Context: an optimization exercise on an open-source flow, tuned for small area. The choices shown serve that exercise and are no tape-out recipe. Where RTL was checked, it was by simulation tests only, not by an equivalence proof against the original. Not every run is shown, and edits may drop behaviour that the tests do not exercise. For runs 2, 3 and 10 to 13, only the layout was checked, not whether the RTL still works. No activity file was given, so power comes from the tool's default toggle rates.

==> run_1/routing.png <==
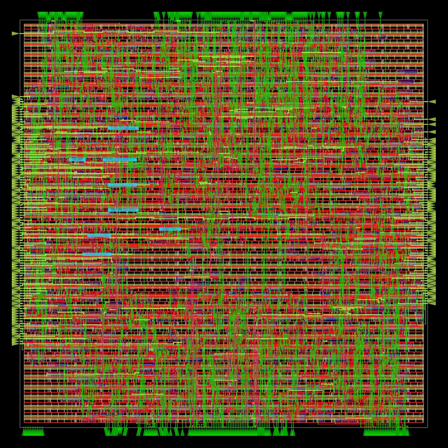
==> run_1/clk_routes.png <==
Drawn at 3 px/um.
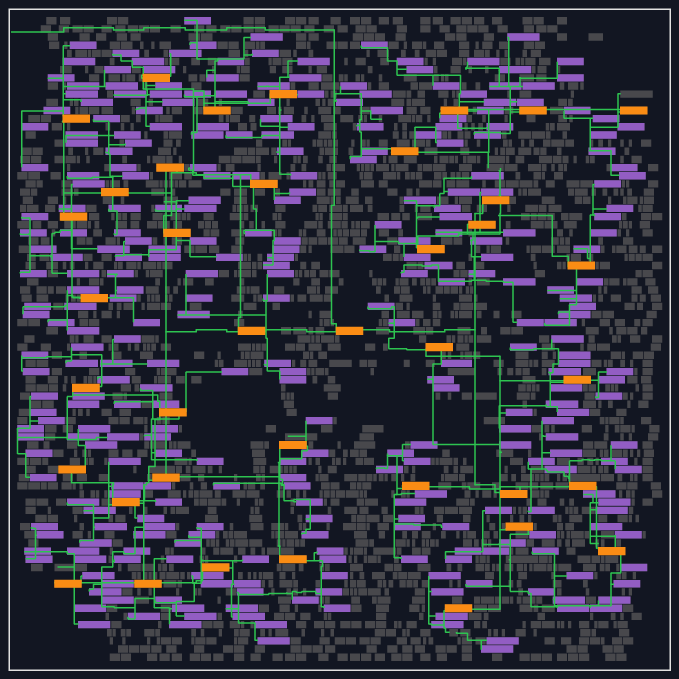
==> run_1/layer_met4.png <==
Drawn at 1.5 px/um.
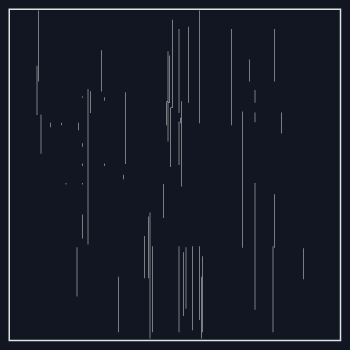
==> run_1/layout.png <==
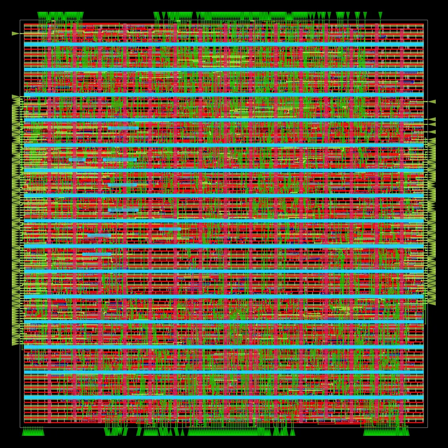
`design.v`:
```
`timescale 1ns / 1ps
module check_receive_window#(
		parameter OFFSET = 10,
		parameter WAIT_TABLE = 0,
		parameter CHECK_FLAG = 1,
		parameter CHECK_TIME = 0,
		parameter WAIT_DATA = 1,
		parameter DROP_DATA = 2,
		parameter CHECK_ID_LENGTH = 3
		)
	(
	input clk,
	input rst_n,
	input [63:0] in_tt_data,
	input [7:0] in_tt_ctrl,
	input in_tt_wr,
	input in_buffer_rdy,
	input in_table_wr,
	input [15:0] in_port_number,
	input [15:0] in_buffer_number,
	input [63:0] in_window_start,
	input [63:0] in_window_end,
	input [63:0] in_global_time,
	input [15:0] in_flow_id,
	input in_tt_flag,
	input [15:0] in_tt_length,
	output reg out_tt_flag_clear,
	output reg [63:0] out_buffer_data,
	output reg [7:0] out_buffer_ctrl,
	output reg out_buffer_wr,
	output reg out_tt_rdy,
	output reg [3:0] out_switch_port,
	output reg [3:0] out_switch_buffer,
	output reg out_table_rdy
    );
	reg state1;
	reg [1:0] state2;
	reg [15:0] temp_port_number;
	reg [3:0] temp_buffer_number;
	reg [63:0] temp_window_start;
	reg [63:0] temp_window_end;
	reg [15:0] temp_flow_id;
	reg [15:0] temp_tt_length;
	reg check_header_done;
	 reg [63:0] temp_data [1:0];
	 reg [1:0] in_count;
	 reg [1:0] out_count;
	 reg empty;
	always @(posedge clk or negedge rst_n)begin 
	if(!rst_n)begin
		out_table_rdy <= 0;
		empty <= 1;
		state1 <= WAIT_TABLE;
		temp_port_number <= 0;
		temp_buffer_number <= 0;
		temp_window_start <= 0;
		temp_window_end <= 0;
		temp_flow_id <= 0;
		temp_tt_length <= 0;
		out_tt_flag_clear <= 0;
		end
	else begin
	case(state1)
	WAIT_TABLE:begin
		out_tt_flag_clear <= 0;
		if(in_table_wr == 1)begin
		empty <= 0;
		temp_port_number <= in_port_number;
		temp_buffer_number <= in_buffer_number;
		temp_window_start <= in_window_start;
		temp_window_end <= in_window_end;
		temp_tt_length <= in_tt_length;
		temp_flow_id <= in_flow_id;
		state1 <= CHECK_FLAG;
		out_table_rdy <= 0;
		end
		else begin
		out_table_rdy <= 1;
		end
	end
	CHECK_FLAG:begin
		if(in_global_time >= temp_window_end + OFFSET)begin
			if(in_tt_flag == 0)begin
				state1 <= WAIT_TABLE;
			end
			else begin
				if(check_header_done == 1)begin
					out_tt_flag_clear <= 1;
					state1 <= WAIT_TABLE;
				end
			end
		end
	end
	endcase
	end
	end
	always @(posedge clk or negedge rst_n)begin 
	if(!rst_n)begin
		state2 <= CHECK_TIME;
		in_count <= 0;
		out_count <= 0;
		check_header_done <= 0;
		end
	else
	case(state2)
	CHECK_TIME:begin
	if(empty == 1) ;
	else begin
			if(in_count == 2 )begin
				if(temp_data[0] >= temp_window_start && temp_data[0] <= temp_window_end)begin
				check_header_done <= 1;
				state2 <= CHECK_ID_LENGTH;
				in_count <= 0;
				end
				else begin
				state2 <= DROP_DATA;
				in_count <= 0;
				end
			end
			else if(in_count == 1)begin
				if(in_tt_wr == 1)begin
				temp_data[in_count] <= in_tt_data;
				in_count <= 2;
				out_count <= 0;
				check_header_done <= 0;
				end
			end
			else begin
				if(in_tt_wr == 1)begin
				check_header_done <= 0;
				out_count <= 0;
				temp_data[in_count] <= in_tt_data;
				in_count <= 1;
				end
			end
	end
end
	CHECK_ID_LENGTH: begin
		if(temp_data[1][63:48] == temp_flow_id && temp_data[1][47:32] == temp_tt_length)begin
		out_count <= 0;
		state2 <= WAIT_DATA;
		check_header_done <= 1;
		end
		else begin
		in_count <= 0;
		state2 <= DROP_DATA;
		end
end
	DROP_DATA:begin
		if(in_tt_ctrl == 1) state2 <= CHECK_TIME;
	end
	WAIT_DATA:begin
		if(out_count == 2) out_count <= 3;
		if(out_count == 1) out_count <= 2;
		else if(out_count == 0) out_count <= 1;
		else begin
		if(in_tt_ctrl == 1) begin
				state2 <= CHECK_TIME;
			end
			else ;
		end
	end
	endcase
	end
	always @(*) begin
	case(state2)
	CHECK_TIME:
	begin
		if(in_count == 0) out_tt_rdy = 1;
		else out_tt_rdy = 0;
		out_buffer_data = 0;
		out_buffer_ctrl = 0;
		out_buffer_wr = 0;
		out_switch_port = 0;
		out_switch_buffer = 0;
	end
	CHECK_ID_LENGTH:begin
		out_tt_rdy = 0;
		out_buffer_data = 0;
		out_buffer_ctrl = 0;
		out_buffer_wr = 0;
		out_switch_port = 0;
		out_switch_buffer = 0;
	end
	WAIT_DATA: begin
	if(out_count == 0) begin
		out_tt_rdy = 0;
		out_buffer_data = 0;
		out_buffer_ctrl = 0;
		out_buffer_wr = 0;
	case(temp_port_number)
		1: out_switch_port = 4'b0001;
		2: out_switch_port = 4'b0010;
		3: out_switch_port = 4'b0100;
		4: out_switch_port = 4'b1000;
		default: out_switch_port = 4'b0000;
		endcase
		out_switch_buffer = temp_buffer_number;
	end
	else if(out_count <= 2)begin
	out_tt_rdy = 0;
	out_buffer_data = temp_data[out_count-1];
	out_buffer_ctrl = 0;
	out_buffer_wr = 1;
	case(temp_port_number)
		1: out_switch_port = 4'b0001;
		2: out_switch_port = 4'b0010;
		3: out_switch_port = 4'b0100;
		4: out_switch_port = 4'b1000;
		default: out_switch_port = 4'b0000;
		endcase
		out_switch_buffer = temp_buffer_number;
	end
	else begin
		out_tt_rdy = in_buffer_rdy;
		out_buffer_data = in_tt_data;
		out_buffer_ctrl = in_tt_ctrl;
		out_buffer_wr = in_tt_wr;
		case(temp_port_number)
		1: out_switch_port = 4'b0001;
		2: out_switch_port = 4'b0010;
		3: out_switch_port = 4'b0100;
		4: out_switch_port = 4'b1000;
		default: out_switch_port = 4'b0000;
		endcase
		out_switch_buffer = temp_buffer_number;
		end
	end
	DROP_DATA:begin
		out_tt_rdy = 1;
		out_buffer_data = 0;
		out_buffer_ctrl = 0;
		out_buffer_wr = 0;
		out_switch_port = 0;
		out_switch_buffer = 0;
	end
	default: begin
		out_tt_rdy = 0;
		out_buffer_data = 0;
		out_buffer_ctrl = 0;
		out_buffer_wr = 0;
		out_switch_port = 0;
		out_switch_buffer = 0;
	end
	endcase
	end
endmodule
```
`constraint.sdc`:
```
create_clock -name core_clock -period 5.0 [get_ports {clk}]
set_input_delay 1.0000 -clock core_clock [delete_from_list [all_inputs] [get_ports {clk}]]
set_output_delay 1.0000 -clock core_clock [all_outputs]
set_load 0.01 [all_outputs]
```
`config.mk`:
```
export PLATFORM = sky130hd
export DESIGN_NAME = check_receive_window
export DESIGN_NICKNAME = check_receive_window
export VERILOG_FILES = /design/flow/design.v
export SDC_FILE = /design/flow/constraint.sdc
export NUM_CORES = 4
export LEC_CHECK = 0
export CAP_MARGIN = 20
export CORE_MARGIN = 2
export CORE_UTILIZATION = 40
export SLEW_MARGIN = 20
```
`run.sh`:
```
#!/bin/bash
# synth_recipe.tcl (not shown) runs the flow's synth.tcl, then flattens the netlist and writes it again
# the make line also repeats each setting of config.mk as NAME=value (left out here)
make -C /OpenROAD-flow-scripts/flow DESIGN_CONFIG=/design/flow/config.mk WORK_HOME=/design/flow/orfs CLKGATE_MAP_FILE= SYNTH_SCRIPT=/design/flow/synth_recipe.tcl finish
```
==> impl_metrics.yaml, run 1 <==
run_status:
  status: "complete, no violations"
sta:
  max_freq_mhz: 219
  final.period_utilization: 0.912
  fin_setup_tns_ns: 0
  setup_viol: 0
floorplanning:
  start_util: 0.403
  die-area_um2: 48300
  die_w_um: 220
  n_tap_cell: 607
  std_cell_rows: 79
clock_network:
  cts-root-buf: "clkbuf_16"
  cts_inserted_buffers: 38
  path_clk_slew_ns: 0.06
  clockBufferDepth: 3
  cts_tree: "built"
critical_path:
  critical_path_buf_inv_count: 0
  critPathArrivalTime_ns: 5.00
  cp-start-kind: "register"
  path_delay_family: "compound AO/OA/AOI/OAI gates"
  reg2reg_slack_ns: 0.44
  cp_common_cell: "o21ai_0"
placed_design:
  portBuffers: 405
  place_area_um2: 23400
final_layout:
  fillers: 4166
  multi_input_area_share: 0.375
  syn_to_final_growth_pct: 33.0
  largestClassByArea: "multi-input combinational cells"
  n_antenna_cell: 8
  inv_count: 146
pwr:
  clkPwrFrac: 0.246
  power_mw: 11.9
  seq_power_share: 0.351
  comb_cell_power_mw: 4.79
  seq-power_mw: 4.17
routing:
  via_per_inst: 5.26
grt:
  antenna_found_initial: 18
  grt_max_degree: 158
  grt_overflow: 0
  grt_pass1_vias: 15300
synth:
  syn_area_per_cell_um2: 10.0
  synth_most_common_cell: "ha_1"
  yosys-top-cells-count: "ha_1 (204), nand2_1 (196), dfrtp_1 (190)"
  ys_ff_latch: 319
  synth_compound_area_frac: 0.109
  synthArstFlopShare: 0.599
Notes on routing.png above:
WL met1: 26100 um
routed wl met3: 3880 um
WL final: 60200 um
via count: 15300
WL met2: 28200 um

Notes on clk_routes.png above:
[clock drivers] orange | count: 38
[clock wires] green | length: 4650 um
[flip-flops] purple | count: 319
flops lie	all over the die
routed clock nets	39
worst clock skew: 0.0191 ns
worst skew pair latency: 0.56 ns
clk pwr: 2.92 mW

Notes on layer_met4.png above:
wire length on this layer	1880 um
nets with wire on the layer	38

Notes on layout.png above:
Die Ht: 220 um
I/O Pins: 418
fin util: 0.536

[run 1: sequential cells by signal (all words and copies together), names as in the netlist]
register and cells:
temp_flow_id 16, state2 2, in_count 2, temp_window_start 64, out_count 2, temp_port_number 16
state1 1, out_tt_flag_clear 1, out_table_rdy 1, temp_buffer_number 4, temp_window_end 64, check_header_done 1
temp_tt_length 16, temp_data 128, empty 1
[run 1: layout by cell type, fill, tap and decap left out, types with 6 or more instances in the layout]
cell type | netlist | routed
a211oi_1 | 11 | 11
a21o_1 | 19 | 19
and4_1 | 6 | 6
inv_1 | 146 | 146
nand2_1 | 196 | 196
xnor2_1 | 60 | 60
nor3_1 | 22 | 21
clkbuf_1 | 60 | 10
buf_4 | 0 | 12
o31ai_1 | 6 | 6
nand3_1 | 34 | 33
ha_1 | 204 | 203
o21ai_0 | 163 | 163
a221oi_1 | 10 | 10
nand4_1 | 52 | 52
nor4_1 | 19 | 18
clkdlybuf4s50_1 | 0 | 404
mux2_2 | 54 | 54
xor2_1 | 33 | 33
o211ai_1 | 6 | 6
clkbuf_16 | 0 | 39
a21oi_1 | 133 | 133
mux2i_1 | 64 | 64
edfxtp_1 | 128 | 128
and3_1 | 9 | 9
nor4b_1 | 6 | 6
diode_2 | 0 | 8
nor2_1 | 168 | 166
nor2b_1 | 9 | 8
and2_1 | 6 | 6
dfrtp_1 | 190 | 189
[run 1: path summary, 6_finish.rpt]
kind / endpoint / cells past startpoint / from
worst max-delay path: out_tt_flag_clear$_DFFE_PN0P_ / 17 / temp_window_end[6]$_DFFE_PN0P_
worst min-delay path: temp_window_end[59]$_DFFE_PN0P_ / 1 / rst_n
worst max register to register: out_tt_flag_clear$_DFFE_PN0P_ / 17 / temp_window_end[6]$_DFFE_PN0P_
worst min register to register: temp_buffer_number[1]$_DFFE_PN0P_ / 1 / temp_buffer_number[1]$_DFFE_PN0P_
max in group asynchronous: temp_port_number[6]$_DFFE_PN0P_ / 2 / rst_n
min in group core_clock: temp_buffer_number[1]$_DFFE_PN0P_ / 1 / temp_buffer_number[1]$_DFFE_PN0P_
[run 1: routing by layer]
metal  vias up  GRT usage  part of all wire
li1       7395          -                 -
met1      7331      0.318              0.43
met2       399      0.400              0.47
met3       110     0.0589             0.065
met4        16     0.0908             0.031
met5         -          0            0.0017
--- run 2 (changed files replaced; the others as in run 1) ---
==> design.v <==
`timescale 1ns / 1ps
module check_receive_window (
	input clk,
	input rst_n,
	input [63:0] in_tt_data,
	input [7:0] in_tt_ctrl,
	input in_tt_wr,
	input in_buffer_rdy,
	input in_table_wr,
	input [15:0] in_port_number,
	input [15:0] in_buffer_number,
	input [63:0] in_window_start,
	input [63:0] in_window_end,
	input [63:0] in_global_time,
	input [15:0] in_flow_id,
	input in_tt_flag,
	input [15:0] in_tt_length,
	output reg out_tt_flag_clear,
	output [63:0] out_buffer_data,
	output [7:0] out_buffer_ctrl,
	output out_buffer_wr,
	output out_tt_rdy,
	output [3:0] out_switch_port,
	output [3:0] out_switch_buffer,
	output reg out_table_rdy
);
	localparam CHECK_TIME = 2'd0, WAIT_DATA = 2'd1, DROP_DATA = 2'd2, CHECK_ID = 2'd3;
	reg entry_active;           
	reg armed;                  
	reg [3:0] port_onehot;
	reg [3:0] buffer_number;
	reg [63:0] window_start;
	reg [63:0] window_end;
	reg [15:0] flow_id;
	reg [15:0] tt_length;
	reg [1:0] state2;
	reg [1:0] count;            
	reg header_ok;
	reg [63:0] word_a;          
	reg [63:0] word_b;          
	wire [63:0] end_plus;
	wire [64:0] inc_carry;
	assign end_plus[0] = window_end[0];
	assign end_plus[1] = ~window_end[1];
	assign end_plus[2] = window_end[2] ^ window_end[1];
	assign end_plus[3] = ~(window_end[3] ^ (window_end[2] & window_end[1]));
	assign inc_carry[4] = window_end[3] | (window_end[2] & window_end[1]);
	genvar gi;
	generate
		for (gi = 4; gi < 64; gi = gi + 1) begin : inc
			assign end_plus[gi] = window_end[gi] ^ inc_carry[gi];
			assign inc_carry[gi + 1] = window_end[gi] & inc_carry[gi];
		end
	endgenerate
	wire expired, start_ok, end_ok;
	ge64 ge_exp (.a(in_global_time), .b(end_plus), .y(expired));
	ge64 ge_start (.a(word_a), .b(window_start), .y(start_ok));
	ge64 ge_end (.a(window_end), .b(word_a), .y(end_ok));
	wire time_ok = start_ok && end_ok;
	wire id_ok = word_b[63:32] == {flow_id, tt_length};
	wire ctrl_end = in_tt_ctrl == 8'h01;
	wire in_check = state2 == CHECK_TIME;
	wire in_wait = state2 == WAIT_DATA;
	wire take0 = in_check && armed && count == 2'd0 && in_tt_wr;
	wire take1 = in_check && count == 2'd1 && in_tt_wr;
	wire fwd_hdr = in_wait && (count == 2'd1 || count == 2'd2);
	wire pass = in_wait && count == 2'd3;
	always @(posedge clk or negedge rst_n) begin
		if (!rst_n) begin
			entry_active <= 1'b0;
			armed <= 1'b0;
			out_table_rdy <= 1'b0;
			out_tt_flag_clear <= 1'b0;
		end else begin
			out_table_rdy <= !entry_active && !in_table_wr;
			out_tt_flag_clear <= entry_active && expired && in_tt_flag && header_ok;
			if (!entry_active) begin
				if (in_table_wr) begin
					entry_active <= 1'b1;
					armed <= 1'b1;
				end
			end else if (expired && (!in_tt_flag || header_ok)) begin
				entry_active <= 1'b0;
			end
		end
	end
	always @(posedge clk) begin
		if (!entry_active && in_table_wr) begin
			port_onehot <= {in_port_number == 16'd4, in_port_number == 16'd3,
			                in_port_number == 16'd2, in_port_number == 16'd1};
			buffer_number <= in_buffer_number[3:0];
			window_start <= in_window_start;
			window_end <= in_window_end;
			flow_id <= in_flow_id;
			tt_length <= in_tt_length;
		end
	end
	always @(posedge clk or negedge rst_n) begin
		if (!rst_n) begin
			state2 <= CHECK_TIME;
			count <= 2'd0;
			header_ok <= 1'b0;
		end else begin
			case (state2)
			CHECK_TIME: begin
				if (count == 2'd2) begin
					count <= 2'd0;
					if (time_ok) begin
						header_ok <= 1'b1;
						state2 <= CHECK_ID;
					end else begin
						state2 <= DROP_DATA;
					end
				end else if (take0 || take1) begin
					count <= count + 2'd1;
					header_ok <= 1'b0;
				end
			end
			CHECK_ID: state2 <= id_ok ? WAIT_DATA : DROP_DATA;
			DROP_DATA: if (ctrl_end) state2 <= CHECK_TIME;
			WAIT_DATA: begin
				if (count >= 2'd2 && ctrl_end) begin
					state2 <= CHECK_TIME;
					count <= 2'd0;
				end else if (count != 2'd3) begin
					count <= count + 2'd1;
				end
			end
			endcase
		end
	end
	always @(posedge clk) begin
		if (take0 || take1) word_b <= in_tt_data;
		if (take1 || (in_wait && count == 2'd1)) word_a <= word_b;
	end
	assign out_tt_rdy = (in_check && count == 2'd0) || state2 == DROP_DATA || (pass && in_buffer_rdy);
	assign out_buffer_wr = fwd_hdr || (pass && in_tt_wr);
	assign out_buffer_data = fwd_hdr ? word_a : in_tt_data;
	assign out_buffer_ctrl = fwd_hdr ? 8'd0 : in_tt_ctrl;
	assign out_switch_port = port_onehot;
	assign out_switch_buffer = buffer_number;
endmodule
module ge64 (
	input [63:0] a,
	input [63:0] b,
	output y
);
	wire [63:0] g0 = a & ~b;
	wire [63:0] t0 = a | ~b;
	wire [31:0] g1, t1;
	wire [15:0] g2, t2;
	wire [7:0] g3, t3;
	wire [3:0] g4, t4;
	wire [1:0] g5, t5;
	genvar i;
	generate
		for (i = 0; i < 32; i = i + 1) begin : l1
			assign g1[i] = g0[2*i+1] | (t0[2*i+1] & g0[2*i]);
			assign t1[i] = t0[2*i+1] & t0[2*i];
		end
		for (i = 0; i < 16; i = i + 1) begin : l2
			assign g2[i] = g1[2*i+1] | (t1[2*i+1] & g1[2*i]);
			assign t2[i] = t1[2*i+1] & t1[2*i];
		end
		for (i = 0; i < 8; i = i + 1) begin : l3
			assign g3[i] = g2[2*i+1] | (t2[2*i+1] & g2[2*i]);
			assign t3[i] = t2[2*i+1] & t2[2*i];
		end
		for (i = 0; i < 4; i = i + 1) begin : l4
			assign g4[i] = g3[2*i+1] | (t3[2*i+1] & g3[2*i]);
			assign t4[i] = t3[2*i+1] & t3[2*i];
		end
		for (i = 0; i < 2; i = i + 1) begin : l5
			assign g5[i] = g4[2*i+1] | (t4[2*i+1] & g4[2*i]);
			assign t5[i] = t4[2*i+1] & t4[2*i];
		end
	endgenerate
	assign y = g5[1] | (t5[1] & (g5[0] | t5[0]));
endmodule
==> run_2/layer_met4.png <==
Drawn at 2 px/um.
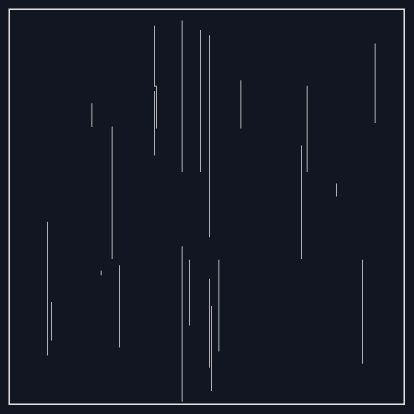
main direction	vertical
longest straight run	101 um
wire length on this layer	999 um
share of all routed wire	2.1%
via count: 11300
WL final: 47700 um

==> run_2/clk_routes.png <==
Drawn at 3 px/um.
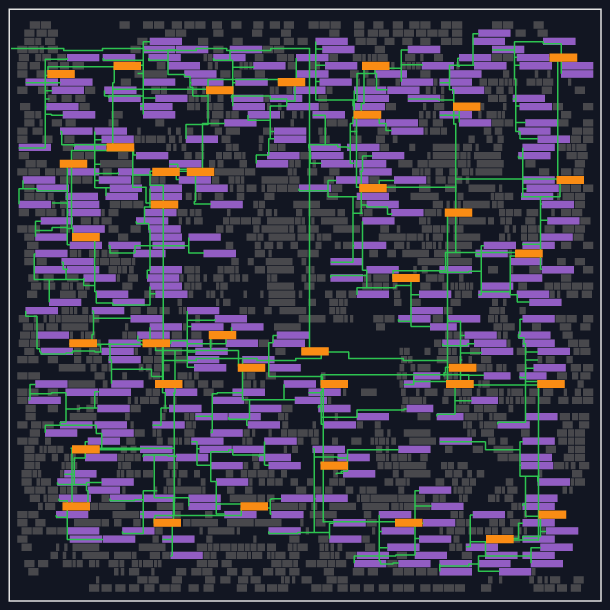
Clk pwr share: 0.271
worst clock skew: 0.0141 ns
worst skew pair latency: 0.53 ns
clk pwr: 2.55 mW

==> run_2/sizes.png <==
Drawn at 2 px/um.
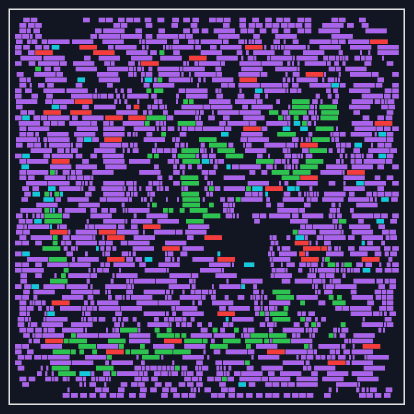
size	color	cells
_6 and larger	red	45
_3 and _4 cells	green	131
_0 and _1 cells	purple	1464
_2 cells	cyan	47

==> run 2 against run 1 <==
Now fails the layout checks on setup timing. Non-clock buffer count is 46 higher. Clock power is 13% lower. Clock skew is 0.0049 ns lower. Worst hold slack better by 0.053 ns. First-iteration DRC count is 18% lower. Clock-buffer cell count is 6 lower. Global-route usage is 0.17 points lower. Worst setup slack worse by 6.9 ns. Largest cell class is now registers. Critical path type unchanged. Core utilization is 6.4 points higher. Register-to-register slack worse by 6.9 ns.
==> impl_metrics.yaml, run 2 <==
floorplanning:
  std_cell_rows: 70
  die_w_um: 197
  die_y_um: 197
  io-pin-count: 418
  start_util: 0.406
final_layout:
  syn_to_final_growth_pct: 47.7
  mostFrequentLayoutCells: "clkdlybuf4s50_1 (405), edfxtp_1 (296), inv_1 (144)"
  fillers: 2976
  final_common_cell: "clkdlybuf4s50_1"
grt:
  grt_overflow: 0
  use_met2: 0.402
  grt_pass1_vias: 11600
  grt_busiest_layer: "met2"
  grtUsageMet3: 0.0703
  grtUsageMet1: 0.312
critical_path:
  cp_common_cell: "ha_4"
  critPathArrivalTime_ns: 11.91
  cp-start-kind: "register"
synth:
  ys_ff_latch: 305
  synth_xor_area_frac: 0.0194
  synth_most_common_cell: "edfxtp_1"
  ys_types: 62
  synthArstFlopShare: 0.0295
  synth_compound_area_frac: 0.116
  yosys-top-cells-count: "edfxtp_1 (296), inv_1 (147), ha_1 (71)"
  syn_area_per_cell_um2: 12.7
run_status:
  so.violations: "setup timing"
  status: "failed layout checks"
sta:
  max_freq_mhz: 87.4
  final.period_utilization: 2.29
  maxSlewHeadroom: 0.300
  setup_viol: 2
  worst_slack_ns: -6.44
clock_network:
  cts-root-buf: "clkbuf_16"
  path_clk_slew_ns: 0.06
  clockBufferDepth: 3
  cts_inserted_buffers: 37
routing:
  via_per_inst: 5.24
  drc: 0
  drtPass1Iterations: 5
placed_design:
  portBuffers: 405
run 2: kinds of logic after synthesis:
logic type      count (synthesis)
compound gates                246
xor+xnor                       33
fa+ha+maj                     116
buf+inv                       159
flops                         305
mux                            20
simple gates                  288
run 2: layout make-up:
class	instances	share of cell area
diodes	10	0.00114
well taps	468	0.0267
repair buffers	467	0.206
clock buffers	47	0.0458
clock inverters	18	0.00667
multi-input cells	703	0.273
flip-flops and latches	305	0.415
inverters	147	0.0254
run 2: what timing repair did:
item	in CTS	in global routing
endpoints found under the setup margin	2	2
pin swaps	8	1
buffers inserted	1	1
resized for setup	9	1
run 2: routing by layer:
layer,share of wire,vias to the layer above
met2,0.48,431
li1,-,5393
met5,0.0012,-
met3,0.086,57
met4,0.021,8
met1,0.41,5460
run 2: critical path: cells and delay by family (launching register included):
family / cells / cell delay (ns)
adders and majority gates: 62 / 9.70
AOI/OAI and AO/OA: 3 / 0.74
DFF: 1 / 0.40
buffers and inverters: 3 / 0.23
and+or+nand+nor: 2 / 0.20
run 2: final timing paths:
check / slack (ns) / startpoint / cells after the start / end
min in group asynchronous: 0.80 / rst_n / 1 / entry_active$_DFF_PN0_
worst min register to register: 0.42 / word_b[13]$_DFFE_PN_ / 0 / word_a[13]$_DFFE_PP_
max in group asynchronous: 3.88 / rst_n / 1 / state2[1]$_DFFE_PN0P_
worst max register to register: -6.44 / window_end[1]$_DFFE_PP_ / 70 / entry_active$_DFF_PN0_
worst max-delay path: -6.44 / window_end[1]$_DFFE_PP_ / 70 / entry_active$_DFF_PN0_
worst min-delay path: 0.42 / word_b[13]$_DFFE_PN_ / 0 / word_a[13]$_DFFE_PP_
run 2: through the flow:
| step | utilization | setup slack (ns) | hold slack [ns] | TNS (ns) | area, um^2 |
|---|---|---|---|---|---|
| floorplan | - | -6.14 | 0.400 | -12.27 | 15600 |
| global placement | 0.566 | -6.46 | 0.400 | -12.92 | 20700 |
| detailed placement | 0.566 | -6.58 | 0.405 | -13.15 | 20700 |
| CTS | 0.599 | -6.49 | 0.418 | -12.98 | 21900 |
| global route | 0.599 | -6.76 | 0.425 | -13.50 | 21900 |
| finish | 0.600 | -6.44 | 0.418 | -12.88 | 22000 |
run 2: power breakdown:
group	internal, mW	leakage (nW)	total [mW]	switching (mW)
clock network	1.53	0.565	2.55	1.03
logic	1.41	4.57	3.04	1.63
registers	3.48	2.85	3.84	0.353
==> run 3, diff against run 2 <==
==> flow/run.sh (new file) <==
#!/bin/bash
# Standard ORFS layout with smaller port buffers and a leaner clock tree.
set -euo pipefail
export BUFFER_PORTS_ARGS="-buffer_cell sky130_fd_sc_hd__buf_1"
export CTS_ARGS="-sink_clustering_enable -repair_clock_nets -dont_use_dummy_load"
bash standard.sh > flow_make.log 2>&1
==> standard.sh (new file) <==
#!/bin/bash
# synth_recipe.tcl (not shown) runs the flow's synth.tcl, then flattens the netlist and writes it again
# the make line also repeats each setting of config.mk as NAME=value (left out here)
make -C /OpenROAD-flow-scripts/flow DESIGN_CONFIG=/design/flow/config.mk WORK_HOME=/design/flow/orfs CLKGATE_MAP_FILE= SYNTH_SCRIPT=/design/flow/synth_recipe.tcl "${@:-finish}"
removed: run.sh
==> run_3/layer_met4.png <==
Drawn at 2 px/um.
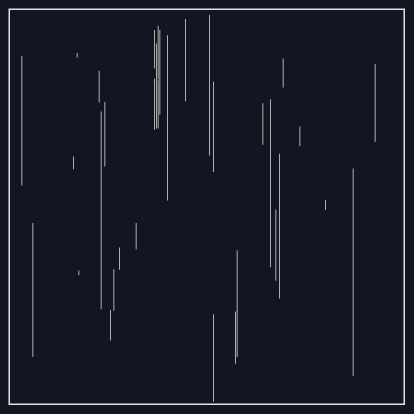
WL final: 45600 um
via count: 11300

==> run_3/io_fan.png <==
Drawn at 3 px/um.
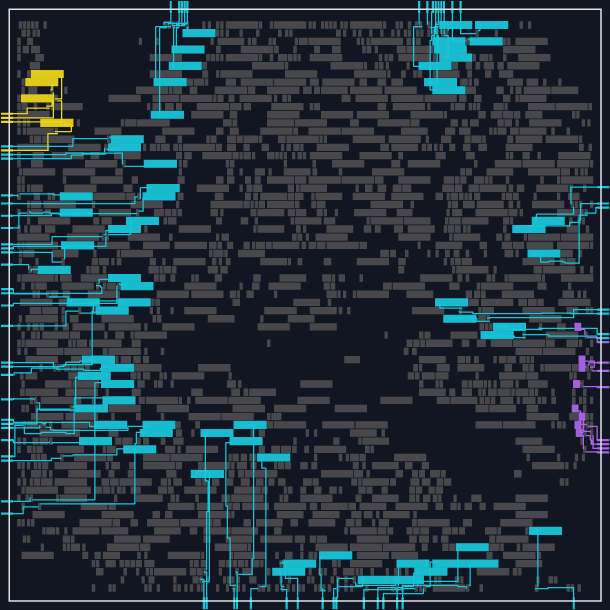
port	color	bits	direction	edge	end cells	wire
out_buffer_ctrl	purple	8	output	east	8	76.8 um
in_window_start	cyan	64	input	27 west, 16 south, 14 north, 7 east	64	2220 um
out_switch_port	yellow	4	output	west	4	108 um

==> run_3/sizes.png <==
Drawn at 2 px/um.
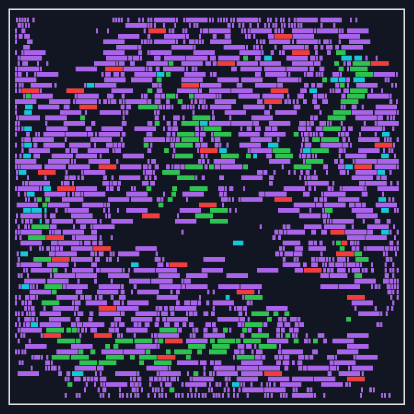
size	color	cells
_0 and _1 cells	purple	1450
_6 and larger	red	38
_3 and _4 cells	green	128
_2 cells	cyan	41

==> run 3 against run 2 <==
Combinational power shrank 15%. Sequential power is essentially flat. Critical path depth grew 2. Via count shrank 0.22%. Sequential share of layout area grew 6.1 points. Largest power group unchanged. Final area shrank 13%. The layout still fails its checks (setup timing). Total power shrank 8.5%. Synthesized cell count is the same. Clock skew grew 0.0077 ns. Core utilization shrank 7.7 points. Die area is the same.
==> impl_metrics.yaml, run 3 <==
pwr:
  swShare: 0.337
  power_mw: 8.63
  seq_power_share: 0.445
  clkPwrFrac: 0.256
run_status:
  status: "failed layout checks"
  so.violations: "setup timing"
final_layout:
  buf_share: 0.104
  n_clock_buffer: 36
  nMultiInputCombCells: 703
  inv_count: 147
  final_common_cell: "buf_1"
  n_antenna_cell: 3
  syn_to_final_growth_pct: 28.8
  buffers: 466
  seq_cell_count: 305
  multi_input_area_share: 0.313
clock_network:
  cts_tree: "built"
  cts-root-buf: "clkbuf_16"
  clk_latency_ns: 0.54
  cts_inserted_buffers: 36
sta:
  setup_viol: 2
  worst_slack_ns: -6.49
  final.period_utilization: 2.30
  maxSlewHeadroom: 0.247
  fin_setup_tns_ns: -12.96
grt:
  grt_overflow: 0
  grt_pass1_vias: 11300
  antenna_found_initial: 7
critical_path:
  r2r_start: "window_end[1]$_DFFE_PP_"
  critical_path_buf_inv_count: 3
  critPathArrivalTime_ns: 11.91
  cp-start-kind: "register"
  r2r_cells: 72
  path_delay_family: "adder cells"
floorplanning:
  std_cell_rows: 70
  io-pin-count: 418
  n_tap_cell: 468
  die_y_um: 197
  die-area_um2: 38700
routing:
  drc: 0
  via_per_inst: 5.32
synth:
  ys_types: 62
  synthArstFlopShare: 0.0295
  synth_most_common_cell: "edfxtp_1"
hold_path:
  min_from: "word_b[14]$_DFFE_PN_"
placed_design:
  portBuffers: 405
run 3: logic make-up (layout without fill, tap and decap cells):
group | count (synthesis) | count (layout) | share of synthesized area
xor+xnor | 33 | 33 | 0.0194
other cells | 0 | 3 | 0
mux | 20 | 20 | 0.0152
compound gates | 246 | 246 | 0.116
buf+inv | 159 | 649 | 0.0402
fa+ha+maj | 116 | 116 | 0.0905
flops | 305 | 305 | 0.613
simple gates | 288 | 288 | 0.105
run 3: timing repair:
item | CTS | global route
endpoints found under the setup margin | 2 | 2
gates resized for setup | 7 | 3
pin swaps | 9 | 3
buffers inserted | 0 | 2
run 3: how the worst max path moves through the flow:
stage | startpoint | slack, ns | endpoint | depth (start not counted)
after floorplan | window_end[1]$_DFFE_PP_ | -6.14 | out_tt_flag_clear$_DFF_PN0_ | 71
after CTS | window_end[2]$_DFFE_PP_ | -6.52 | entry_active$_DFF_PN0_ | 71
after global routing | window_end[2]$_DFFE_PP_ | -6.79 | entry_active$_DFF_PN0_ | 72
after global placement | window_end[2]$_DFFE_PP_ | -6.54 | out_tt_flag_clear$_DFF_PN0_ | 71
after detailed placement | window_end[2]$_DFFE_PP_ | -6.65 | entry_active$_DFF_PN0_ | 71
final | window_end[1]$_DFFE_PP_ | -6.49 | entry_active$_DFF_PN0_ | 72
run 3: power by group through the flow:
stage / combinational (mW) / clock, mW / sequential, mW
2_1_floorplan: 1.56 / 0 / 3.85
3_3_place_gp: 2.55 / 0 / 3.87
3_5_place_dp: 2.58 / 0 / 3.88
4_1_cts: 2.61 / 2.27 / 3.84
5_1_grt: 2.84 / 2.35 / 3.89
6_report: 2.58 / 2.21 / 3.84
run 3: layer usage:
metal	vias to the layer above	global-route usage	wire length, um
met1	5442	0.293	18800
met4	6	0.0791	1270
li1	5352	-	-
met2	448	0.378	21600
met3	76	0.0613	3990
met5	-	0	42
run 3: stage by stage:
| step | utilization | setup slack [ns] | instance area, um^2 | instances |
|---|---|---|---|---|
| 4_1_cts | 0.522 | -6.52 | 19100 | 2123 |
| 5_1_grt | 0.523 | -6.79 | 19100 | 2126 |
| 3_5_place_dp | 0.496 | -6.65 | 18200 | 2087 |
| 6_report | 0.523 | -6.49 | 19100 | 2128 |
| 3_3_place_gp | 0.496 | -6.54 | 18200 | 2087 |
| 2_1_floorplan | - | -6.14 | 15600 | 1167 |
==> run 4, diff against run 3 <==
--- a/design.v
+++ b/design.v
@@ -38,18 +38,30 @@
 	reg header_ok;
 	reg [63:0] word_a;          
 	reg [63:0] word_b;          
+	wire carry4 = window_end[3] | (window_end[2] & window_end[1]);
 	wire [63:0] end_plus;
-	wire [64:0] inc_carry;
+	wire [63:4] run;            
+	wire [15:0] blk;            
+	wire [15:0] blk_pre;        
 	assign end_plus[0] = window_end[0];
 	assign end_plus[1] = ~window_end[1];
 	assign end_plus[2] = window_end[2] ^ window_end[1];
 	assign end_plus[3] = ~(window_end[3] ^ (window_end[2] & window_end[1]));
-	assign inc_carry[4] = window_end[3] | (window_end[2] & window_end[1]);
+	assign blk_pre[1] = 1'b1;
 	genvar gi;
 	generate
+		for (gi = 1; gi < 16; gi = gi + 1) begin : blocks
+			assign blk[gi] = &window_end[4*gi+3:4*gi];
+			if (gi > 1) begin : pre
+				assign blk_pre[gi] = blk_pre[gi-1] & blk[gi-1];
+			end
+			assign run[4*gi] = blk_pre[gi];
+			assign run[4*gi+1] = blk_pre[gi] & window_end[4*gi];
+			assign run[4*gi+2] = blk_pre[gi] & (&window_end[4*gi+1:4*gi]);
+			assign run[4*gi+3] = blk_pre[gi] & (&window_end[4*gi+2:4*gi]);
+		end
 		for (gi = 4; gi < 64; gi = gi + 1) begin : inc
-			assign end_plus[gi] = window_end[gi] ^ inc_carry[gi];
-			assign inc_carry[gi + 1] = window_end[gi] & inc_carry[gi];
+			assign end_plus[gi] = window_end[gi] ^ (carry4 & run[gi]);
 		end
 	endgenerate
 	wire expired, start_ok, end_ok;
==> run_4/sizes.png <==
Drawn at 2 px/um.
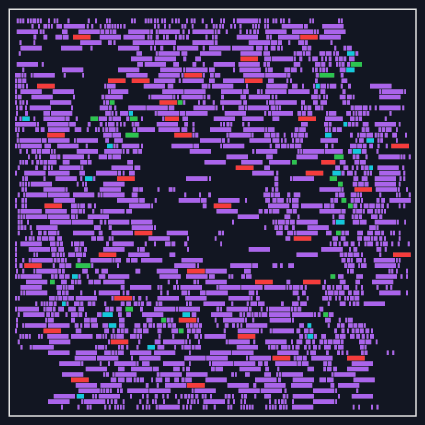
size	color	cells
_0 and _1 cells	purple	1717
_2 cells	cyan	23
_3 and _4 cells	green	21
_6 and larger	red	38

==> run_4/layout.png <==
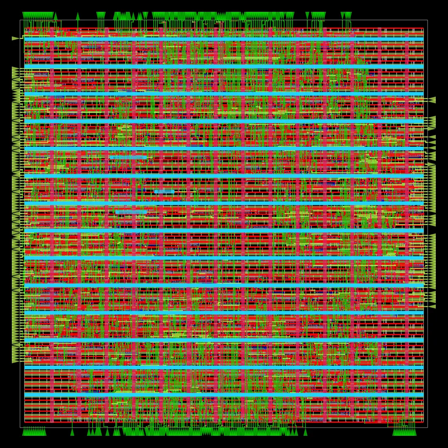
total die area: 41100 um^2
fin util: 0.485

==> run_4/clk_routes.png <==
Drawn at 3 px/um.
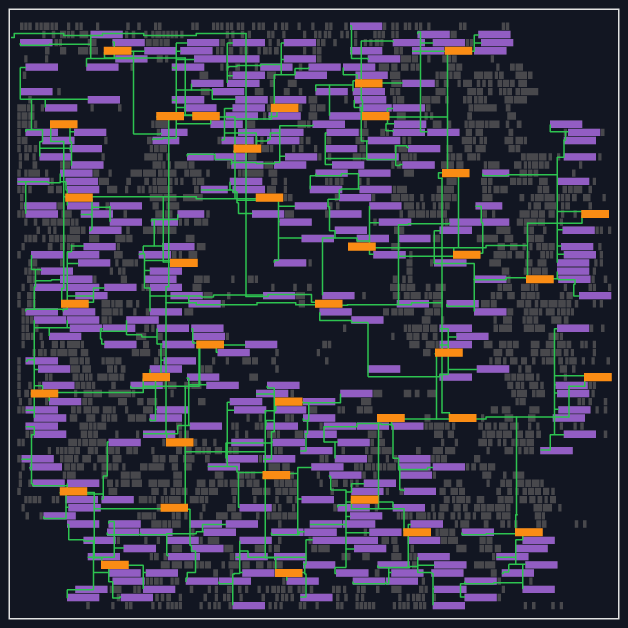
[clock drivers] orange | count: 36
[clock wires] green | length: 4270 um
[flip-flops] purple | count: 305
routed clock nets	37
Clk pwr share: 0.254
worst clock skew: 0.0501 ns
clk pwr: 2.21 mW
worst skew pair latency: 0.55 ns

==> run 4 against run 3 <==
Now clean on timing, DRC and antenna. Register-to-register slack better by 6.9 ns. Worst setup slack better by 6.9 ns. Fmax grew to 2.5 times the previous value. Routed wire length is 8.3% higher. Via count is 14% higher. Critical path depth is 56 lower. Clock power hardly changed. Sequential power is 1% higher.
==> impl_metrics.yaml, run 4 <==
run_status:
  status: "complete, no violations"
clock_network:
  post_cts_buffers: 0
  cts-root-buf: "clkbuf_16"
  clockBufferDepth: 3
  cts_tree: "built"
pwr:
  power_switching_mw: 3.08
  p_int_mw: 5.65
  seq_power_share: 0.445
  swShare: 0.353
final_layout:
  finalInstanceArea_um2: 18800
  mostFrequentLayoutCells: "buf_1 (405), edfxtp_1 (296), nand2_1 (122)"
  final_common_cell: "buf_1"
  nNetsFinal: 2148
  syn_to_final_growth_pct: 19.3
  layoutNonFillerInstCount: 2323
critical_path:
  critical_path_buf_inv_count: 3
  path_delay_family: "simple AND/OR/NAND/NOR gates"
  cp-start-kind: "register"
  r2r_cells: 16
  critPathArrivalTime_ns: 4.97
  crit_cells: 16
sta:
  worst_slack_ns: 0.416
  setup_viol: 0
  slew_viol_final: 0
  maxSlewHeadroom: 0.317
  max_freq_mhz: 218
  fin_setup_tns_ns: 0
  final.period_utilization: 0.917
  hold_ws_ns: 0.407
synth:
  ys_ff_latch: 305
  synth_most_common_cell: "edfxtp_1"
  yosys-top-cells-count: "edfxtp_1 (296), nand2_1 (123), inv_1 (119)"
  ys_types: 84
  synthArstFlopShare: 0.0295
  postSynthCellCount: 1389
  syn_area_per_cell_um2: 11.4
floorplanning:
  start_util: 0.406
  die_y_um: 203
  std_cell_rows: 72
  core_um2: 38800
  die_w_um: 203
hold_path:
  min_path_cells: 0
routing:
  drt_iter0_markers: 1031
  via_per_inst: 5.55
  wl_um: 49500
  drtPass1Iterations: 5
  num_vias: 12900
placed_design:
  portBuffers: 405
  dp.cells: 2281
  place_ws_ns: 0.485
  place_area_um2: 17900
  gp_congestion: 0.900
grt:
  grt_pass1_vias: 12300
  grt_max_degree: 104
  grt_overflow: 0
  antenna_found_initial: 7
==> run 4: cell types whose count changed after synthesis, sizes merged, moves of 32 or more <==
cell and delta:
o21ai +43, nor2b -32, a21oi +32, ha -58, nor2 +35, nand2 +55
==> run 4: kinds of logic (layout without fill, tap and decap cells) <==
logic type	after synthesis	count (layout)	synth area share
simple gates	407	407	0.138
mux	9	9	0.00603
flops	305	305	0.577
xor+xnor	68	68	0.0377
fa+ha+maj	63	63	0.0420
other cells	0	6	0
buf+inv	164	574	0.0408
compound gates	373	373	0.158
==> run 4: layer usage <==
| metal | global-route usage | part of all wire | vias to the layer above | wire (um) |
|---|---|---|---|---|
| li1 | - | - | 6131 | - |
| met5 | 0 | 0.00077 | - | 38 |
| met1 | 0.316 | 0.43 | 6139 | 21000 |
| met2 | 0.379 | 0.47 | 523 | 23000 |
| met3 | 0.0499 | 0.081 | 84 | 4010 |
| met4 | 0.0769 | 0.027 | 6 | 1340 |
==> run 4: layout make-up <==
class	count	area (um^2)
inverter	119	447
antenna	6	15.0
multi-input combinational	920	6060
fill	3589	20000
sequential	305	9110
clock buffer	36	901
timing repair buffer	419	1650
tap	518	648
==> run 4: final timing paths <==
kind	startpoint	endpoint	slack, ns
worst min register to register	word_b[16]$_DFFE_PN_	word_a[16]$_DFFE_PP_	0.41
min in group asynchronous	rst_n	armed$_DFFE_PN0P_	0.49
max in group asynchronous	rst_n	out_table_rdy$_DFF_PN0_	4.02
worst max register to register	window_end[1]$_DFFE_PP_	entry_active$_DFF_PN0_	0.42
worst min-delay path	word_b[16]$_DFFE_PN_	word_a[16]$_DFFE_PP_	0.41
worst max-delay path	window_end[1]$_DFFE_PP_	entry_active$_DFF_PN0_	0.42
==> run 4: power by group through the flow <==
stage	registers, mW	logic (mW)	clock network (mW)
floorplan	3.80	1.73	0
global placement	3.91	2.61	0
detailed placement	3.92	2.64	0
CTS	3.88	2.66	2.27
global route	3.94	2.92	2.35
finish	3.88	2.63	2.21
==> run 5, diff against run 4 <==
==> flow/run.sh (replaced) <==
#!/bin/bash
# Standard ORFS layout with smaller port buffers and a leaner clock tree.
set -euo pipefail
export BUFFER_PORTS_ARGS="-buffer_cell sky130_fd_sc_hd__buf_1"
export CTS_ARGS="-sink_clustering_enable -repair_clock_nets -dont_use_dummy_load -buf_list sky130_fd_sc_hd__clkbuf_16 -sink_clustering_size 24 -sink_clustering_max_diameter 60"
bash standard.sh > flow_make.log 2>&1
==> run_5/clk_routes.png <==
Drawn at 3 px/um.
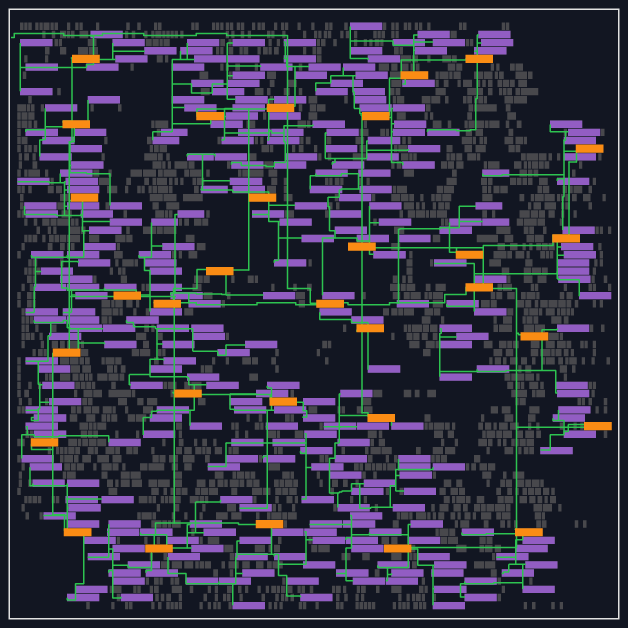
worst clock skew: 0.0515 ns
Clk pwr share: 0.233
clk pwr: 1.97 mW
worst skew pair latency: 0.58 ns

==> run_5/layout.png <==
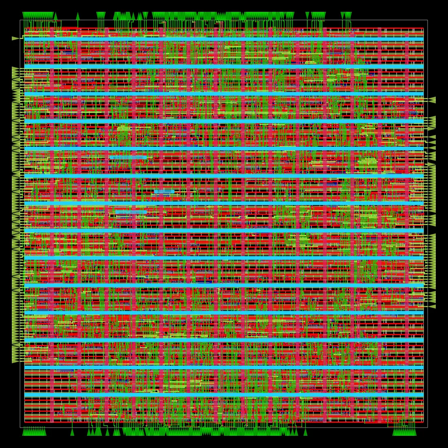
post-route cell area: 18700 um^2
Post-Layout Cell Count: 2318
WL final: 49100 um
DIE WIDTH: 203 um

==> run_5/layer_met4.png <==
Drawn at 2 px/um.
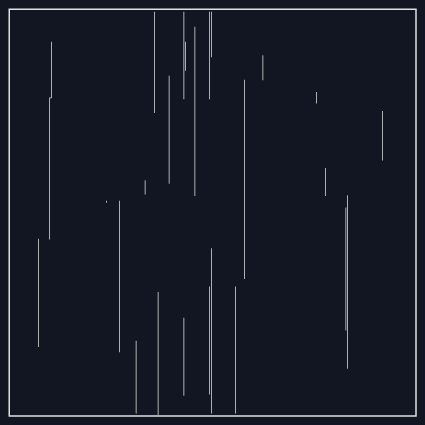
via count: 12800

==> run 5 against run 4 <==
Flip-flop and latch count unchanged. Synthesized cell count unchanged. Final area fell by 0.66%. Global-route usage fell by 0.30 points.
==> impl_metrics.yaml, run 5 <==
run_status:
  status: "complete, no violations"
final_layout:
  syn_to_final_growth_pct: 18.5
  mostFrequentLayoutCells: "buf_1 (405), edfxtp_1 (296), nand2_1 (122)"
  nNetsFinal: 2143
  multi_input_area_um2: 6060
  fin_util: 0.482
  fillers: 3612
critical_path:
  critPathArrivalTime_ns: 5.04
  reg2reg_slack_ns: 0.39
  r2r_start: "window_end[1]$_DFFE_PP_"
  cp-start-kind: "register"
  timing.rr.end: "entry_active$_DFF_PN0_"
  r2r_cells: 16
synth:
  postSynthCellCount: 1389
  yosys-top-cells-count: "edfxtp_1 (296), nand2_1 (123), inv_1 (119)"
  ys_types: 84
  synth.area.mux_share: 0.00603
  synth_compound_area_frac: 0.158
  synth_top_family_by_area: "compound AO/OA/AOI/OAI gates"
  ys_ff_latch: 305
  synth_most_common_cell: "edfxtp_1"
  syn_area_per_cell_um2: 11.4
  synthArstFlopShare: 0.0295
placed_design:
  place_area_um2: 17900
  dp.cells: 2281
  place_ws_ns: 0.485
  gp_congestion: 0.900
floorplanning:
  start_util: 0.406
  core_um2: 38800
  io-pin-count: 418
  std_cell_rows: 72
pwr:
  power_mw: 8.48
sta:
  setup_viol: 0
  maxSlewHeadroom: 0.333
  worst_slack_ns: 0.387
  max_freq_mhz: 217
  fin_setup_tns_ns: 0
  hold_ws_ns: 0.407
routing:
  via_per_inst: 5.52
  drtPass1Iterations: 6
  drc: 0
  drt_iter0_markers: 995
clock_network:
  cts-root-buf: "clkbuf_16"
  clockBufferDepth: 3
  cts.repair.resized: 0
  cts_inserted_buffers: 31
grt:
  antenna_found_initial: 7
  grtUsageMet3: 0.0496
  use_met2: 0.381
  grt_pass1_vias: 12200
  grtUsageMet1: 0.315
  grt_busiest_layer: "met2"
  grt_overflow: 0
hold_path:
  hold_end: "word_a[16]$_DFFE_PP_"
[run 5: cell types whose count changed in the layout (fill, tap and decap cells not counted)]
cell       previous run  this run
clkbuf_16            36        31
[run 5: cell type report]
class | instances | area share
well taps | 518 | 0.0346
multi-input cells | 920 | 0.324
clock buffers | 31 | 0.0415
inverters | 119 | 0.0239
diodes | 6 | 0.000803
flip-flops and latches | 305 | 0.487
repair buffers | 419 | 0.0882
[run 5: report_power, final]
| part | leakage [nW] | switching [mW] | internal, mW |
|---|---|---|---|
| clock network | 0.382 | 0.900 | 1.07 |
| registers | 2.85 | 0.388 | 3.49 |
| logic | 3.06 | 1.74 | 0.893 |
| total | 6.29 | 3.02 | 5.46 |
[run 5: worst max-delay path by stage]
stage                     slack [ns]                      to                     from
final                           0.39  entry_active$_DFF_PN0_  window_end[1]$_DFFE_PP_
after global routing            0.11  entry_active$_DFF_PN0_  window_end[1]$_DFFE_PP_
after CTS                       0.42  entry_active$_DFF_PN0_  window_end[1]$_DFFE_PP_
after detailed placement        0.48  entry_active$_DFF_PN0_  window_end[1]$_DFFE_PP_
after global placement          0.55  entry_active$_DFF_PN0_  window_end[1]$_DFFE_PP_
after floorplan                 0.34    count[0]$_DFFE_PN0P_                 in_tt_wr
[run 5: layer usage]
metal  up-vias  routed length, um
met4         6               1190
li1       6118                  -
met3        64               3830
met1      6091              21000
met2       516              23000
met5         -                 38
[run 5: critical path: cells and delay by family, from the launching register on]
family,cells,cell delay (ns)
and+or+nand+nor,7,2.29
DFF,1,0.40
AOI/OAI and AO/OA,3,0.66
adders and majority gates,2,0.43
buffers and inverters,3,0.43
xor gates and xnor gates,1,0.23
[run 5: cell families after synthesis]
group,count (synthesis)
compound gates,373
xor+xnor,68
simple gates,407
fa+ha+maj,63
buf+inv,164
mux,9
flops,305
==> run 6, diff against run 5 <==
==> flow/run.sh (replaced) <==
#!/bin/bash
# ORFS layout with an area-oriented ABC mapping, smaller port buffers and a
# leaner clock tree. Everything else is the standard flow (standard.sh).
set -euo pipefail
here=$(pwd)
# copy of the ORFS scripts with only the ABC script replaced
rm -rf "$here/orfs_scripts"
cp -r "$FLOW_HOME/scripts" "$here/orfs_scripts"
cp "$here/flow/abc.script" "$here/orfs_scripts/abc_speed.script"
export SCRIPTS_DIR="$here/orfs_scripts"
export BUFFER_PORTS_ARGS="-buffer_cell sky130_fd_sc_hd__buf_1"
export CTS_ARGS="-sink_clustering_enable -repair_clock_nets -dont_use_dummy_load"
bash standard.sh > flow_make.log 2>&1
==> flow/abc.script (new file) <==
strash
&get -n
&fraig -x
&put
scorr
dc2
strash
&get -n
&dch -f
&nf
&put
topo
stime -c
buffer -c
upsize -c
dnsize -c
==> run_6/sizes.png <==
Drawn at 2 px/um.
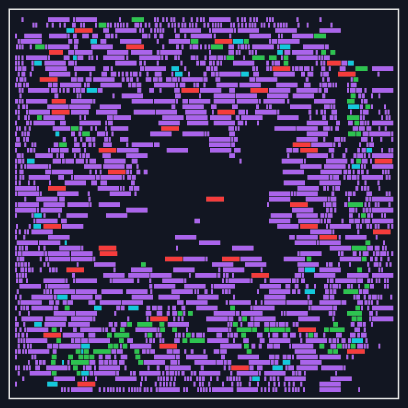
size	color	cells
_6 and larger	red	39
_3 and _4 cells	green	99
_2 cells	cyan	35
_0 and _1 cells	purple	1504
Signal buffers: 477
post-route cell area: 18100 um^2
P&R area growth vs syn: 25.4%
Setup WS post-layout: -1.83 ns

==> run_6/layout.png <==
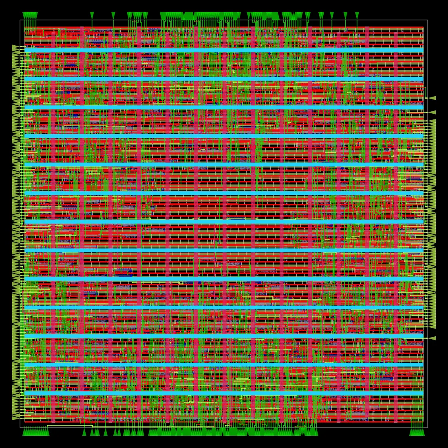
total die area: 37600 um^2
fin util: 0.508
Die Ht: 194 um
Post-Layout Cell Count: 2141

==> run_6/routing.png <==
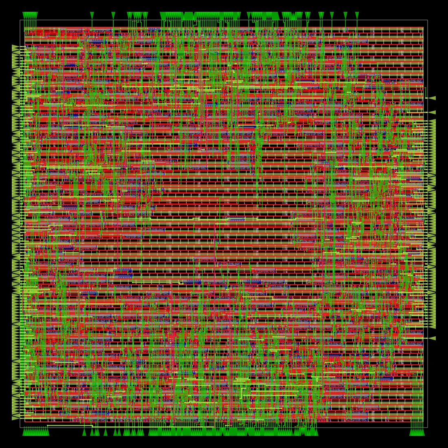
via count: 11300
WL per Instance: 19.5 um
uppermost layer routed: met4
WL final: 41800 um

==> run 6 against run 5 <==
The layout now fails its checks (setup timing). Final cell count decreased by 7.6%. Critical path depth increased by 22. Synthesized area decreased by 8.6%. Die area decreased by 8.5%. Final area decreased by 3.4%. Sequential power decreased by 3%. Routed wire length decreased by 15%. Worst hold slack got worse by 0.012 ns. Synthesized cell count decreased by 15%. Combinational power decreased by 17%. Core utilization increased by 2.6 points. Worst setup slack got worse by 2.2 ns.
==> impl_metrics.yaml, run 6 <==
floorplanning:
  start_util: 0.405
  io-pin-count: 418
clock_network:
  cts_inserted_buffers: 36
  cts_tree: "built"
  clockBufferDepth: 3
sta:
  setup_viol: 2
  skew_ns: 0.0214
  slew_viol_final: 0
  final.period_utilization: 1.37
  worst_slack_ns: -1.83
grt:
  grt_overflow: 0
  grt_pass1_vias: 11000
synth:
  ys_types: 66
  postSynthCellCount: 1180
  yosys-top-cells-count: "edfxtp_1 (296), nand2_1 (150), inv_1 (141)"
  syn_area_per_cell_um2: 12.2
  synth_most_common_cell: "edfxtp_1"
hold_path:
  min_from: "word_b[17]$_DFFE_PN_"
  min_path_cells: 0
critical_path:
  path_delay_family: "compound AO/OA/AOI/OAI gates"
  critPathArrivalTime_ns: 7.23
  cp_common_cell: "o21ai_1"
  r2r_start: "window_end[1]$_DFFE_PP_"
  r2r_cells: 38
  reg2reg_slack_ns: -1.83
routing:
  drtPass1Iterations: 6
  drt_iter0_markers: 790
final_layout:
  final_common_cell: "buf_1"
  mostFrequentLayoutCells: "buf_1 (405), edfxtp_1 (296), nand2_1 (147)"
run_status:
  status: "failed layout checks"
  so.violations: "setup timing"
==> run 6: routing by layer <==
layer,GRT usage,vias to the layer above,wire [um]
li1,-,5439,-
met1,0.292,5355,18300
met2,0.355,428,20000
met3,0.0362,63,2560
met4,0.0595,0,955
met5,0,-,0
==> run 6: metrics by stage <==
step                total power [mW]  std cells
finish                          8.14       2141
global route                    8.58       2140
CTS                             8.20       2138
detailed placement              5.96       2099
global placement                5.91       2099
floorplan                       5.08       1180
==> run 6: area by class of cell <==
type	instances	area, um^2	share of cell area
antenna	3	7.51	0.000415
clock buffer	36	901	0.0498
inverter	141	532	0.0294
multi-input combinational	718	4860	0.269
sequential	305	9110	0.504
tap	461	577	0.0319
timing repair buffer	477	2090	0.115
==> run 6: what timing repair did <==
action / CTS / global route
pin swaps: 33 / 14
setup endpoints to repair: 3 / 4
buffers inserted: 3 / 0
resized for setup: 11 / 11
==> run 6: kinds of logic after synthesis <==
kind of cell / count (synthesis) / synth area share
buffers and inverters: 157 / 0.0411
AO/OA/AOI/OAI: 327 / 0.154
adder cells (fa/ha/maj): 19 / 0.0154
XOR/XNOR: 53 / 0.0327
multiplexers: 10 / 0.00781
AND/OR/NAND/NOR: 309 / 0.117
flip-flops: 305 / 0.632
==> run 6: report_power, final <==
part	switching [mW]	internal, mW	leakage [nW]
sequential	0.297	3.46	2.84
combinational	1.41	0.775	3.21
clock	0.939	1.26	0.444
==> run 6: worst max path at each step <==
stage / end / slack (ns) / from
CTS: out_tt_flag_clear$_DFF_PN0_ / -1.80 / window_end[1]$_DFFE_PP_
finish: out_tt_flag_clear$_DFF_PN0_ / -1.83 / window_end[1]$_DFFE_PP_
detailed placement: out_tt_flag_clear$_DFF_PN0_ / -2.24 / in_global_time[1]
global route: out_tt_flag_clear$_DFF_PN0_ / -2.33 / window_end[1]$_DFFE_PP_
global placement: out_tt_flag_clear$_DFF_PN0_ / -2.31 / in_global_time[3]
floorplan: out_tt_flag_clear$_DFF_PN0_ / -0.98 / window_end[1]$_DFFE_PP_
==> run 7, diff against run 6 <==
==> flow/abc.script (replaced) <==
strash
dch
map -D 3000
strash
dch
map -D 3000
topo
stime -c
buffer -c
upsize -c
dnsize -c
==> run_7/routing.png <==
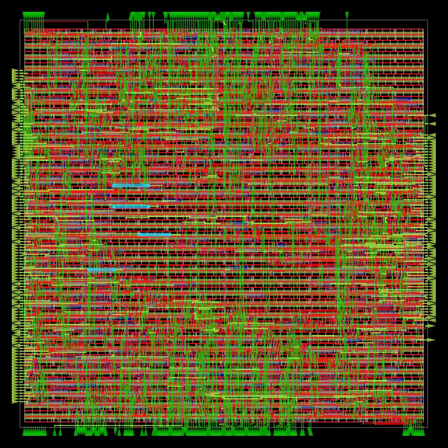
WL met2: 21800 um
WL per Instance: 19.4 um

==> run_7/layer_met4.png <==
Drawn at 2 px/um.
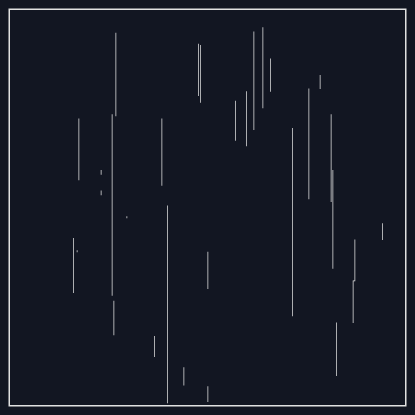
WL final: 46100 um
via count: 12600

==> run_7/sizes.png <==
Drawn at 2 px/um.
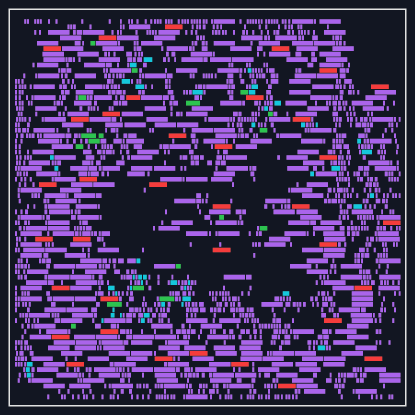
size	color	cells
_3 and _4 cells	green	18
_2 cells	cyan	46
_6 and larger	red	36
_0 and _1 cells	purple	1802

==> run 7 against run 6 <==
Now clean on timing, DRC and antenna. Sequential share of layout area increased by 0.19 points. Global-route usage increased by 1.8 points. Worst setup slack gained 2.3 ns. Register-to-register slack improved by 2.3 ns. Largest power group unchanged. Clock skew grew 0.016 ns. Routed wire length up 10%. Critical path type unchanged. Clock-buffer cell count fell by 1. Via count increased by 11%. Critical path depth is 15 lower. First-iteration DRC count up 11%. Final area fell by 0.37%. Non-clock buffer count is 65 lower. Highest routed layer is now met5.
==> impl_metrics.yaml, run 7 <==
grt:
  grt_pass1_vias: 12000
  grt_max_degree: 106
  grt_overflow: 0
  grtUsageMet3: 0.0415
  grt_busiest_layer: "met2"
critical_path:
  reg2reg_slack_ns: 0.51
  r2r_cells: 23
  cp-start-kind: "register"
pwr:
  seq_power_share: 0.467
  power_switching_mw: 2.63
  swShare: 0.331
  p_comb_frac: 0.260
  clkPwrFrac: 0.272
clock_network:
  cts-root-buf: "clkbuf_16"
  clk_latency_ns: 0.54
  cts_tree: "built"
  cts_inserted_buffers: 35
  post_cts_buffers: 0
synth:
  synth_top_family_by_area: "simple AND/OR/NAND/NOR gates"
  synthArstFlopShare: 0.0295
  postSynthCellCount: 1470
  synth_most_common_cell: "edfxtp_1"
  yosys.area_share.simple: 0.157
  yosys-top-cells-count: "edfxtp_1 (296), inv_1 (242), nand2_1 (241)"
routing:
  drtPass1Iterations: 7
  via_per_inst: 5.30
  routed.top_layer: "met5"
  met1_length_um: 19800
floorplanning:
  die_y_um: 198
  core_um2: 36800
  std_cell_rows: 70
run_status:
  status: "complete, no violations"
placed_design:
  dp.cells: 2335
sta:
  fin_setup_tns_ns: 0
  max_freq_mhz: 223
  worst_slack_ns: 0.514
hold_path:
  min_path_cells: 0
-- run 7: cell count changes in the layout (fill, tap and decap cells not counted), moves of 28 or more --
cell     before  now
nor3_1        4   32
xnor2_1      42    9
nor2_1       45  147
o21ai_0      77  106
nand2_1     147  240
buf_4        70    6
inv_1       137  242
-- run 7: critical path, stage by stage (launching register included) --
cell	delay, ns
edfxtp_1	0.42
ha_1	0.17
inv_1	0.04
ha_1	0.29
nor2_2	0.18
inv_2	0.05
nor2_2	0.11
inv_2	0.07
nor4_4	0.24
nand4_2	0.23
nor3_2	0.29
nand3_1	0.20
nor4_2	0.27
xor2_1	0.13
or2_2	0.30
nand2_1	0.09
a221oi_2	0.05
o21ai_1	0.13
a21oi_1	0.07
o41ai_1	0.58
a31oi_1	0.16
buf_4	0.19
nand2_1	0.05
nor2_1	0.04
-- run 7: metrics by stage --
| step | util | total power, mW | hold WS, ns | area (um^2) |
|---|---|---|---|---|
| CTS | 0.490 | 8.01 | 0.416 | 18000 |
| global placement | 0.466 | 5.78 | 0.401 | 17100 |
| detailed placement | 0.466 | 5.82 | 0.405 | 17100 |
| finish | 0.490 | 7.94 | 0.413 | 18000 |
| floorplan | - | 5.03 | 0.400 | 15000 |
| global route | 0.490 | 8.40 | 0.420 | 18000 |
-- run 7: layout make-up --
cell class | count | area, um^2
diodes | 1 | 2.50
clock buffers | 35 | 876
fillers | 3439 | 18800
inverters | 255 | 957
multi-input cells | 895 | 4890
flip-flops and latches | 305 | 9110
well taps | 468 | 586
repair buffers | 412 | 1590
-- run 7: final timing paths --
check,end,start
max in group asynchronous,state2[1]$_DFFE_PN0P_,rst_n
hold / removal,word_a[13]$_DFFE_PP_,word_b[13]$_DFFE_PN_
min in group asynchronous,armed$_DFFE_PN0P_,rst_n
setup reg to reg,out_tt_flag_clear$_DFF_PN0_,window_end[1]$_DFFE_PP_
setup / recovery,out_tt_flag_clear$_DFF_PN0_,window_end[1]$_DFFE_PP_
hold reg to reg,word_a[13]$_DFFE_PP_,word_b[13]$_DFFE_PN_
-- run 7: power by group through the flow --
stage	clock [mW]	combinational [mW]	sequential [mW]
3_3_place_gp	0	2.03	3.75
6_report	2.16	2.07	3.71
4_1_cts	2.23	2.07	3.71
3_5_place_dp	0	2.06	3.76
2_1_floorplan	0	1.33	3.70
5_1_grt	2.33	2.31	3.76
==> run 8, diff against run 7 <==
--- a/flow/run.sh
+++ b/flow/run.sh
@@ -9,5 +9,5 @@
 cp "$here/flow/abc.script" "$here/orfs_scripts/abc_speed.script"
 export SCRIPTS_DIR="$here/orfs_scripts"
 export BUFFER_PORTS_ARGS="-buffer_cell sky130_fd_sc_hd__buf_1"
-export CTS_ARGS="-sink_clustering_enable -repair_clock_nets -dont_use_dummy_load"
+export CTS_ARGS="-sink_clustering_enable -repair_clock_nets -dont_use_dummy_load -buf_list sky130_fd_sc_hd__clkbuf_8 -sink_clustering_size 16 -sink_clustering_max_diameter 80"
 bash standard.sh > flow_make.log 2>&1
==> run_8/clk_routes.png <==
Drawn at 3 px/um.
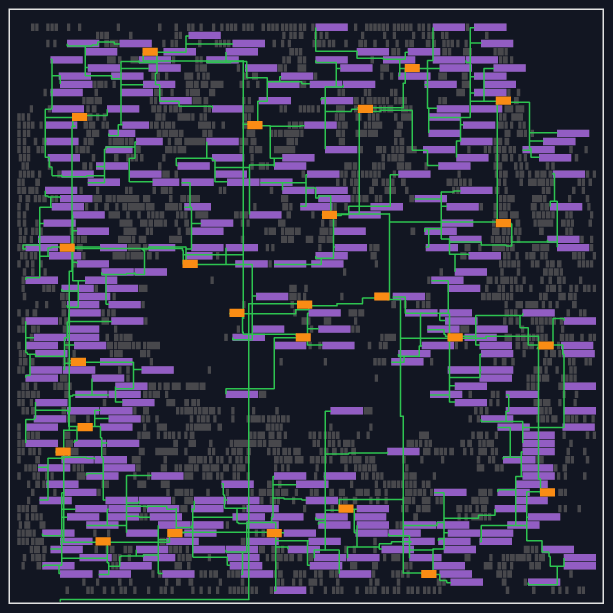
[clock drivers] orange | count: 25
[clock wires] green | length: 3930 um
[flip-flops] purple | count: 305
routed clock nets	26
clk pwr: 1.25 mW
worst clock skew: 0.0491 ns
Clk pwr share: 0.178
worst skew pair latency: 0.60 ns

==> run_8/layout.png <==
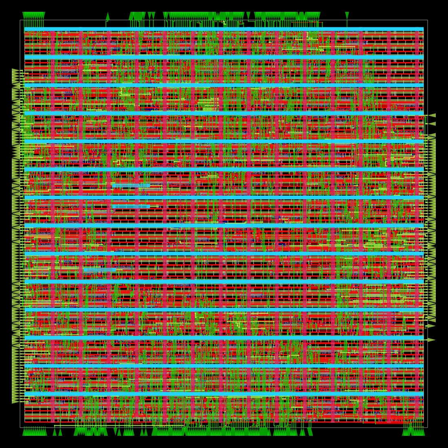
DIE WIDTH: 198 um
WL final: 45800 um
fin util: 0.475

==> run_8/io_fan.png <==
Drawn at 3 px/um.
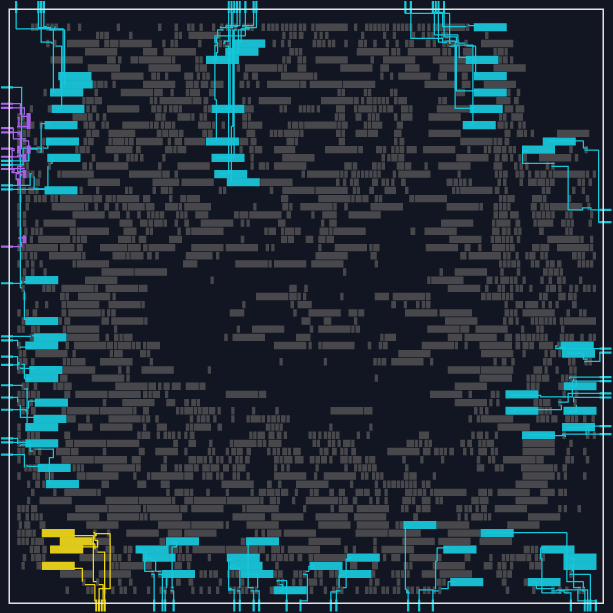
port	color	bits	direction	edge	end cells	wire
in_window_start	cyan	64	input	20 south, 18 north, 16 west, 10 east	64	1720 um
out_switch_port	yellow	4	output	south	4	112 um
out_buffer_ctrl	purple	8	output	west	8	86.7 um
IO buf count: 405

==> run 8 against run 7 <==
First-iteration DRC count up 1.6%. Flip-flop and latch count unchanged. Via count about the same.
==> impl_metrics.yaml, run 8 <==
critical_path:
  crit_chain: "ha_1 > inv_1 > ha_1 > nor2_2 > inv_2 > nor2_2 > inv_2 > nor4_4 > nand4_2 > nor3_2 > nand3_1 > nor4_2 > xor2_1 > or2_2 > nand2_1 > a221oi_2 > o21ai_1 > a21oi_1 > o41ai_1 > a31oi_1 > buf_4 > nand2_1 > nor2_1"
  cpPeakStageDelay_ns: 0.61
  r2r_start: "window_end[1]$_DFFE_PP_"
  r2r_cells: 23
  critical_path_buf_inv_count: 4
  timing.rr.end: "out_tt_flag_clear$_DFF_PN0_"
  path_delay_family: "simple AND/OR/NAND/NOR gates"
final_layout:
  mostFrequentLayoutCells: "buf_1 (405), edfxtp_1 (296), inv_1 (242)"
  final_common_cell: "buf_1"
  fillers: 3512
  syn_to_final_growth_pct: 16.7
floorplanning:
  std_cell_rows: 70
  start_util: 0.407
run_status:
  status: "complete, no violations"
grt:
  antenna_found_initial: 5
  grt_overflow: 0
  grt_pass1_vias: 11900
clock_network:
  clockBufferDepth: 3
  cts_inserted_buffers: 25
  cts_tree: "built"
synth:
  yosys-top-cells-count: "edfxtp_1 (296), inv_1 (242), nand2_1 (241)"
  ys_ff_latch: 305
  ys_types: 65
  synth_most_common_cell: "edfxtp_1"
placed_design:
  place_area_um2: 17100
routing:
  drc: 0
[run 8: worst max-delay path by stage]
stage               slack (ns)                           to  cells past startpoint
global placement          0.63  out_tt_flag_clear$_DFF_PN0_                     26
global route              0.02  out_tt_flag_clear$_DFF_PN0_                     26
floorplan                 0.89          word_a[0]$_DFFE_PP_                      4
CTS                       0.52  out_tt_flag_clear$_DFF_PN0_                     26
finish                    0.51  out_tt_flag_clear$_DFF_PN0_                     23
detailed placement        0.56  out_tt_flag_clear$_DFF_PN0_                     23
[run 8: per-layer routing]
| layer | track usage | routed length (um) | vias to the layer above |
|---|---|---|---|
| li1 | - | - | 6012 |
| met1 | 0.316 | 20300 | 6013 |
| met3 | 0.0306 | 3000 | 57 |
| met5 | 0 | 46 | - |
| met4 | 0.0515 | 977 | 6 |
| met2 | 0.380 | 21600 | 496 |
[run 8: through the flow]
stage,cells,setup WS (ns),total power [mW],utilization
floorplan,1470,0.888,5.03,-
global placement,2335,0.633,5.78,0.466
detailed placement,2335,0.559,5.82,0.466
CTS,2360,0.522,7.08,0.475
global route,2362,0.0204,7.44,0.475
finish,2362,0.506,7.02,0.475
[run 8: power breakdown]
group	internal (mW)	switching, mW
registers	3.43	0.269
logic	0.638	1.43
clock network	0.446	0.802
total	4.52	2.50
[run 8: layout make-up]
type,instances,area (um^2),area share
inverter,255,957,0.0548
multi-input combinational,895,4890,0.280
timing repair buffer,412,1590,0.0907
antenna,2,5.00,0.000286
sequential,305,9110,0.521
clock buffer,25,344,0.0197
tap,468,586,0.0335
[run 8: logic make-up (layout without fill, tap and decap cells)]
logic type / after synthesis / count (layout) / synth area share
fa+ha+maj: 13 / 13 / 0.0109
flops: 305 / 305 / 0.608
buf+inv: 270 / 692 / 0.0677
simple gates: 524 / 524 / 0.157
xor+xnor: 21 / 21 / 0.0123
compound gates: 337 / 337 / 0.144
other cells: 0 / 2 / 0
==> run 9, diff against run 8 <==
--- a/flow/run.sh
+++ b/flow/run.sh
@@ -9,5 +9,5 @@
 cp "$here/flow/abc.script" "$here/orfs_scripts/abc_speed.script"
 export SCRIPTS_DIR="$here/orfs_scripts"
 export BUFFER_PORTS_ARGS="-buffer_cell sky130_fd_sc_hd__buf_1"
-export CTS_ARGS="-sink_clustering_enable -repair_clock_nets -dont_use_dummy_load -buf_list sky130_fd_sc_hd__clkbuf_8 -sink_clustering_size 16 -sink_clustering_max_diameter 80"
+export CTS_ARGS="-sink_clustering_enable -repair_clock_nets -dont_use_dummy_load -buf_list sky130_fd_sc_hd__clkbuf_16 -sink_clustering_size 30 -sink_clustering_max_diameter 100"
 bash standard.sh > flow_make.log 2>&1
==> run_9/layer_met4.png <==
Drawn at 2 px/um.
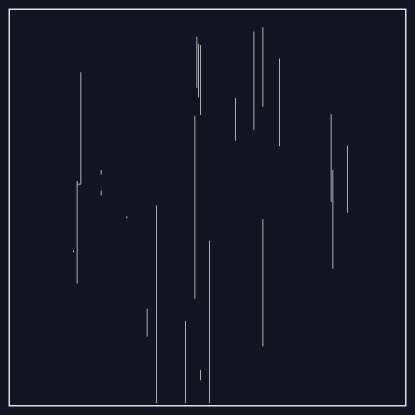
wire length on this layer	872 um
share of all routed wire	1.9%
WL final: 45300 um
via count: 12400

==> run_9/layout.png <==
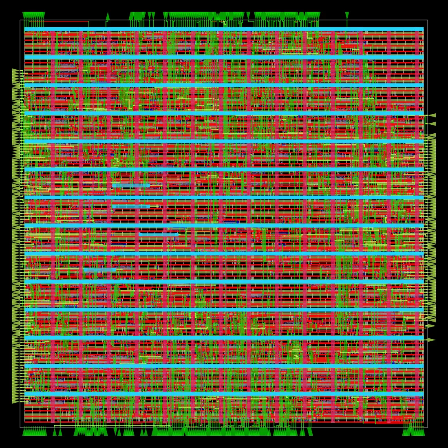
fin util: 0.476
row count: 70

==> run_9/routing.png <==
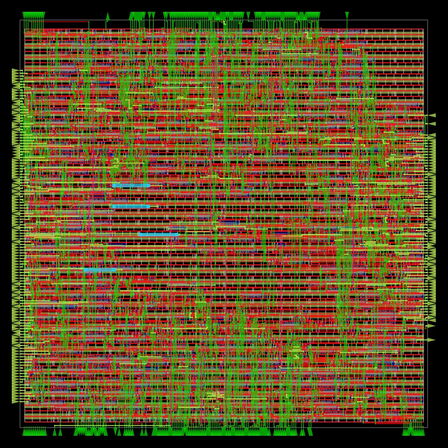
Tot GR Track Use: 0.226
WL per Instance: 19.3 um
uppermost layer routed: met5
WL met1: 19900 um
routed wl met3: 3060 um

==> run 9 against run 8 <==
Worst hold slack improved by 0.047 ns. Synthesized area stayed put. Worst setup slack worse by 0.013 ns. Flip-flop and latch count stayed put. Final area rose by 0.21%. First-iteration DRC count grew 2.1%. Final cell count decreased by 0.38%. Total power grew 0.94%. Critical path type unchanged. Critical endpoint unchanged. Largest cell class unchanged. Largest power group unchanged.
==> impl_metrics.yaml, run 9 <==
clock_network:
  cts-root-buf: "clkbuf_16"
  clockBufferDepth: 3
  clk_latency_ns: 0.53
placed_design:
  place_ws_ns: 0.559
  gp_congestion: 0.874
  portBuffers: 405
  dp.cells: 2335
routing:
  route.met2.wl_um: 21400
  drc: 0
  drt_iter0_markers: 911
  via_per_inst: 5.29
final_layout:
  layoutNonFillerInstCount: 2353
  fillers: 3502
sta:
  worst_slack_ns: 0.493
  hold_ws_ns: 0.417
  skew_ns: 0.0629
  slew_viol_final: 0
floorplanning:
  io-pin-count: 418
  die-area_um2: 39000
  start_util: 0.407
  core_um2: 36800
synth:
  synth_most_common_cell: "edfxtp_1"
  postSynthCellCount: 1470
pwr:
  p_int_mw: 4.61
  clkPwrFrac: 0.186
critical_path:
  critPathSlowestCell: "o41ai_1"
  critical_path_buf_inv_count: 4
  path_delay_family: "simple AND/OR/NAND/NOR gates"
  crit_chain: "ha_1 > inv_1 > ha_1 > nor2_2 > inv_2 > nor2_2 > inv_2 > nor4_4 > nand4_2 > nor3_2 > nand3_1 > nor4_2 > xor2_1 > or2_2 > nand2_1 > a221oi_2 > o21ai_1 > a21oi_1 > o41ai_1 > a31oi_1 > buf_4 > nand2_1 > nor2_1"
grt:
  grt_pass1_vias: 11700
  grt_overflow: 0
  antenna_found_initial: 7
run_status:
  status: "complete, no violations"
==> run 9: area by class of cell <==
class / count / area [um^2] / share of cell area
multi-input cells: 895 / 4890 / 0.279
diodes: 3 / 7.51 / 0.000429
inverters: 255 / 957 / 0.0546
repair buffers: 412 / 1590 / 0.0905
well taps: 468 / 586 / 0.0334
clock buffers: 15 / 375 / 0.0214
flip-flops and latches: 305 / 9110 / 0.520
==> run 9: path summary, 6_finish.rpt <==
kind / from / slack (ns) / cells past startpoint / end
setup reg to reg: window_end[1]$_DFFE_PP_ / 0.49 / 23 / out_tt_flag_clear$_DFF_PN0_
min in group asynchronous: rst_n / 0.43 / 1 / armed$_DFFE_PN0P_
max in group asynchronous: rst_n / 4.17 / 1 / state2[1]$_DFFE_PN0P_
setup / recovery: window_end[1]$_DFFE_PP_ / 0.49 / 23 / out_tt_flag_clear$_DFF_PN0_
hold reg to reg: word_b[16]$_DFFE_PN_ / 0.42 / 0 / word_a[16]$_DFFE_PP_
hold / removal: word_b[16]$_DFFE_PN_ / 0.42 / 0 / word_a[16]$_DFFE_PP_
==> run 9: logic make-up (layout without fill, tap and decap cells) <==
| kind of cell | after synthesis | count (layout) | share of synthesized area |
|---|---|---|---|
| simple gates | 524 | 524 | 0.157 |
| flops | 305 | 305 | 0.608 |
| buf+inv | 270 | 682 | 0.0677 |
| compound gates | 337 | 337 | 0.144 |
| fa+ha+maj | 13 | 13 | 0.0109 |
| xor+xnor | 21 | 21 | 0.0123 |
| other cells | 0 | 3 | 0 |
==> run 9: routing by layer <==
metal | up-vias | track usage
met2 | 470 | 0.378
met4 | 8 | 0.0476
met3 | 47 | 0.0307
met5 | - | 0
li1 | 6006 | -
met1 | 5906 | 0.313
==> run 9: power by group through the flow <==
| stage | Sequential (mW) | Clock [mW] | Combinational, mW |
|---|---|---|---|
| 2_1_floorplan | 3.70 | 0 | 1.33 |
| 3_3_place_gp | 3.75 | 0 | 2.03 |
| 3_5_place_dp | 3.76 | 0 | 2.06 |
| 4_1_cts | 3.70 | 1.36 | 2.07 |
| 5_1_grt | 3.75 | 1.45 | 2.31 |
| 6_report | 3.70 | 1.32 | 2.06 |
==> run 9: repair_timing <==
| item | 4_1_cts | 5_1_grt |
|---|---|---|
| setup buffers | 0 | 0 |
| gates resized for setup | 0 | 1 |
| endpoints found under the setup margin | 0 | 1 |
==> run 10, diff against run 9 <==
--- a/design.v
+++ b/design.v
@@ -40,28 +40,27 @@
 	reg [63:0] word_b;          
 	wire carry4 = window_end[3] | (window_end[2] & window_end[1]);
 	wire [63:0] end_plus;
-	wire [63:4] run;            
-	wire [15:0] blk;            
-	wire [15:0] blk_pre;        
+	wire [64:4] inc_c;
 	assign end_plus[0] = window_end[0];
 	assign end_plus[1] = ~window_end[1];
 	assign end_plus[2] = window_end[2] ^ window_end[1];
 	assign end_plus[3] = ~(window_end[3] ^ (window_end[2] & window_end[1]));
-	assign blk_pre[1] = 1'b1;
 	genvar gi;
 	generate
-		for (gi = 1; gi < 16; gi = gi + 1) begin : blocks
-			assign blk[gi] = &window_end[4*gi+3:4*gi];
-			if (gi > 1) begin : pre
-				assign blk_pre[gi] = blk_pre[gi-1] & blk[gi-1];
+		for (gi = 4; gi < 64; gi = gi + 1) begin : inc
+			assign end_plus[gi] = window_end[gi] ^ inc_c[gi];
+			if ((gi - 4) % 8 == 7 || gi == 63) begin : last
+				assign inc_c[gi + 1] = 1'b0;
+			end else begin : mid
+				assign inc_c[gi + 1] = window_end[gi] & inc_c[gi];
 			end
-			assign run[4*gi] = blk_pre[gi];
-			assign run[4*gi+1] = blk_pre[gi] & window_end[4*gi];
-			assign run[4*gi+2] = blk_pre[gi] & (&window_end[4*gi+1:4*gi]);
-			assign run[4*gi+3] = blk_pre[gi] & (&window_end[4*gi+2:4*gi]);
 		end
-		for (gi = 4; gi < 64; gi = gi + 1) begin : inc
-			assign end_plus[gi] = window_end[gi] ^ (carry4 & run[gi]);
+		for (gi = 4; gi < 64; gi = gi + 8) begin : blk
+			if (gi == 4) begin : first
+				assign inc_c[gi] = carry4;
+			end else begin : rest
+				assign inc_c[gi] = carry4 & (&window_end[gi - 1:4]);
+			end
 		end
 	endgenerate
 	wire expired, start_ok, end_ok;
--- a/flow/run.sh
+++ b/flow/run.sh
@@ -9,5 +9,5 @@
 cp "$here/flow/abc.script" "$here/orfs_scripts/abc_speed.script"
 export SCRIPTS_DIR="$here/orfs_scripts"
 export BUFFER_PORTS_ARGS="-buffer_cell sky130_fd_sc_hd__buf_1"
-export CTS_ARGS="-sink_clustering_enable -repair_clock_nets -dont_use_dummy_load -buf_list sky130_fd_sc_hd__clkbuf_16 -sink_clustering_size 30 -sink_clustering_max_diameter 100"
+export CTS_ARGS="-sink_clustering_enable -repair_clock_nets -dont_use_dummy_load -buf_list sky130_fd_sc_hd__clkbuf_8 -sink_clustering_size 16 -sink_clustering_max_diameter 80"
 bash standard.sh > flow_make.log 2>&1
==> run_10/routing.png <==
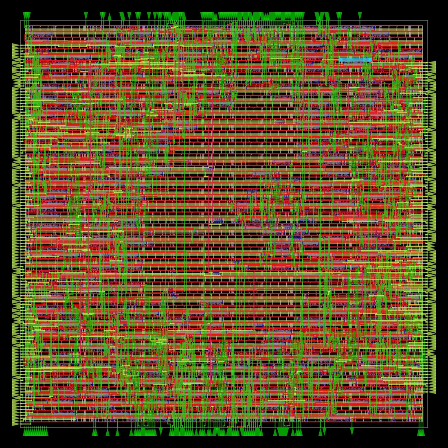
routed wl met3: 3390 um
WL final: 40500 um
via count: 11100
WL met1: 17000 um
WL met2: 19300 um

==> run_10/io_fan.png <==
Drawn at 4 px/um.
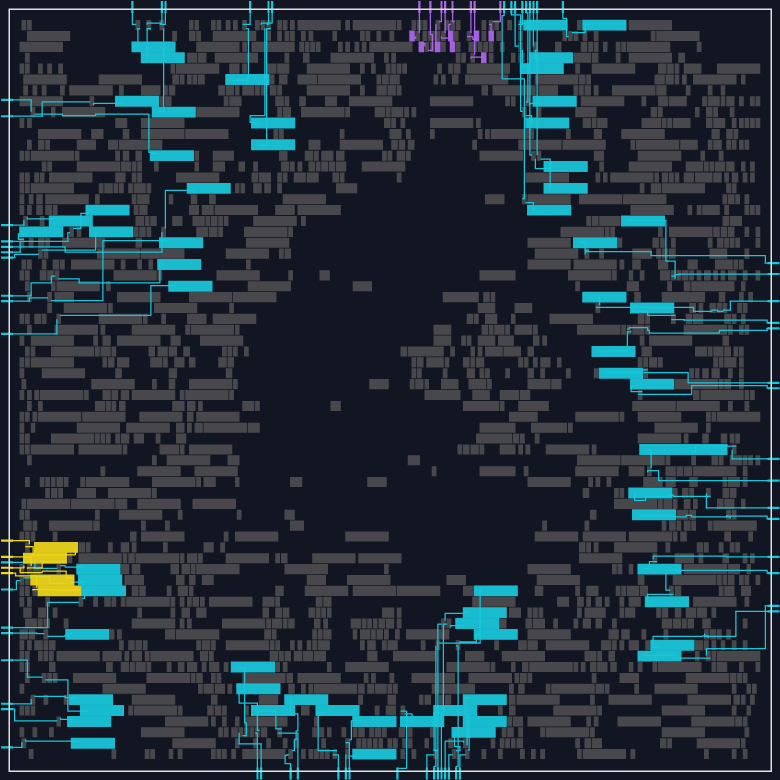

==> run_10/layout.png <==
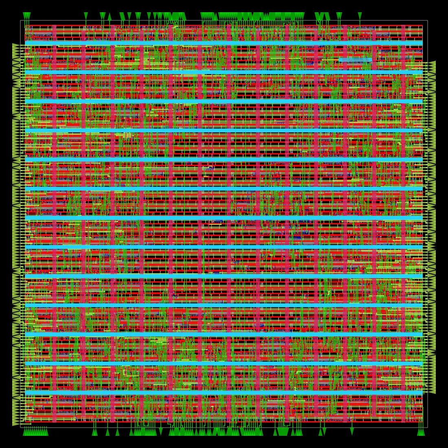
total die area: 36100 um^2
Die Ht: 190 um
post-route cell area: 16300 um^2
Post-Layout Cell Count: 2111

==> run 10 against run 9 <==
Total power barely moved. Sequential power rose by 1%. Core utilization barely moved. Clock power fell by 8%. Register-to-register slack improved by 0.64 ns. Worst setup slack improved by 0.45 ns. Final cell count fell by 10%. Sequential share of layout area rose by 3.8 points. Critical path depth fell by 16. Largest cell class unchanged. Largest power group unchanged.
==> impl_metrics.yaml, run 10 <==
run_status:
  status: "complete, no violations"
critical_path:
  critical_path_buf_inv_count: 3
  timing.rr.end: "out_tt_flag_clear$_DFF_PN0_"
  r2r_start: "window_end[1]$_DFFE_PP_"
  reg2reg_slack_ns: 1.13
  cpPeakStageDelay_ns: 0.61
synth:
  yosys-top-cells-count: "edfxtp_1 (296), inv_1 (214), nand2_1 (163)"
  ys_types: 50
  synth_compound_area_frac: 0.157
  synth.area.mux_share: 0
  synth_most_common_cell: "edfxtp_1"
  synth_xor_area_frac: 0.00632
placed_design:
  gp_congestion: 0.883
final_layout:
  n_antenna_cell: 0
  mostFrequentLayoutCells: "buf_1 (405), edfxtp_1 (296), inv_1 (214)"
  syn_to_final_growth_pct: 17.9
  fillers: 3265
clock_network:
  cts-root-buf: "clkbuf_8"
  post_cts_buffers: 0
  clockBufferDepth: 3
  cts_inserted_buffers: 25
  cts.repair.resized: 0
sta:
  max_freq_mhz: 247
  skew_ns: 0.0419
  setup_viol: 0
  slew_viol_final: 0
  maxSlewHeadroom: 0.327
floorplanning:
  core_um2: 34300
  die_w_um: 190
grt:
  antenna_found_initial: 1
  grt_overflow: 0
routing:
  drtPass1Iterations: 5
  avgRoutedWirePerCell_um: 19.2
  drt_iter0_markers: 677
-- run 10: changes by cell type after synthesis, moves of 5 or more --
cell     change
a22oi_1     +15
ha_1         +6
inv_1       -28
inv_2       -10
nand2_1     -78
nand3_1     -15
nor2_1      -48
nor3_1      -13
nor3_2       -5
nor4_1       -6
xor2_1      -11
-- run 10: how the worst max path moves through the flow --
stage / startpoint / to / slack (ns) / depth (start not counted)
3_5_place_dp: window_end[1]$_DFFE_PP_ / out_tt_flag_clear$_DFF_PN0_ / 1.12 / 23
5_1_grt: count[0]$_DFFE_PN0P_ / out_buffer_data[59] / 0.64 / 7
4_1_cts: count[0]$_DFFE_PN0P_ / out_buffer_data[56] / 0.85 / 7
3_3_place_gp: window_end[1]$_DFFE_PP_ / out_tt_flag_clear$_DFF_PN0_ / 1.18 / 23
6_report: count[0]$_DFFE_PN0P_ / out_buffer_data[59] / 0.95 / 7
2_1_floorplan: in_tt_wr / count[0]$_DFFE_PN0P_ / 0.11 / 6
-- run 10: cell families after synthesis --
logic type | count (synthesis)
AOI/OAI and AO/OA | 337
and+or+nand+nor | 332
DFF | 305
buffers and inverters | 230
adders and majority gates | 19
xor gates and xnor gates | 10
-- run 10: metrics by stage --
step | cell area [um^2] | utilization | power, mW | std cells | setup WS [ns]
after floorplan | 13900 | - | 5.10 | 1233 | 0.109
after global placement | 16000 | 0.467 | 5.88 | 2086 | 1.18
after detailed placement | 16000 | 0.467 | 5.95 | 2086 | 1.12
after CTS | 16300 | 0.477 | 7.18 | 2111 | 0.848
after global routing | 16300 | 0.477 | 7.55 | 2111 | 0.645
final | 16300 | 0.477 | 7.09 | 2111 | 0.948
-- run 10: power breakdown --
group,switching (mW),internal (mW),leakage [nW]
Combinational,1.47,0.652,3.08
Sequential,0.268,3.47,2.85
Clock,0.777,0.447,0.180
-- run 10: area by class of cell --
cell class	instances	area (um^2)	area share
multi-input cells	698	3920	0.240
repair buffers	412	1590	0.0970
clock buffers	25	344	0.0211
flip-flops and latches	305	9110	0.558
well taps	455	569	0.0348
inverters	216	811	0.0496
-- run 10: routing by layer --
| layer | track usage | routed length, um | vias up |
|---|---|---|---|
| met5 | 0 | 13 | - |
| met4 | 0.0486 | 840 | 2 |
| met3 | 0.0387 | 3390 | 62 |
| met2 | 0.380 | 19300 | 548 |
| met1 | 0.284 | 17000 | 5230 |
| li1 | - | - | 5287 |
==> run 11, diff against run 10 <==
--- a/design.v
+++ b/design.v
@@ -49,13 +49,13 @@
 	generate
 		for (gi = 4; gi < 64; gi = gi + 1) begin : inc
 			assign end_plus[gi] = window_end[gi] ^ inc_c[gi];
-			if ((gi - 4) % 8 == 7 || gi == 63) begin : last
+			if ((gi - 4) % 12 == 11 || gi == 63) begin : last
 				assign inc_c[gi + 1] = 1'b0;
 			end else begin : mid
 				assign inc_c[gi + 1] = window_end[gi] & inc_c[gi];
 			end
 		end
-		for (gi = 4; gi < 64; gi = gi + 8) begin : blk
+		for (gi = 4; gi < 64; gi = gi + 12) begin : blk
 			if (gi == 4) begin : first
 				assign inc_c[gi] = carry4;
 			end else begin : rest
==> run_11/routing.png <==
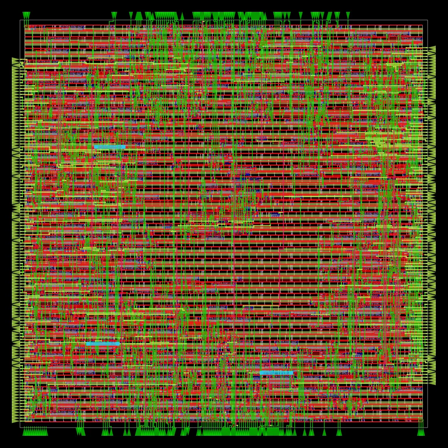
routed wl met3: 3340 um
WL final: 39700 um
WL met1: 16300 um
WL met2: 18700 um
WL per Instance: 19.0 um

==> run_11/io_fan.png <==
Drawn at 4 px/um.
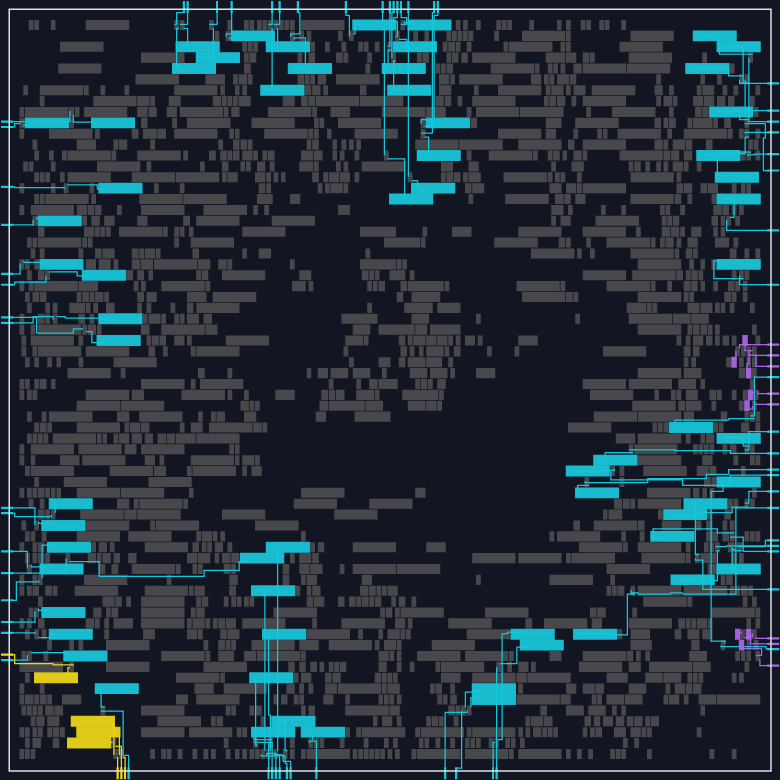

==> run_11/sizes.png <==
Drawn at 2 px/um.
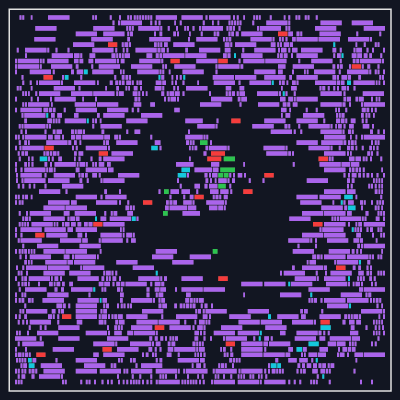
size	color	cells
_6 and larger	red	27
_0 and _1 cells	purple	1556
_3 and _4 cells	green	9
_2 cells	cyan	42
P&R area growth vs syn: 18.0%
Signal buffers: 412
post-route cell area: 16300 um^2
Setup WS post-layout: 0.622 ns

==> run 11 against run 10 <==
Die area is essentially flat. Clock skew grew 0.0030 ns. Fmax shrank 7.4%. Critical path depth grew 18. Sequential share of layout area is essentially flat. Sequential power is essentially flat. Global-route usage shrank 0.51 points. Flip-flop and latch count is the same. Synthesized area is essentially flat. Synthesized cell count shrank 1.8%. Clock-buffer cell count is the same. Worst setup slack lost 0.33 ns. Highest routed layer unchanged.
==> impl_metrics.yaml, run 11 <==
run_status:
  status: "complete, no violations"
critical_path:
  critPathArrivalTime_ns: 4.84
  cp-start-kind: "register"
  crit_start: "window_end[1]$_DFFE_PP_"
grt:
  gr-usage-all-layers: 0.213
  grt_pass1_vias: 10600
  grt_overflow: 0
floorplanning:
  io-pin-count: 418
  die_w_um: 190
  start_util: 0.404
  die-area_um2: 36100
  std_cell_rows: 68
clock_network:
  cts_inserted_buffers: 25
  path_clk_slew_ns: 0.10
  cts.repair.resized: 0
sta:
  final.period_utilization: 0.876
  fin_setup_tns_ns: 0
  slew_viol_final: 0
placed_design:
  gp_congestion: 0.875
  portBuffers: 405
  dp.cells: 2064
final_layout:
  final_common_cell: "buf_1"
  mostFrequentLayoutCells: "buf_1 (405), edfxtp_1 (296), inv_1 (172)"
synth:
  synth_most_common_cell: "edfxtp_1"
  synth_compound_area_frac: 0.155
  synth_xor_area_frac: 0.00885
routing:
  num_vias: 10900
  drtPass1Iterations: 5
pwr:
  power_mw: 7.01
==> run 11: cell count changes after synthesis, sizes merged, moves of 9 or more <==
cell and change:
o221ai +12, xor2 +9, a221oi -10, inv -19
o21ai -12, o22ai -10
==> run 11: area by class of cell <==
type,count,area (um^2)
sequential,305,9110
antenna,1,2.50
tap,455,569
clock buffer,25,344
timing repair buffer,412,1600
inverter,199,748
fill,3252,17900
multi-input combinational,693,3970
==> run 11: per-layer routing <==
layer,track usage,share of wire,vias to the layer above
met5,0,0.0010,-
met4,0.0716,0.034,6
met2,0.364,0.47,467
li1,-,-,5241
met3,0.0432,0.084,73
met1,0.270,0.41,5139
==> run 11: kinds of logic after synthesis <==
logic type,after synthesis
and+or+nand+nor,331
adders and majority gates,23
buffers and inverters,213
DFF,305
AOI/OAI and AO/OA,325
xor gates and xnor gates,14
==> run 11: per-stage QoR <==
stage	util	setup slack, ns	instance area (um^2)	hold WS (ns)
2_1_floorplan	-	0.196	13900	0.400
3_3_place_gp	0.467	0.683	16000	0.400
3_5_place_dp	0.467	0.590	16000	0.405
4_1_cts	0.477	0.566	16300	0.327
5_1_grt	0.477	0.188	16300	0.352
6_report	0.477	0.622	16300	0.357
==> run 11: worst min-delay path by stage <==
stage / depth (start not counted) / end
after floorplan: 0 / word_a[0]$_DFFE_PP_
after global placement: 0 / word_a[18]$_DFFE_PP_
after detailed placement: 0 / word_a[29]$_DFFE_PP_
after CTS: 1 / state2[0]$_DFFE_PN0P_
after global routing: 1 / state2[0]$_DFFE_PN0P_
final: 1 / state2[0]$_DFFE_PN0P_
==> run 11: critical path, delay by kind of cell (launching register included) <==
kind / cells / cell delay (ns)
simple gates: 3 / 0.25
fa+ha+maj: 13 / 2.40
flops: 1 / 0.47
xor+xnor: 1 / 0.18
buf+inv: 2 / 0.09
compound gates: 6 / 0.87
==> run 11: power by group <==
part	switching, mW	internal [mW]	leakage, nW
Clock	0.793	0.447	0.180
Sequential	0.260	3.45	2.84
Combinational	1.41	0.649	3.04
==> run 12, diff against run 11 <==
--- a/design.v
+++ b/design.v
@@ -65,8 +65,8 @@
 	endgenerate
 	wire expired, start_ok, end_ok;
 	ge64 ge_exp (.a(in_global_time), .b(end_plus), .y(expired));
-	ge64 ge_start (.a(word_a), .b(window_start), .y(start_ok));
-	ge64 ge_end (.a(window_end), .b(word_a), .y(end_ok));
+	gerip64 ge_start (.a(word_a), .b(window_start), .y(start_ok));
+	gerip64 ge_end (.a(window_end), .b(word_a), .y(end_ok));
 	wire time_ok = start_ok && end_ok;
 	wire id_ok = word_b[63:32] == {flow_id, tt_length};
 	wire ctrl_end = in_tt_ctrl == 8'h01;
@@ -188,3 +188,18 @@
 	endgenerate
 	assign y = g5[1] | (t5[1] & (g5[0] | t5[0]));
 endmodule
+module gerip64 (
+	input [63:0] a,
+	input [63:0] b,
+	output y
+);
+	wire [64:0] c;
+	assign c[0] = 1'b1;
+	genvar i;
+	generate
+		for (i = 0; i < 64; i = i + 1) begin : r
+			assign c[i + 1] = (a[i] & ~b[i]) | ((a[i] | ~b[i]) & c[i]);
+		end
+	endgenerate
+	assign y = c[64];
+endmodule
==> run_12/layout.png <==
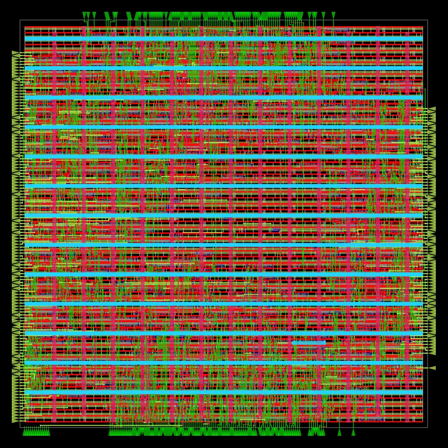
DIE WIDTH: 188 um
Post-Layout Cell Count: 2045
fin util: 0.486

==> run_12/clk_routes.png <==
Drawn at 4 px/um.
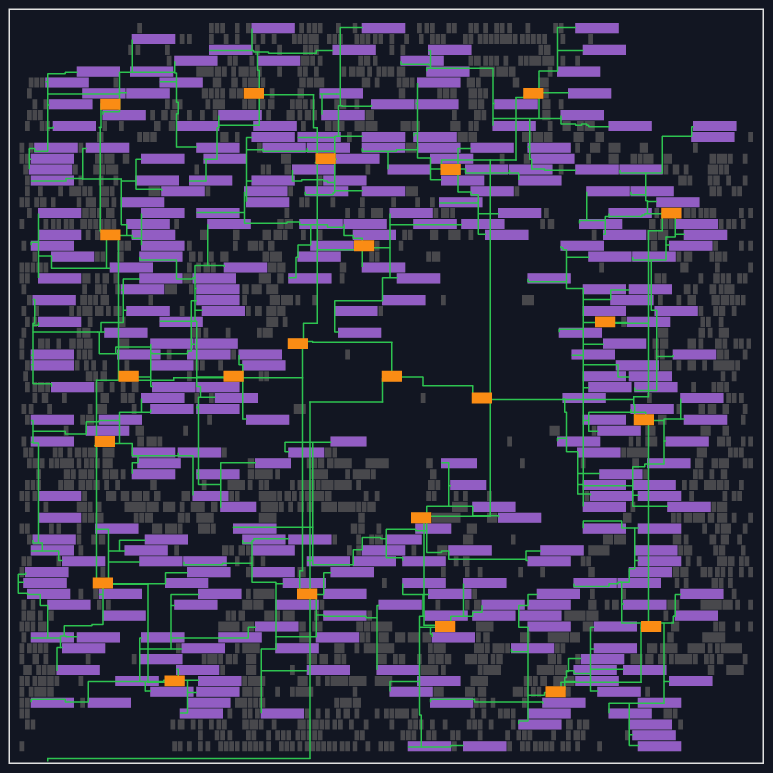
[clock wires] green | length: 3800 um
[flip-flops] purple | count: 305
[clock drivers] orange | count: 23
routed clock nets	24

==> run_12/routing.png <==
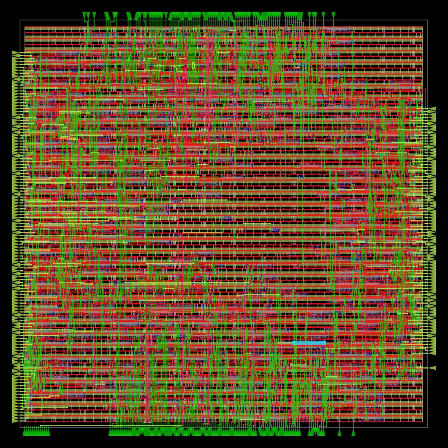
via count: 10500
routed wl met3: 2510 um
WL per Instance: 18.5 um
Tot GR Track Use: 0.206
WL met1: 16000 um

==> run 12 against run 11 <==
Now fails the layout checks on setup timing. Clock power is 4% lower. Flip-flop and latch count stayed put. Clock skew is 0.00065 ns higher. Non-clock buffer count is 15 higher. Final area is 0.63% lower. Critical path depth is 17 higher. Synthesized cell count is 4.9% lower. Worst setup slack worse by 1.3 ns. Clock-buffer cell count is 2 lower. Largest power group unchanged. Largest cell class unchanged.
==> impl_metrics.yaml, run 12 <==
critical_path:
  critPathSlowestCell: "edfxtp_1"
  critPathArrivalTime_ns: 6.13
clock_network:
  path_clk_slew_ns: 0.10
  cts_inserted_buffers: 23
  post_cts_buffers: 0
  cts-root-buf: "clkbuf_8"
  cts_tree: "built"
  clockBufferDepth: 3
sta:
  worst_slack_ns: -0.665
  setup_viol: 2
  maxSlewHeadroom: 0.422
  final.period_utilization: 1.13
  slew_viol_final: 0
  max_freq_mhz: 177
  hold_ws_ns: 0.365
floorplanning:
  start_util: 0.405
  core_um2: 33400
  io-pin-count: 418
  die-area_um2: 35400
synth:
  synthArstFlopShare: 0.0295
  ys_ff_latch: 305
  ys_types: 47
  syn_area_per_cell_um2: 11.8
run_status:
  status: "failed layout checks"
  so.violations: "setup timing"
routing:
  drtPass1Iterations: 5
  wl_um: 37800
grt:
  grt_overflow: 0
  grtUsageMet1: 0.266
final_layout:
  nNetsFinal: 1947
-- run 12: cell count changes after synthesis, sizes merged, moves of 6 or more --
| cell | change |
|---|---|
| inv | -9 |
| nand2 | -18 |
| o21a | +8 |
| o22ai | +36 |
| nand3 | -12 |
| o21ai | +10 |
| xor2 | -9 |
| nor2 | -34 |
| o221ai | -9 |
| o211ai | -9 |
| a31oi | -6 |
| o2111ai | -6 |
| a21oi | +12 |
-- run 12: report_power, final --
part / total (mW) / internal [mW] / switching (mW)
clock network: 1.19 / 0.413 / 0.774
registers: 3.67 / 3.43 / 0.242
logic: 1.97 / 0.647 / 1.32
-- run 12: cell type report --
class,instances,area (um^2)
antenna,9,22.5
clock buffer,23,317
fill,3146,17200
inverter,195,736
multi-input combinational,638,3800
sequential,305,9110
tap,448,561
timing repair buffer,427,1700
-- run 12: logic make-up after synthesis --
| logic type | after synthesis | synth area share |
|---|---|---|
| AOI/OAI and AO/OA | 351 | 0.166 |
| xor gates and xnor gates | 7 | 0.00452 |
| adders and majority gates | 23 | 0.0212 |
| buffers and inverters | 209 | 0.0580 |
| DFF | 305 | 0.672 |
| and+or+nand+nor | 257 | 0.0781 |
-- run 12: layer usage --
metal	share of wire	vias up
met5	0.00034	-
met4	0.030	2
met3	0.066	61
met2	0.48	366
met1	0.42	4973
li1	-	5070
-- run 12: stage by stage --
step	util	instance area [um^2]
floorplan	-	13600
global placement	0.472	15800
detailed placement	0.472	15800
CTS	0.482	16100
global route	0.485	16200
finish	0.486	16200
-- run 12: worst paths after layout --
path,from,to,slack [ns],cells past startpoint
setup / recovery,window_end[2]$_DFFE_PP_,state2[0]$_DFFE_PN0P_,-0.66,42
setup reg to reg,window_end[2]$_DFFE_PP_,state2[0]$_DFFE_PN0P_,-0.66,42
min in group core_clock,word_b[10]$_DFFE_PN_,word_a[10]$_DFFE_PP_,0.41,0
hold / removal,rst_n,state2[1]$_DFFE_PN0P_,0.36,1
hold reg to reg,word_b[10]$_DFFE_PN_,word_a[10]$_DFFE_PP_,0.41,0
max in group asynchronous,rst_n,out_tt_flag_clear$_DFF_PN0_,4.27,1
-- run 12: timing repair --
action                                  in CTS  in global routing
resized for setup                            4                 21
pin swaps                                    0                  4
hold endpoints to repair                     0                  0
endpoints found under the setup margin       3                  4
==> run 13, diff against run 12 <==
--- a/design.v
+++ b/design.v
@@ -40,7 +40,7 @@
 	reg [63:0] word_b;          
 	wire carry4 = window_end[3] | (window_end[2] & window_end[1]);
 	wire [63:0] end_plus;
-	wire [64:4] inc_c;
+	wire [63:4] inc_c;
 	assign end_plus[0] = window_end[0];
 	assign end_plus[1] = ~window_end[1];
 	assign end_plus[2] = window_end[2] ^ window_end[1];
@@ -49,17 +49,12 @@
 	generate
 		for (gi = 4; gi < 64; gi = gi + 1) begin : inc
 			assign end_plus[gi] = window_end[gi] ^ inc_c[gi];
-			if ((gi - 4) % 12 == 11 || gi == 63) begin : last
-				assign inc_c[gi + 1] = 1'b0;
-			end else begin : mid
-				assign inc_c[gi + 1] = window_end[gi] & inc_c[gi];
-			end
-		end
-		for (gi = 4; gi < 64; gi = gi + 12) begin : blk
 			if (gi == 4) begin : first
 				assign inc_c[gi] = carry4;
-			end else begin : rest
+			end else if ((gi - 4) % 8 == 0) begin : blk
 				assign inc_c[gi] = carry4 & (&window_end[gi - 1:4]);
+			end else begin : mid
+				assign inc_c[gi] = window_end[gi - 1] & inc_c[gi - 1];
 			end
 		end
 	endgenerate
==> run_13/io_fan.png <==
Drawn at 3 px/um.
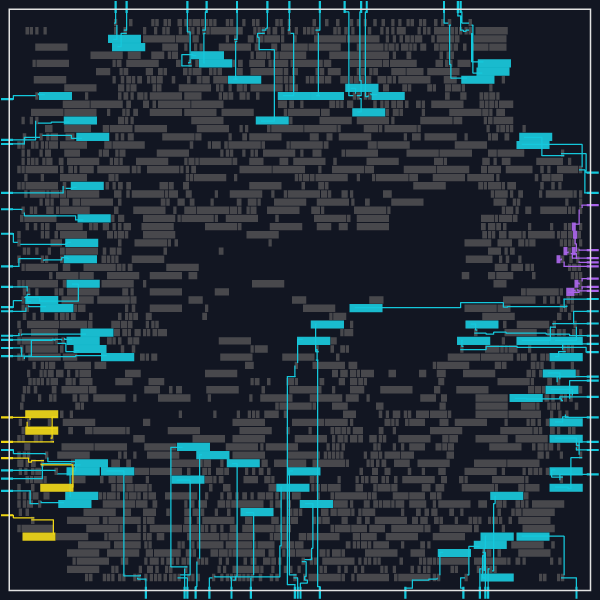
port	color	bits	direction	edge	end cells	wire
out_buffer_ctrl	purple	8	output	east	8	59.7 um
out_switch_port	yellow	4	output	west	4	94.5 um
in_window_start	cyan	64	input	18 west, 17 south, 15 east, 14 north	64	2020 um

==> run_13/routing.png <==
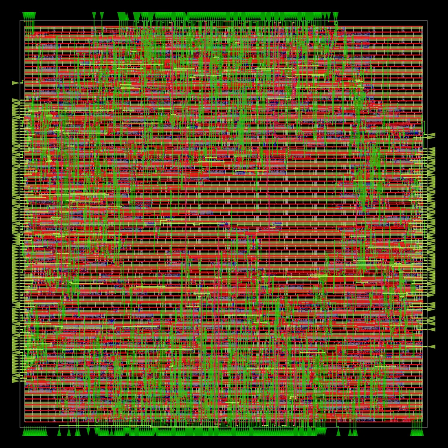
WL per Instance: 18.4 um
Tot GR Track Use: 0.206
via count: 11200

==> run_13/layer_met4.png <==
Drawn at 2 px/um.
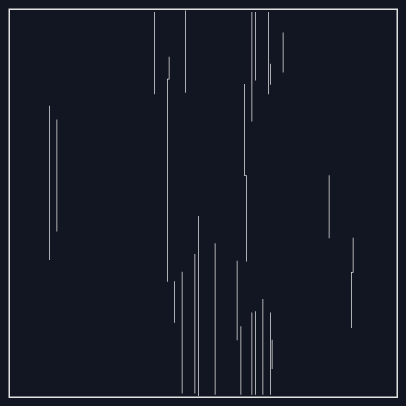
wire length on this layer	1230 um
nets with wire on the layer	18
main direction	vertical
share of all routed wire	3.0%
longest straight run	101 um
WL final: 40600 um

==> run 13 against run 12 <==
Total power up 5.4%. Sequential power about the same. Synthesized cell count up 10%. Via count up 6.7%. Clock-buffer cell count up 2. The layout still fails its checks (setup timing).
==> impl_metrics.yaml, run 13 <==
pwr:
  top_power_group: "sequential cells"
  seq-power_mw: 3.67
  powerClk_mw: 1.25
  p_int_mw: 4.62
  swShare: 0.358
  p_comb_frac: 0.317
  clkPwrFrac: 0.174
  power_mw: 7.20
  comb_cell_power_mw: 2.28
synth:
  ys_ff_latch: 305
  ys_types: 43
  synth_top_family_by_area: "compound AO/OA/AOI/OAI gates"
  synth_xor_area_frac: 0.0135
  synthArstFlopShare: 0.0295
  yosys-top-cells-count: "edfxtp_1 (296), inv_1 (213), nand2_1 (196)"
  postSynthCellCount: 1270
  synth_most_common_cell: "edfxtp_1"
  syn_area_per_cell_um2: 11.3
clock_network:
  path_clk_slew_ns: 0.09
  clockBufferDepth: 3
  cts_inserted_buffers: 25
  cts-root-buf: "clkbuf_8"
critical_path:
  timing.rr.end: "state2[0]$_DFFE_PN0P_"
  cp_common_cell: "a21oi_1"
  critPathArrivalTime_ns: 6.26
  reg2reg_slack_ns: -0.76
  cpPeakStageDelay_ns: 0.42
  cp-start-kind: "register"
final_layout:
  mostFrequentLayoutCells: "buf_1 (405), edfxtp_1 (296), inv_1 (210)"
  nNetsFinal: 2130
  final_common_cell: "buf_1"
floorplanning:
  start_util: 0.405
  die-area_um2: 37300
  io-pin-count: 418
  core_um2: 35400
  die_y_um: 193
  die_w_um: 193
  std_cell_rows: 69
grt:
  grt_overflow: 0
  grt_max_degree: 170
  grt_pass1_vias: 11100
sta:
  skew_ns: 0.0370
  slew_viol_final: 0
  max_freq_mhz: 174
  setup_viol: 2
  hold_ws_ns: 0.375
  maxSlewHeadroom: 0.322
  fin_setup_tns_ns: -1.52
  worst_slack_ns: -0.763
routing:
  via_per_inst: 5.07
  met1_length_um: 17500
  route.met2.wl_um: 19700
  dr_wl_met3_um: 2100
  drtPass1Iterations: 5
  drt_iter0_markers: 648
placed_design:
  gp_congestion: 0.895
  portBuffers: 405
run_status:
  so.violations: "setup timing"
  status: "failed layout checks"
-- run 13: changes by cell type in the layout (fill, tap and decap cells not counted), sizes merged, moves of 7 or more --
cell,delta
nand2,+47
ha,+41
inv,+28
buf,+22
a22oi,-16
o22ai,+13
xor2,+9
clkinv,-8
nand4,+7
-- run 13: cells by family after synthesis --
family,Yosys count
compound gates,337
simple gates,313
buf+inv,229
flops,305
fa+ha+maj,64
xor+xnor,22
-- run 13: layout make-up --
type | instances | area [um^2] | share of cell area
Timing Repair Buffer | 449 | 1870 | 0.105
Multi-Input combinational cell | 736 | 5020 | 0.283
Clock buffer | 25 | 344 | 0.0194
Antenna cell | 11 | 27.5 | 0.00155
Inverter | 215 | 808 | 0.0455
Tap cell | 461 | 577 | 0.0325
Sequential cell | 305 | 9110 | 0.513
-- run 13: per-layer routing --
metal | GRT usage | up-vias
met1 | 0.275 | 5255
met5 | 0 | -
met3 | 0.0291 | 59
met2 | 0.341 | 384
met4 | 0.0789 | 0
li1 | - | 5473
-- run 13: stage by stage --
step / area, um^2 / setup WS, ns / instances / util
after floorplan: 14300 / 0.291 / 1270 / -
after global placement: 16700 / -0.845 / 2164 / 0.472
after detailed placement: 16700 / -0.907 / 2164 / 0.472
after CTS: 17300 / -0.837 / 2188 / 0.488
after global routing: 17800 / -1.38 / 2202 / 0.502
final: 17800 / -0.763 / 2202 / 0.502
-- run 13: worst max-delay path: cells and delay by family (launching register included) --
kind                   cells  cell delay (ns)
AOI/OAI and AO/OA         42             5.09
buffers and inverters      1             0.17
DFF                        1             0.42
-- run 13: how the worst min path moves through the flow --
stage                              end                  from
2_1_floorplan      word_a[0]$_DFFE_PP_   word_b[0]$_DFFE_PN_
3_3_place_gp      word_a[19]$_DFFE_PP_  word_b[19]$_DFFE_PN_
3_5_place_dp       word_a[0]$_DFFE_PP_   word_b[0]$_DFFE_PN_
4_1_cts        out_table_rdy$_DFF_PN0_                 rst_n
5_1_grt        out_table_rdy$_DFF_PN0_                 rst_n
6_report       out_table_rdy$_DFF_PN0_                 rst_n
-- run 13: repair_timing --
| action | 4_1_cts | 5_1_grt |
|---|---|---|
| buffers inserted | 1 | 5 |
| setup endpoints to repair | 4 | 4 |
| hold endpoints to repair | 0 | 0 |
| pin swaps | 19 | 43 |
| gates resized for setup | 44 | 97 |
==> run 14, diff against run 13 <==
--- a/design.v
+++ b/design.v
@@ -60,8 +60,8 @@
 	endgenerate
 	wire expired, start_ok, end_ok;
 	ge64 ge_exp (.a(in_global_time), .b(end_plus), .y(expired));
-	gerip64 ge_start (.a(word_a), .b(window_start), .y(start_ok));
-	gerip64 ge_end (.a(window_end), .b(word_a), .y(end_ok));
+	ge64 ge_start (.a(word_a), .b(window_start), .y(start_ok));
+	ge64 ge_end (.a(window_end), .b(word_a), .y(end_ok));
 	wire time_ok = start_ok && end_ok;
 	wire id_ok = word_b[63:32] == {flow_id, tt_length};
 	wire ctrl_end = in_tt_ctrl == 8'h01;
@@ -183,18 +183,3 @@
 	endgenerate
 	assign y = g5[1] | (t5[1] & (g5[0] | t5[0]));
 endmodule
-module gerip64 (
-	input [63:0] a,
-	input [63:0] b,
-	output y
-);
-	wire [64:0] c;
-	assign c[0] = 1'b1;
-	genvar i;
-	generate
-		for (i = 0; i < 64; i = i + 1) begin : r
-			assign c[i + 1] = (a[i] & ~b[i]) | ((a[i] | ~b[i]) & c[i]);
-		end
-	endgenerate
-	assign y = c[64];
-endmodule
==> run_14/layout.png <==
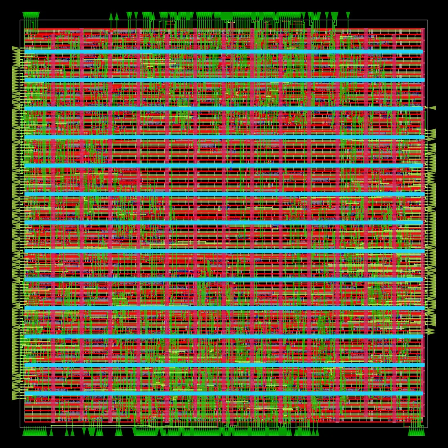
post-route cell area: 17200 um^2
row count: 69
Post-Layout Cell Count: 2186
total die area: 37900 um^2
WL final: 42700 um

==> run_14/sizes.png <==
Drawn at 2 px/um.
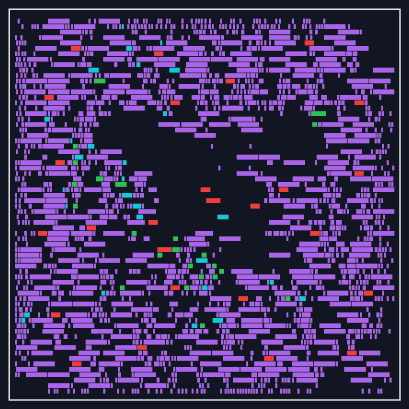
size	color	cells
_0 and _1 cells	purple	1642
_6 and larger	red	26
_2 cells	cyan	28
_3 and _4 cells	green	23

==> run_14/layer_met4.png <==
Drawn at 2 px/um.
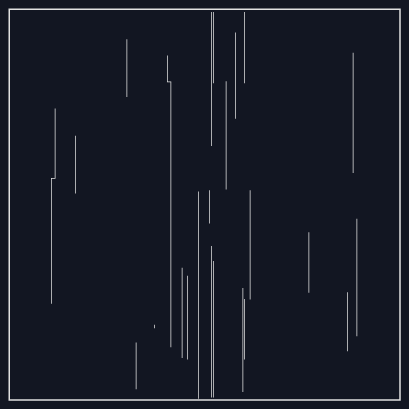
nets with wire on the layer	18
main direction	vertical
wire length on this layer	1230 um

==> run 14 against run 13 <==
Final area fell by 3.3%. Total power decreased by 1.8%. Die area increased by 1.4%. Clock power about the same. Now clean on timing, DRC and antenna. First-iteration DRC count is 14% higher. Synthesized area up 1.5%. Flip-flop and latch count is the same.
==> impl_metrics.yaml, run 14 <==
critical_path:
  r2r_start: "window_end[2]$_DFFE_PP_"
  critPathSlowestCell: "edfxtp_1"
  r2r_cells: 30
  critPathArrivalTime_ns: 5.00
  cpPeakStageDelay_ns: 0.40
  critical_path_buf_inv_count: 7
  cp_common_cell: "ha_1"
run_status:
  status: "complete, no violations"
final_layout:
  nNetsFinal: 2119
  final_common_cell: "buf_1"
clock_network:
  clockBufferDepth: 3
  cts_tree: "built"
  clk_latency_ns: 0.59
  cts-root-buf: "clkbuf_8"
placed_design:
  gp_congestion: 0.899
  portBuffers: 405
synth:
  synth_compound_area_frac: 0.147
  synthArstFlopShare: 0.0295
routing:
  num_vias: 11500
  drtPass1Iterations: 5
  drc: 0
  avgRoutedWirePerCell_um: 19.5
grt:
  grt_max_degree: 97
  gr-usage-all-layers: 0.217
  grt_overflow: 0
sta:
  setup_viol: 0
  fin_setup_tns_ns: 0
  final.period_utilization: 0.903
[run 14: changes by cell type in the layout (fill, tap and decap cells not counted), moves of 9 or more]
cell,before,now
a21oi_2,17,4
a221oi_1,1,10
a22oi_1,27,46
buf_4,40,18
ha_1,20,64
ha_2,23,0
ha_4,21,0
inv_1,210,183
nand2_1,192,177
nor2_1,49,97
nor3_1,9,18
o22ai_1,86,51
[run 14: where the power goes]
group	internal, mW	leakage (nW)	switching (mW)
clock	0.430	0.173	0.798
combinational	0.692	3.52	1.49
sequential	3.40	2.84	0.262
[run 14: cell families (layout without fill, tap and decap cells)]
family                     count (synthesis)  in the layout
AOI/OAI and AO/OA                        329            329
and+or+nand+nor                          359            359
buffers and inverters                    204            639
adders and majority gates                 65             65
xor gates and xnor gates                  22             22
DFF                                      305            305
other                                      0              6
[run 14: layout make-up]
class	count	area [um^2]	area share
sequential	305	9110	0.530
multi-input combinational	775	4740	0.276
timing repair buffer	425	1700	0.0986
inverter	190	714	0.0416
tap	461	577	0.0336
clock buffer	24	330	0.0192
antenna	6	15.0	0.000874
[run 14: how the worst max path moves through the flow]
stage                                  end                    start  slack, ns
global route        entry_active$_DFF_PN0_  window_end[2]$_DFFE_PP_       0.03
global placement    entry_active$_DFF_PN0_  window_end[1]$_DFFE_PP_       0.21
CTS                 entry_active$_DFF_PN0_  window_end[1]$_DFFE_PP_       0.06
floorplan              word_a[0]$_DFFE_PP_                 in_tt_wr       0.29
detailed placement  entry_active$_DFF_PN0_  window_end[1]$_DFFE_PP_       0.10
finish              entry_active$_DFF_PN0_  window_end[2]$_DFFE_PP_       0.48
[run 14: timing repair]
item	4_1_cts	5_1_grt
buffers inserted	0	5
hold buffers	0	0
setup endpoints to repair	0	2
resized for setup	0	12
[run 14: layer usage]
layer	vias to the layer above	GRT usage	wire length, um
met1	5480	0.281	18200
met2	413	0.372	20700
met4	0	0.0721	1220
li1	5565	-	-
met5	-	0	0
met3	58	0.0340	2570
[run 14: metrics by stage]
stage	instances	setup WS (ns)	instance area [um^2]	util	total power, mW
2_1_floorplan	1284	0.290	14500	-	5.04
3_3_place_gp	2151	0.213	16700	0.470	5.84
3_5_place_dp	2151	0.101	16700	0.470	5.89
4_1_cts	2175	0.0608	17100	0.479	7.13
5_1_grt	2185	0.0253	17200	0.482	7.52
6_report	2186	0.483	17200	0.482	7.07

==> screenshots <==
Nets reached from selected ports.
Drawn at 3 px/um.
shot_01.png
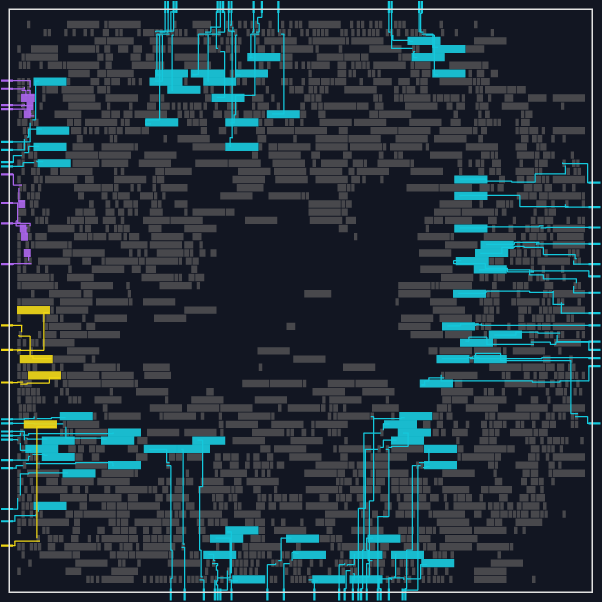
shot_02.png
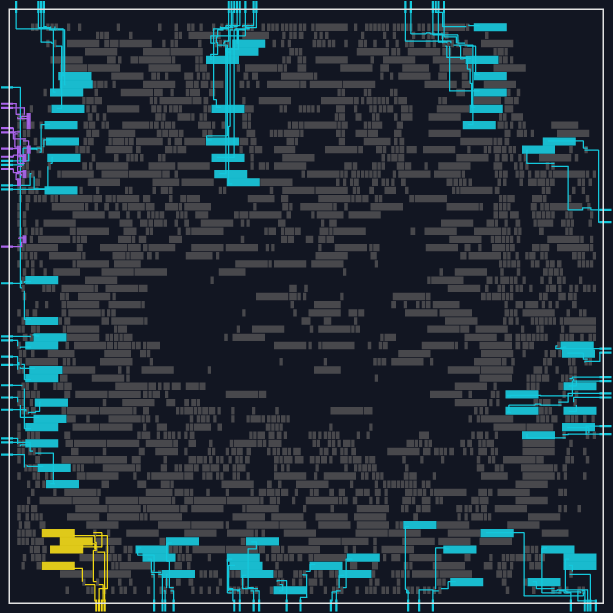
shot_03.png
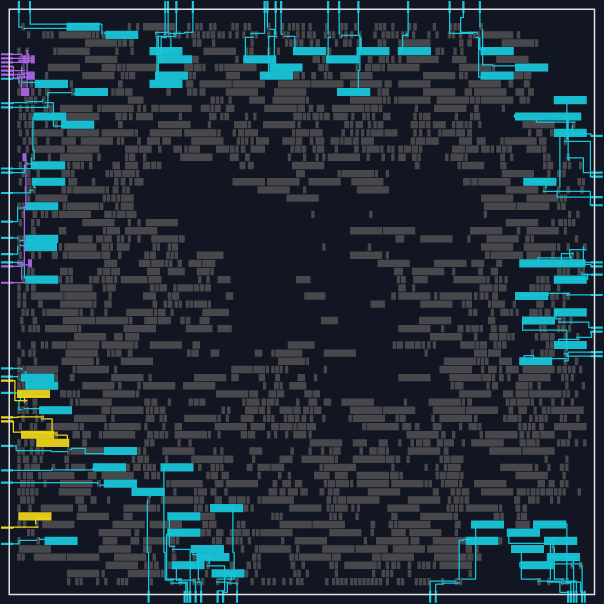
shot_04.png
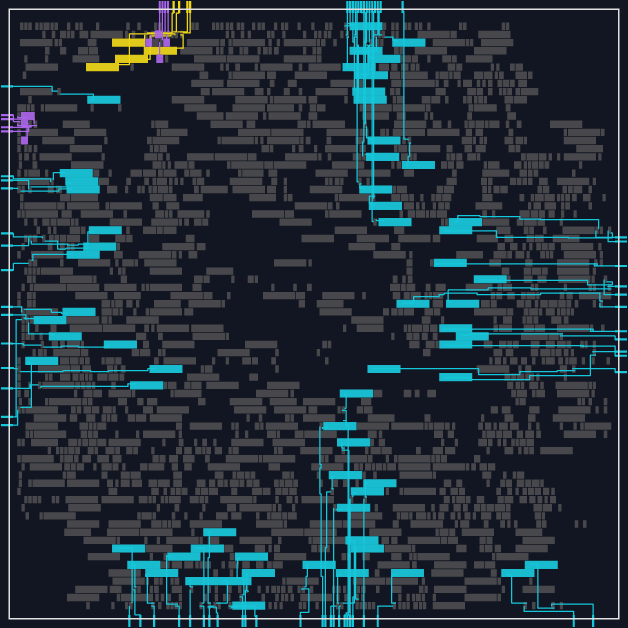
shot_05.png
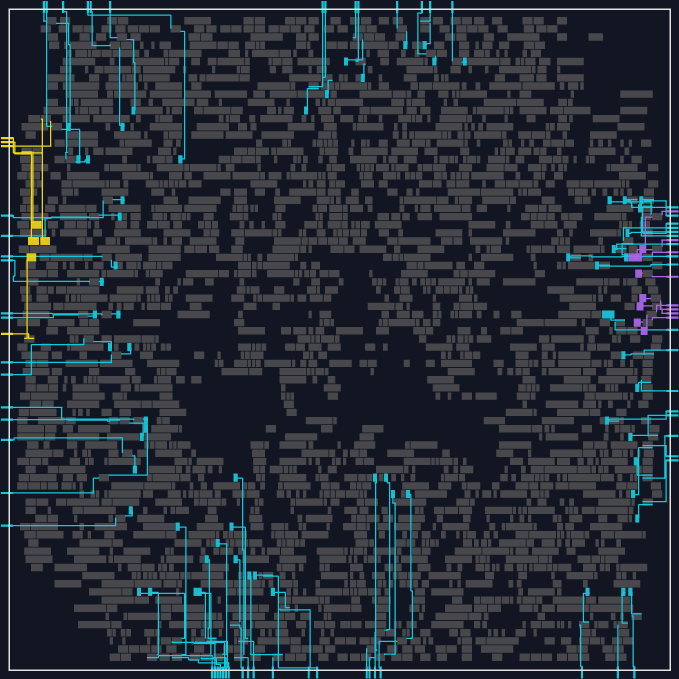
shot_06.png
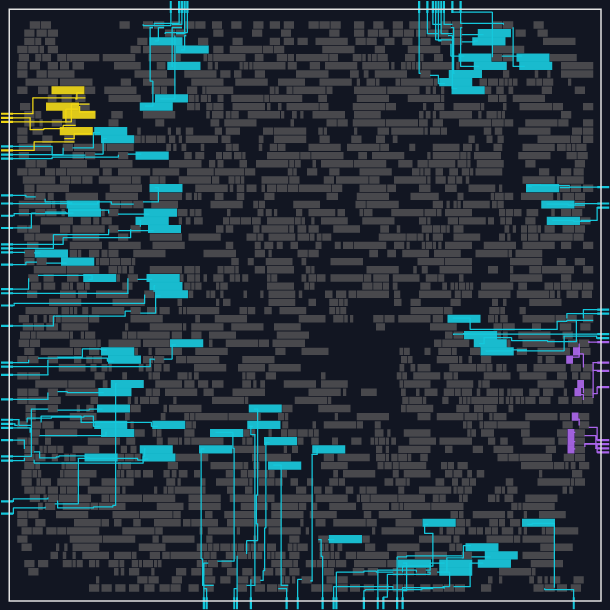
run 6 -> shot_01.png
run 7 -> shot_02.png
run 2 -> shot_06.png
run 5 -> shot_04.png
run 1 -> shot_05.png
run 14 -> shot_03.png
Of these, most cells: shot_05.png
Of these, largest die: shot_05.png

Key to shot_01.png:
port	color	bits	direction	edge	end cells	wire
out_buffer_ctrl	purple	8	output	west	8	87.0 um
in_window_start	cyan	64	input	21 south, 16 north, 14 east, 13 west	64	2190 um
out_switch_port	yellow	4	output	west	4	124 um


==> notes/layouts.md <==
Pictures saved along the way, in no particular order.

Wires after detailed routing.
panel A
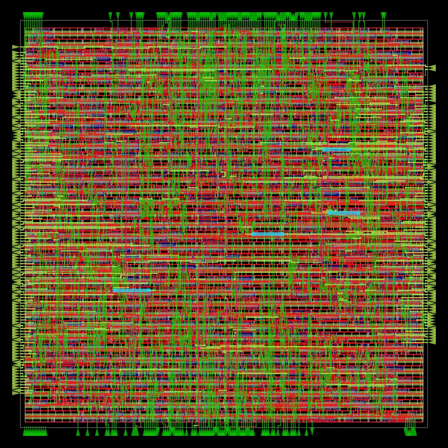
panel B
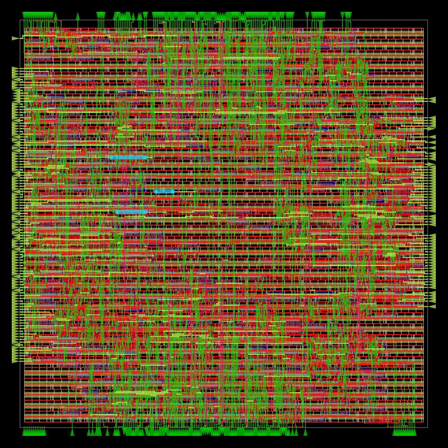
panel C
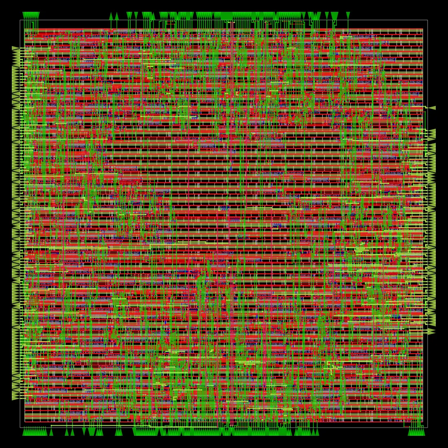
Panel A comes from run 2.
Panel B comes from run 4.
Panel C comes from run 14.

==> re-timing with driven ports <==
In the flow no input, the clock included, has a driving cell. The finished layouts below were timed again as built, in two steps.
Step 1 sets driving cells, clkbuf_16 on the clock port and buf_2 on the other inputs (assumed; they add their load-dependent delay and slew).
Step 2, shift: input delay + t, output delay - t, t = (earliest + latest rising clock arrival at the registers) / 2. This alone moves slack from input paths to output paths.
Three values: ideal ports, drivers, drivers and shift; two values: the first two.
run | t, ns | setup slack, ns | worst hold slack (ns)
run 1 | 0.609 | 0.438 / 0.438 / 0.438 | 0.365 / 0.342 / 0.499
run 2 | 0.579 | -6.443 / -6.443 / -6.443 | 0.418 / 0.418 / 0.418
run 3 | 0.574 | -6.485 / -6.485 / -6.485 | 0.408 / 0.408 / 0.408
run 4 | 0.575 | 0.416 / 0.416 / 0.416 | 0.407 / 0.407 / 0.407
run 5 | 0.617 | 0.387 / 0.387 / 0.387 | 0.407 / 0.407 / 0.407
run 6 | 0.550 | -1.831 / -1.831 / -2.013 | 0.395 / 0.395 / 0.395
run 7 | 0.573 | 0.514 / 0.514 / 0.514 | 0.413 / 0.413 / 0.413
run 8 | 0.619 | 0.506 / 0.506 / 0.506 | 0.370 / 0.354 / 0.370
run 9 | 0.552 | 0.493 / 0.493 / 0.493 | 0.417 / 0.408 / 0.417
run 10 | 0.598 | 0.948 / 0.901 / 1.135 | 0.390 / 0.403 / 0.403
run 11 | 0.606 | 0.622 / 0.622 / 0.622 | 0.357 / 0.365 / 0.423
run 12 | 0.596 | -0.665 / -0.665 / -0.665 | 0.365 / 0.375 / 0.409
run 13 | 0.597 | -0.763 / -0.763 / -0.763 | 0.375 / 0.357 / 0.421
run 14 | 0.617 | 0.483 / 0.483 / 0.483 | 0.360 / 0.372 / 0.416
The setup slack of run 6, which loses most, moves by 0.000 ns with the drivers and by -0.182 ns with both steps.
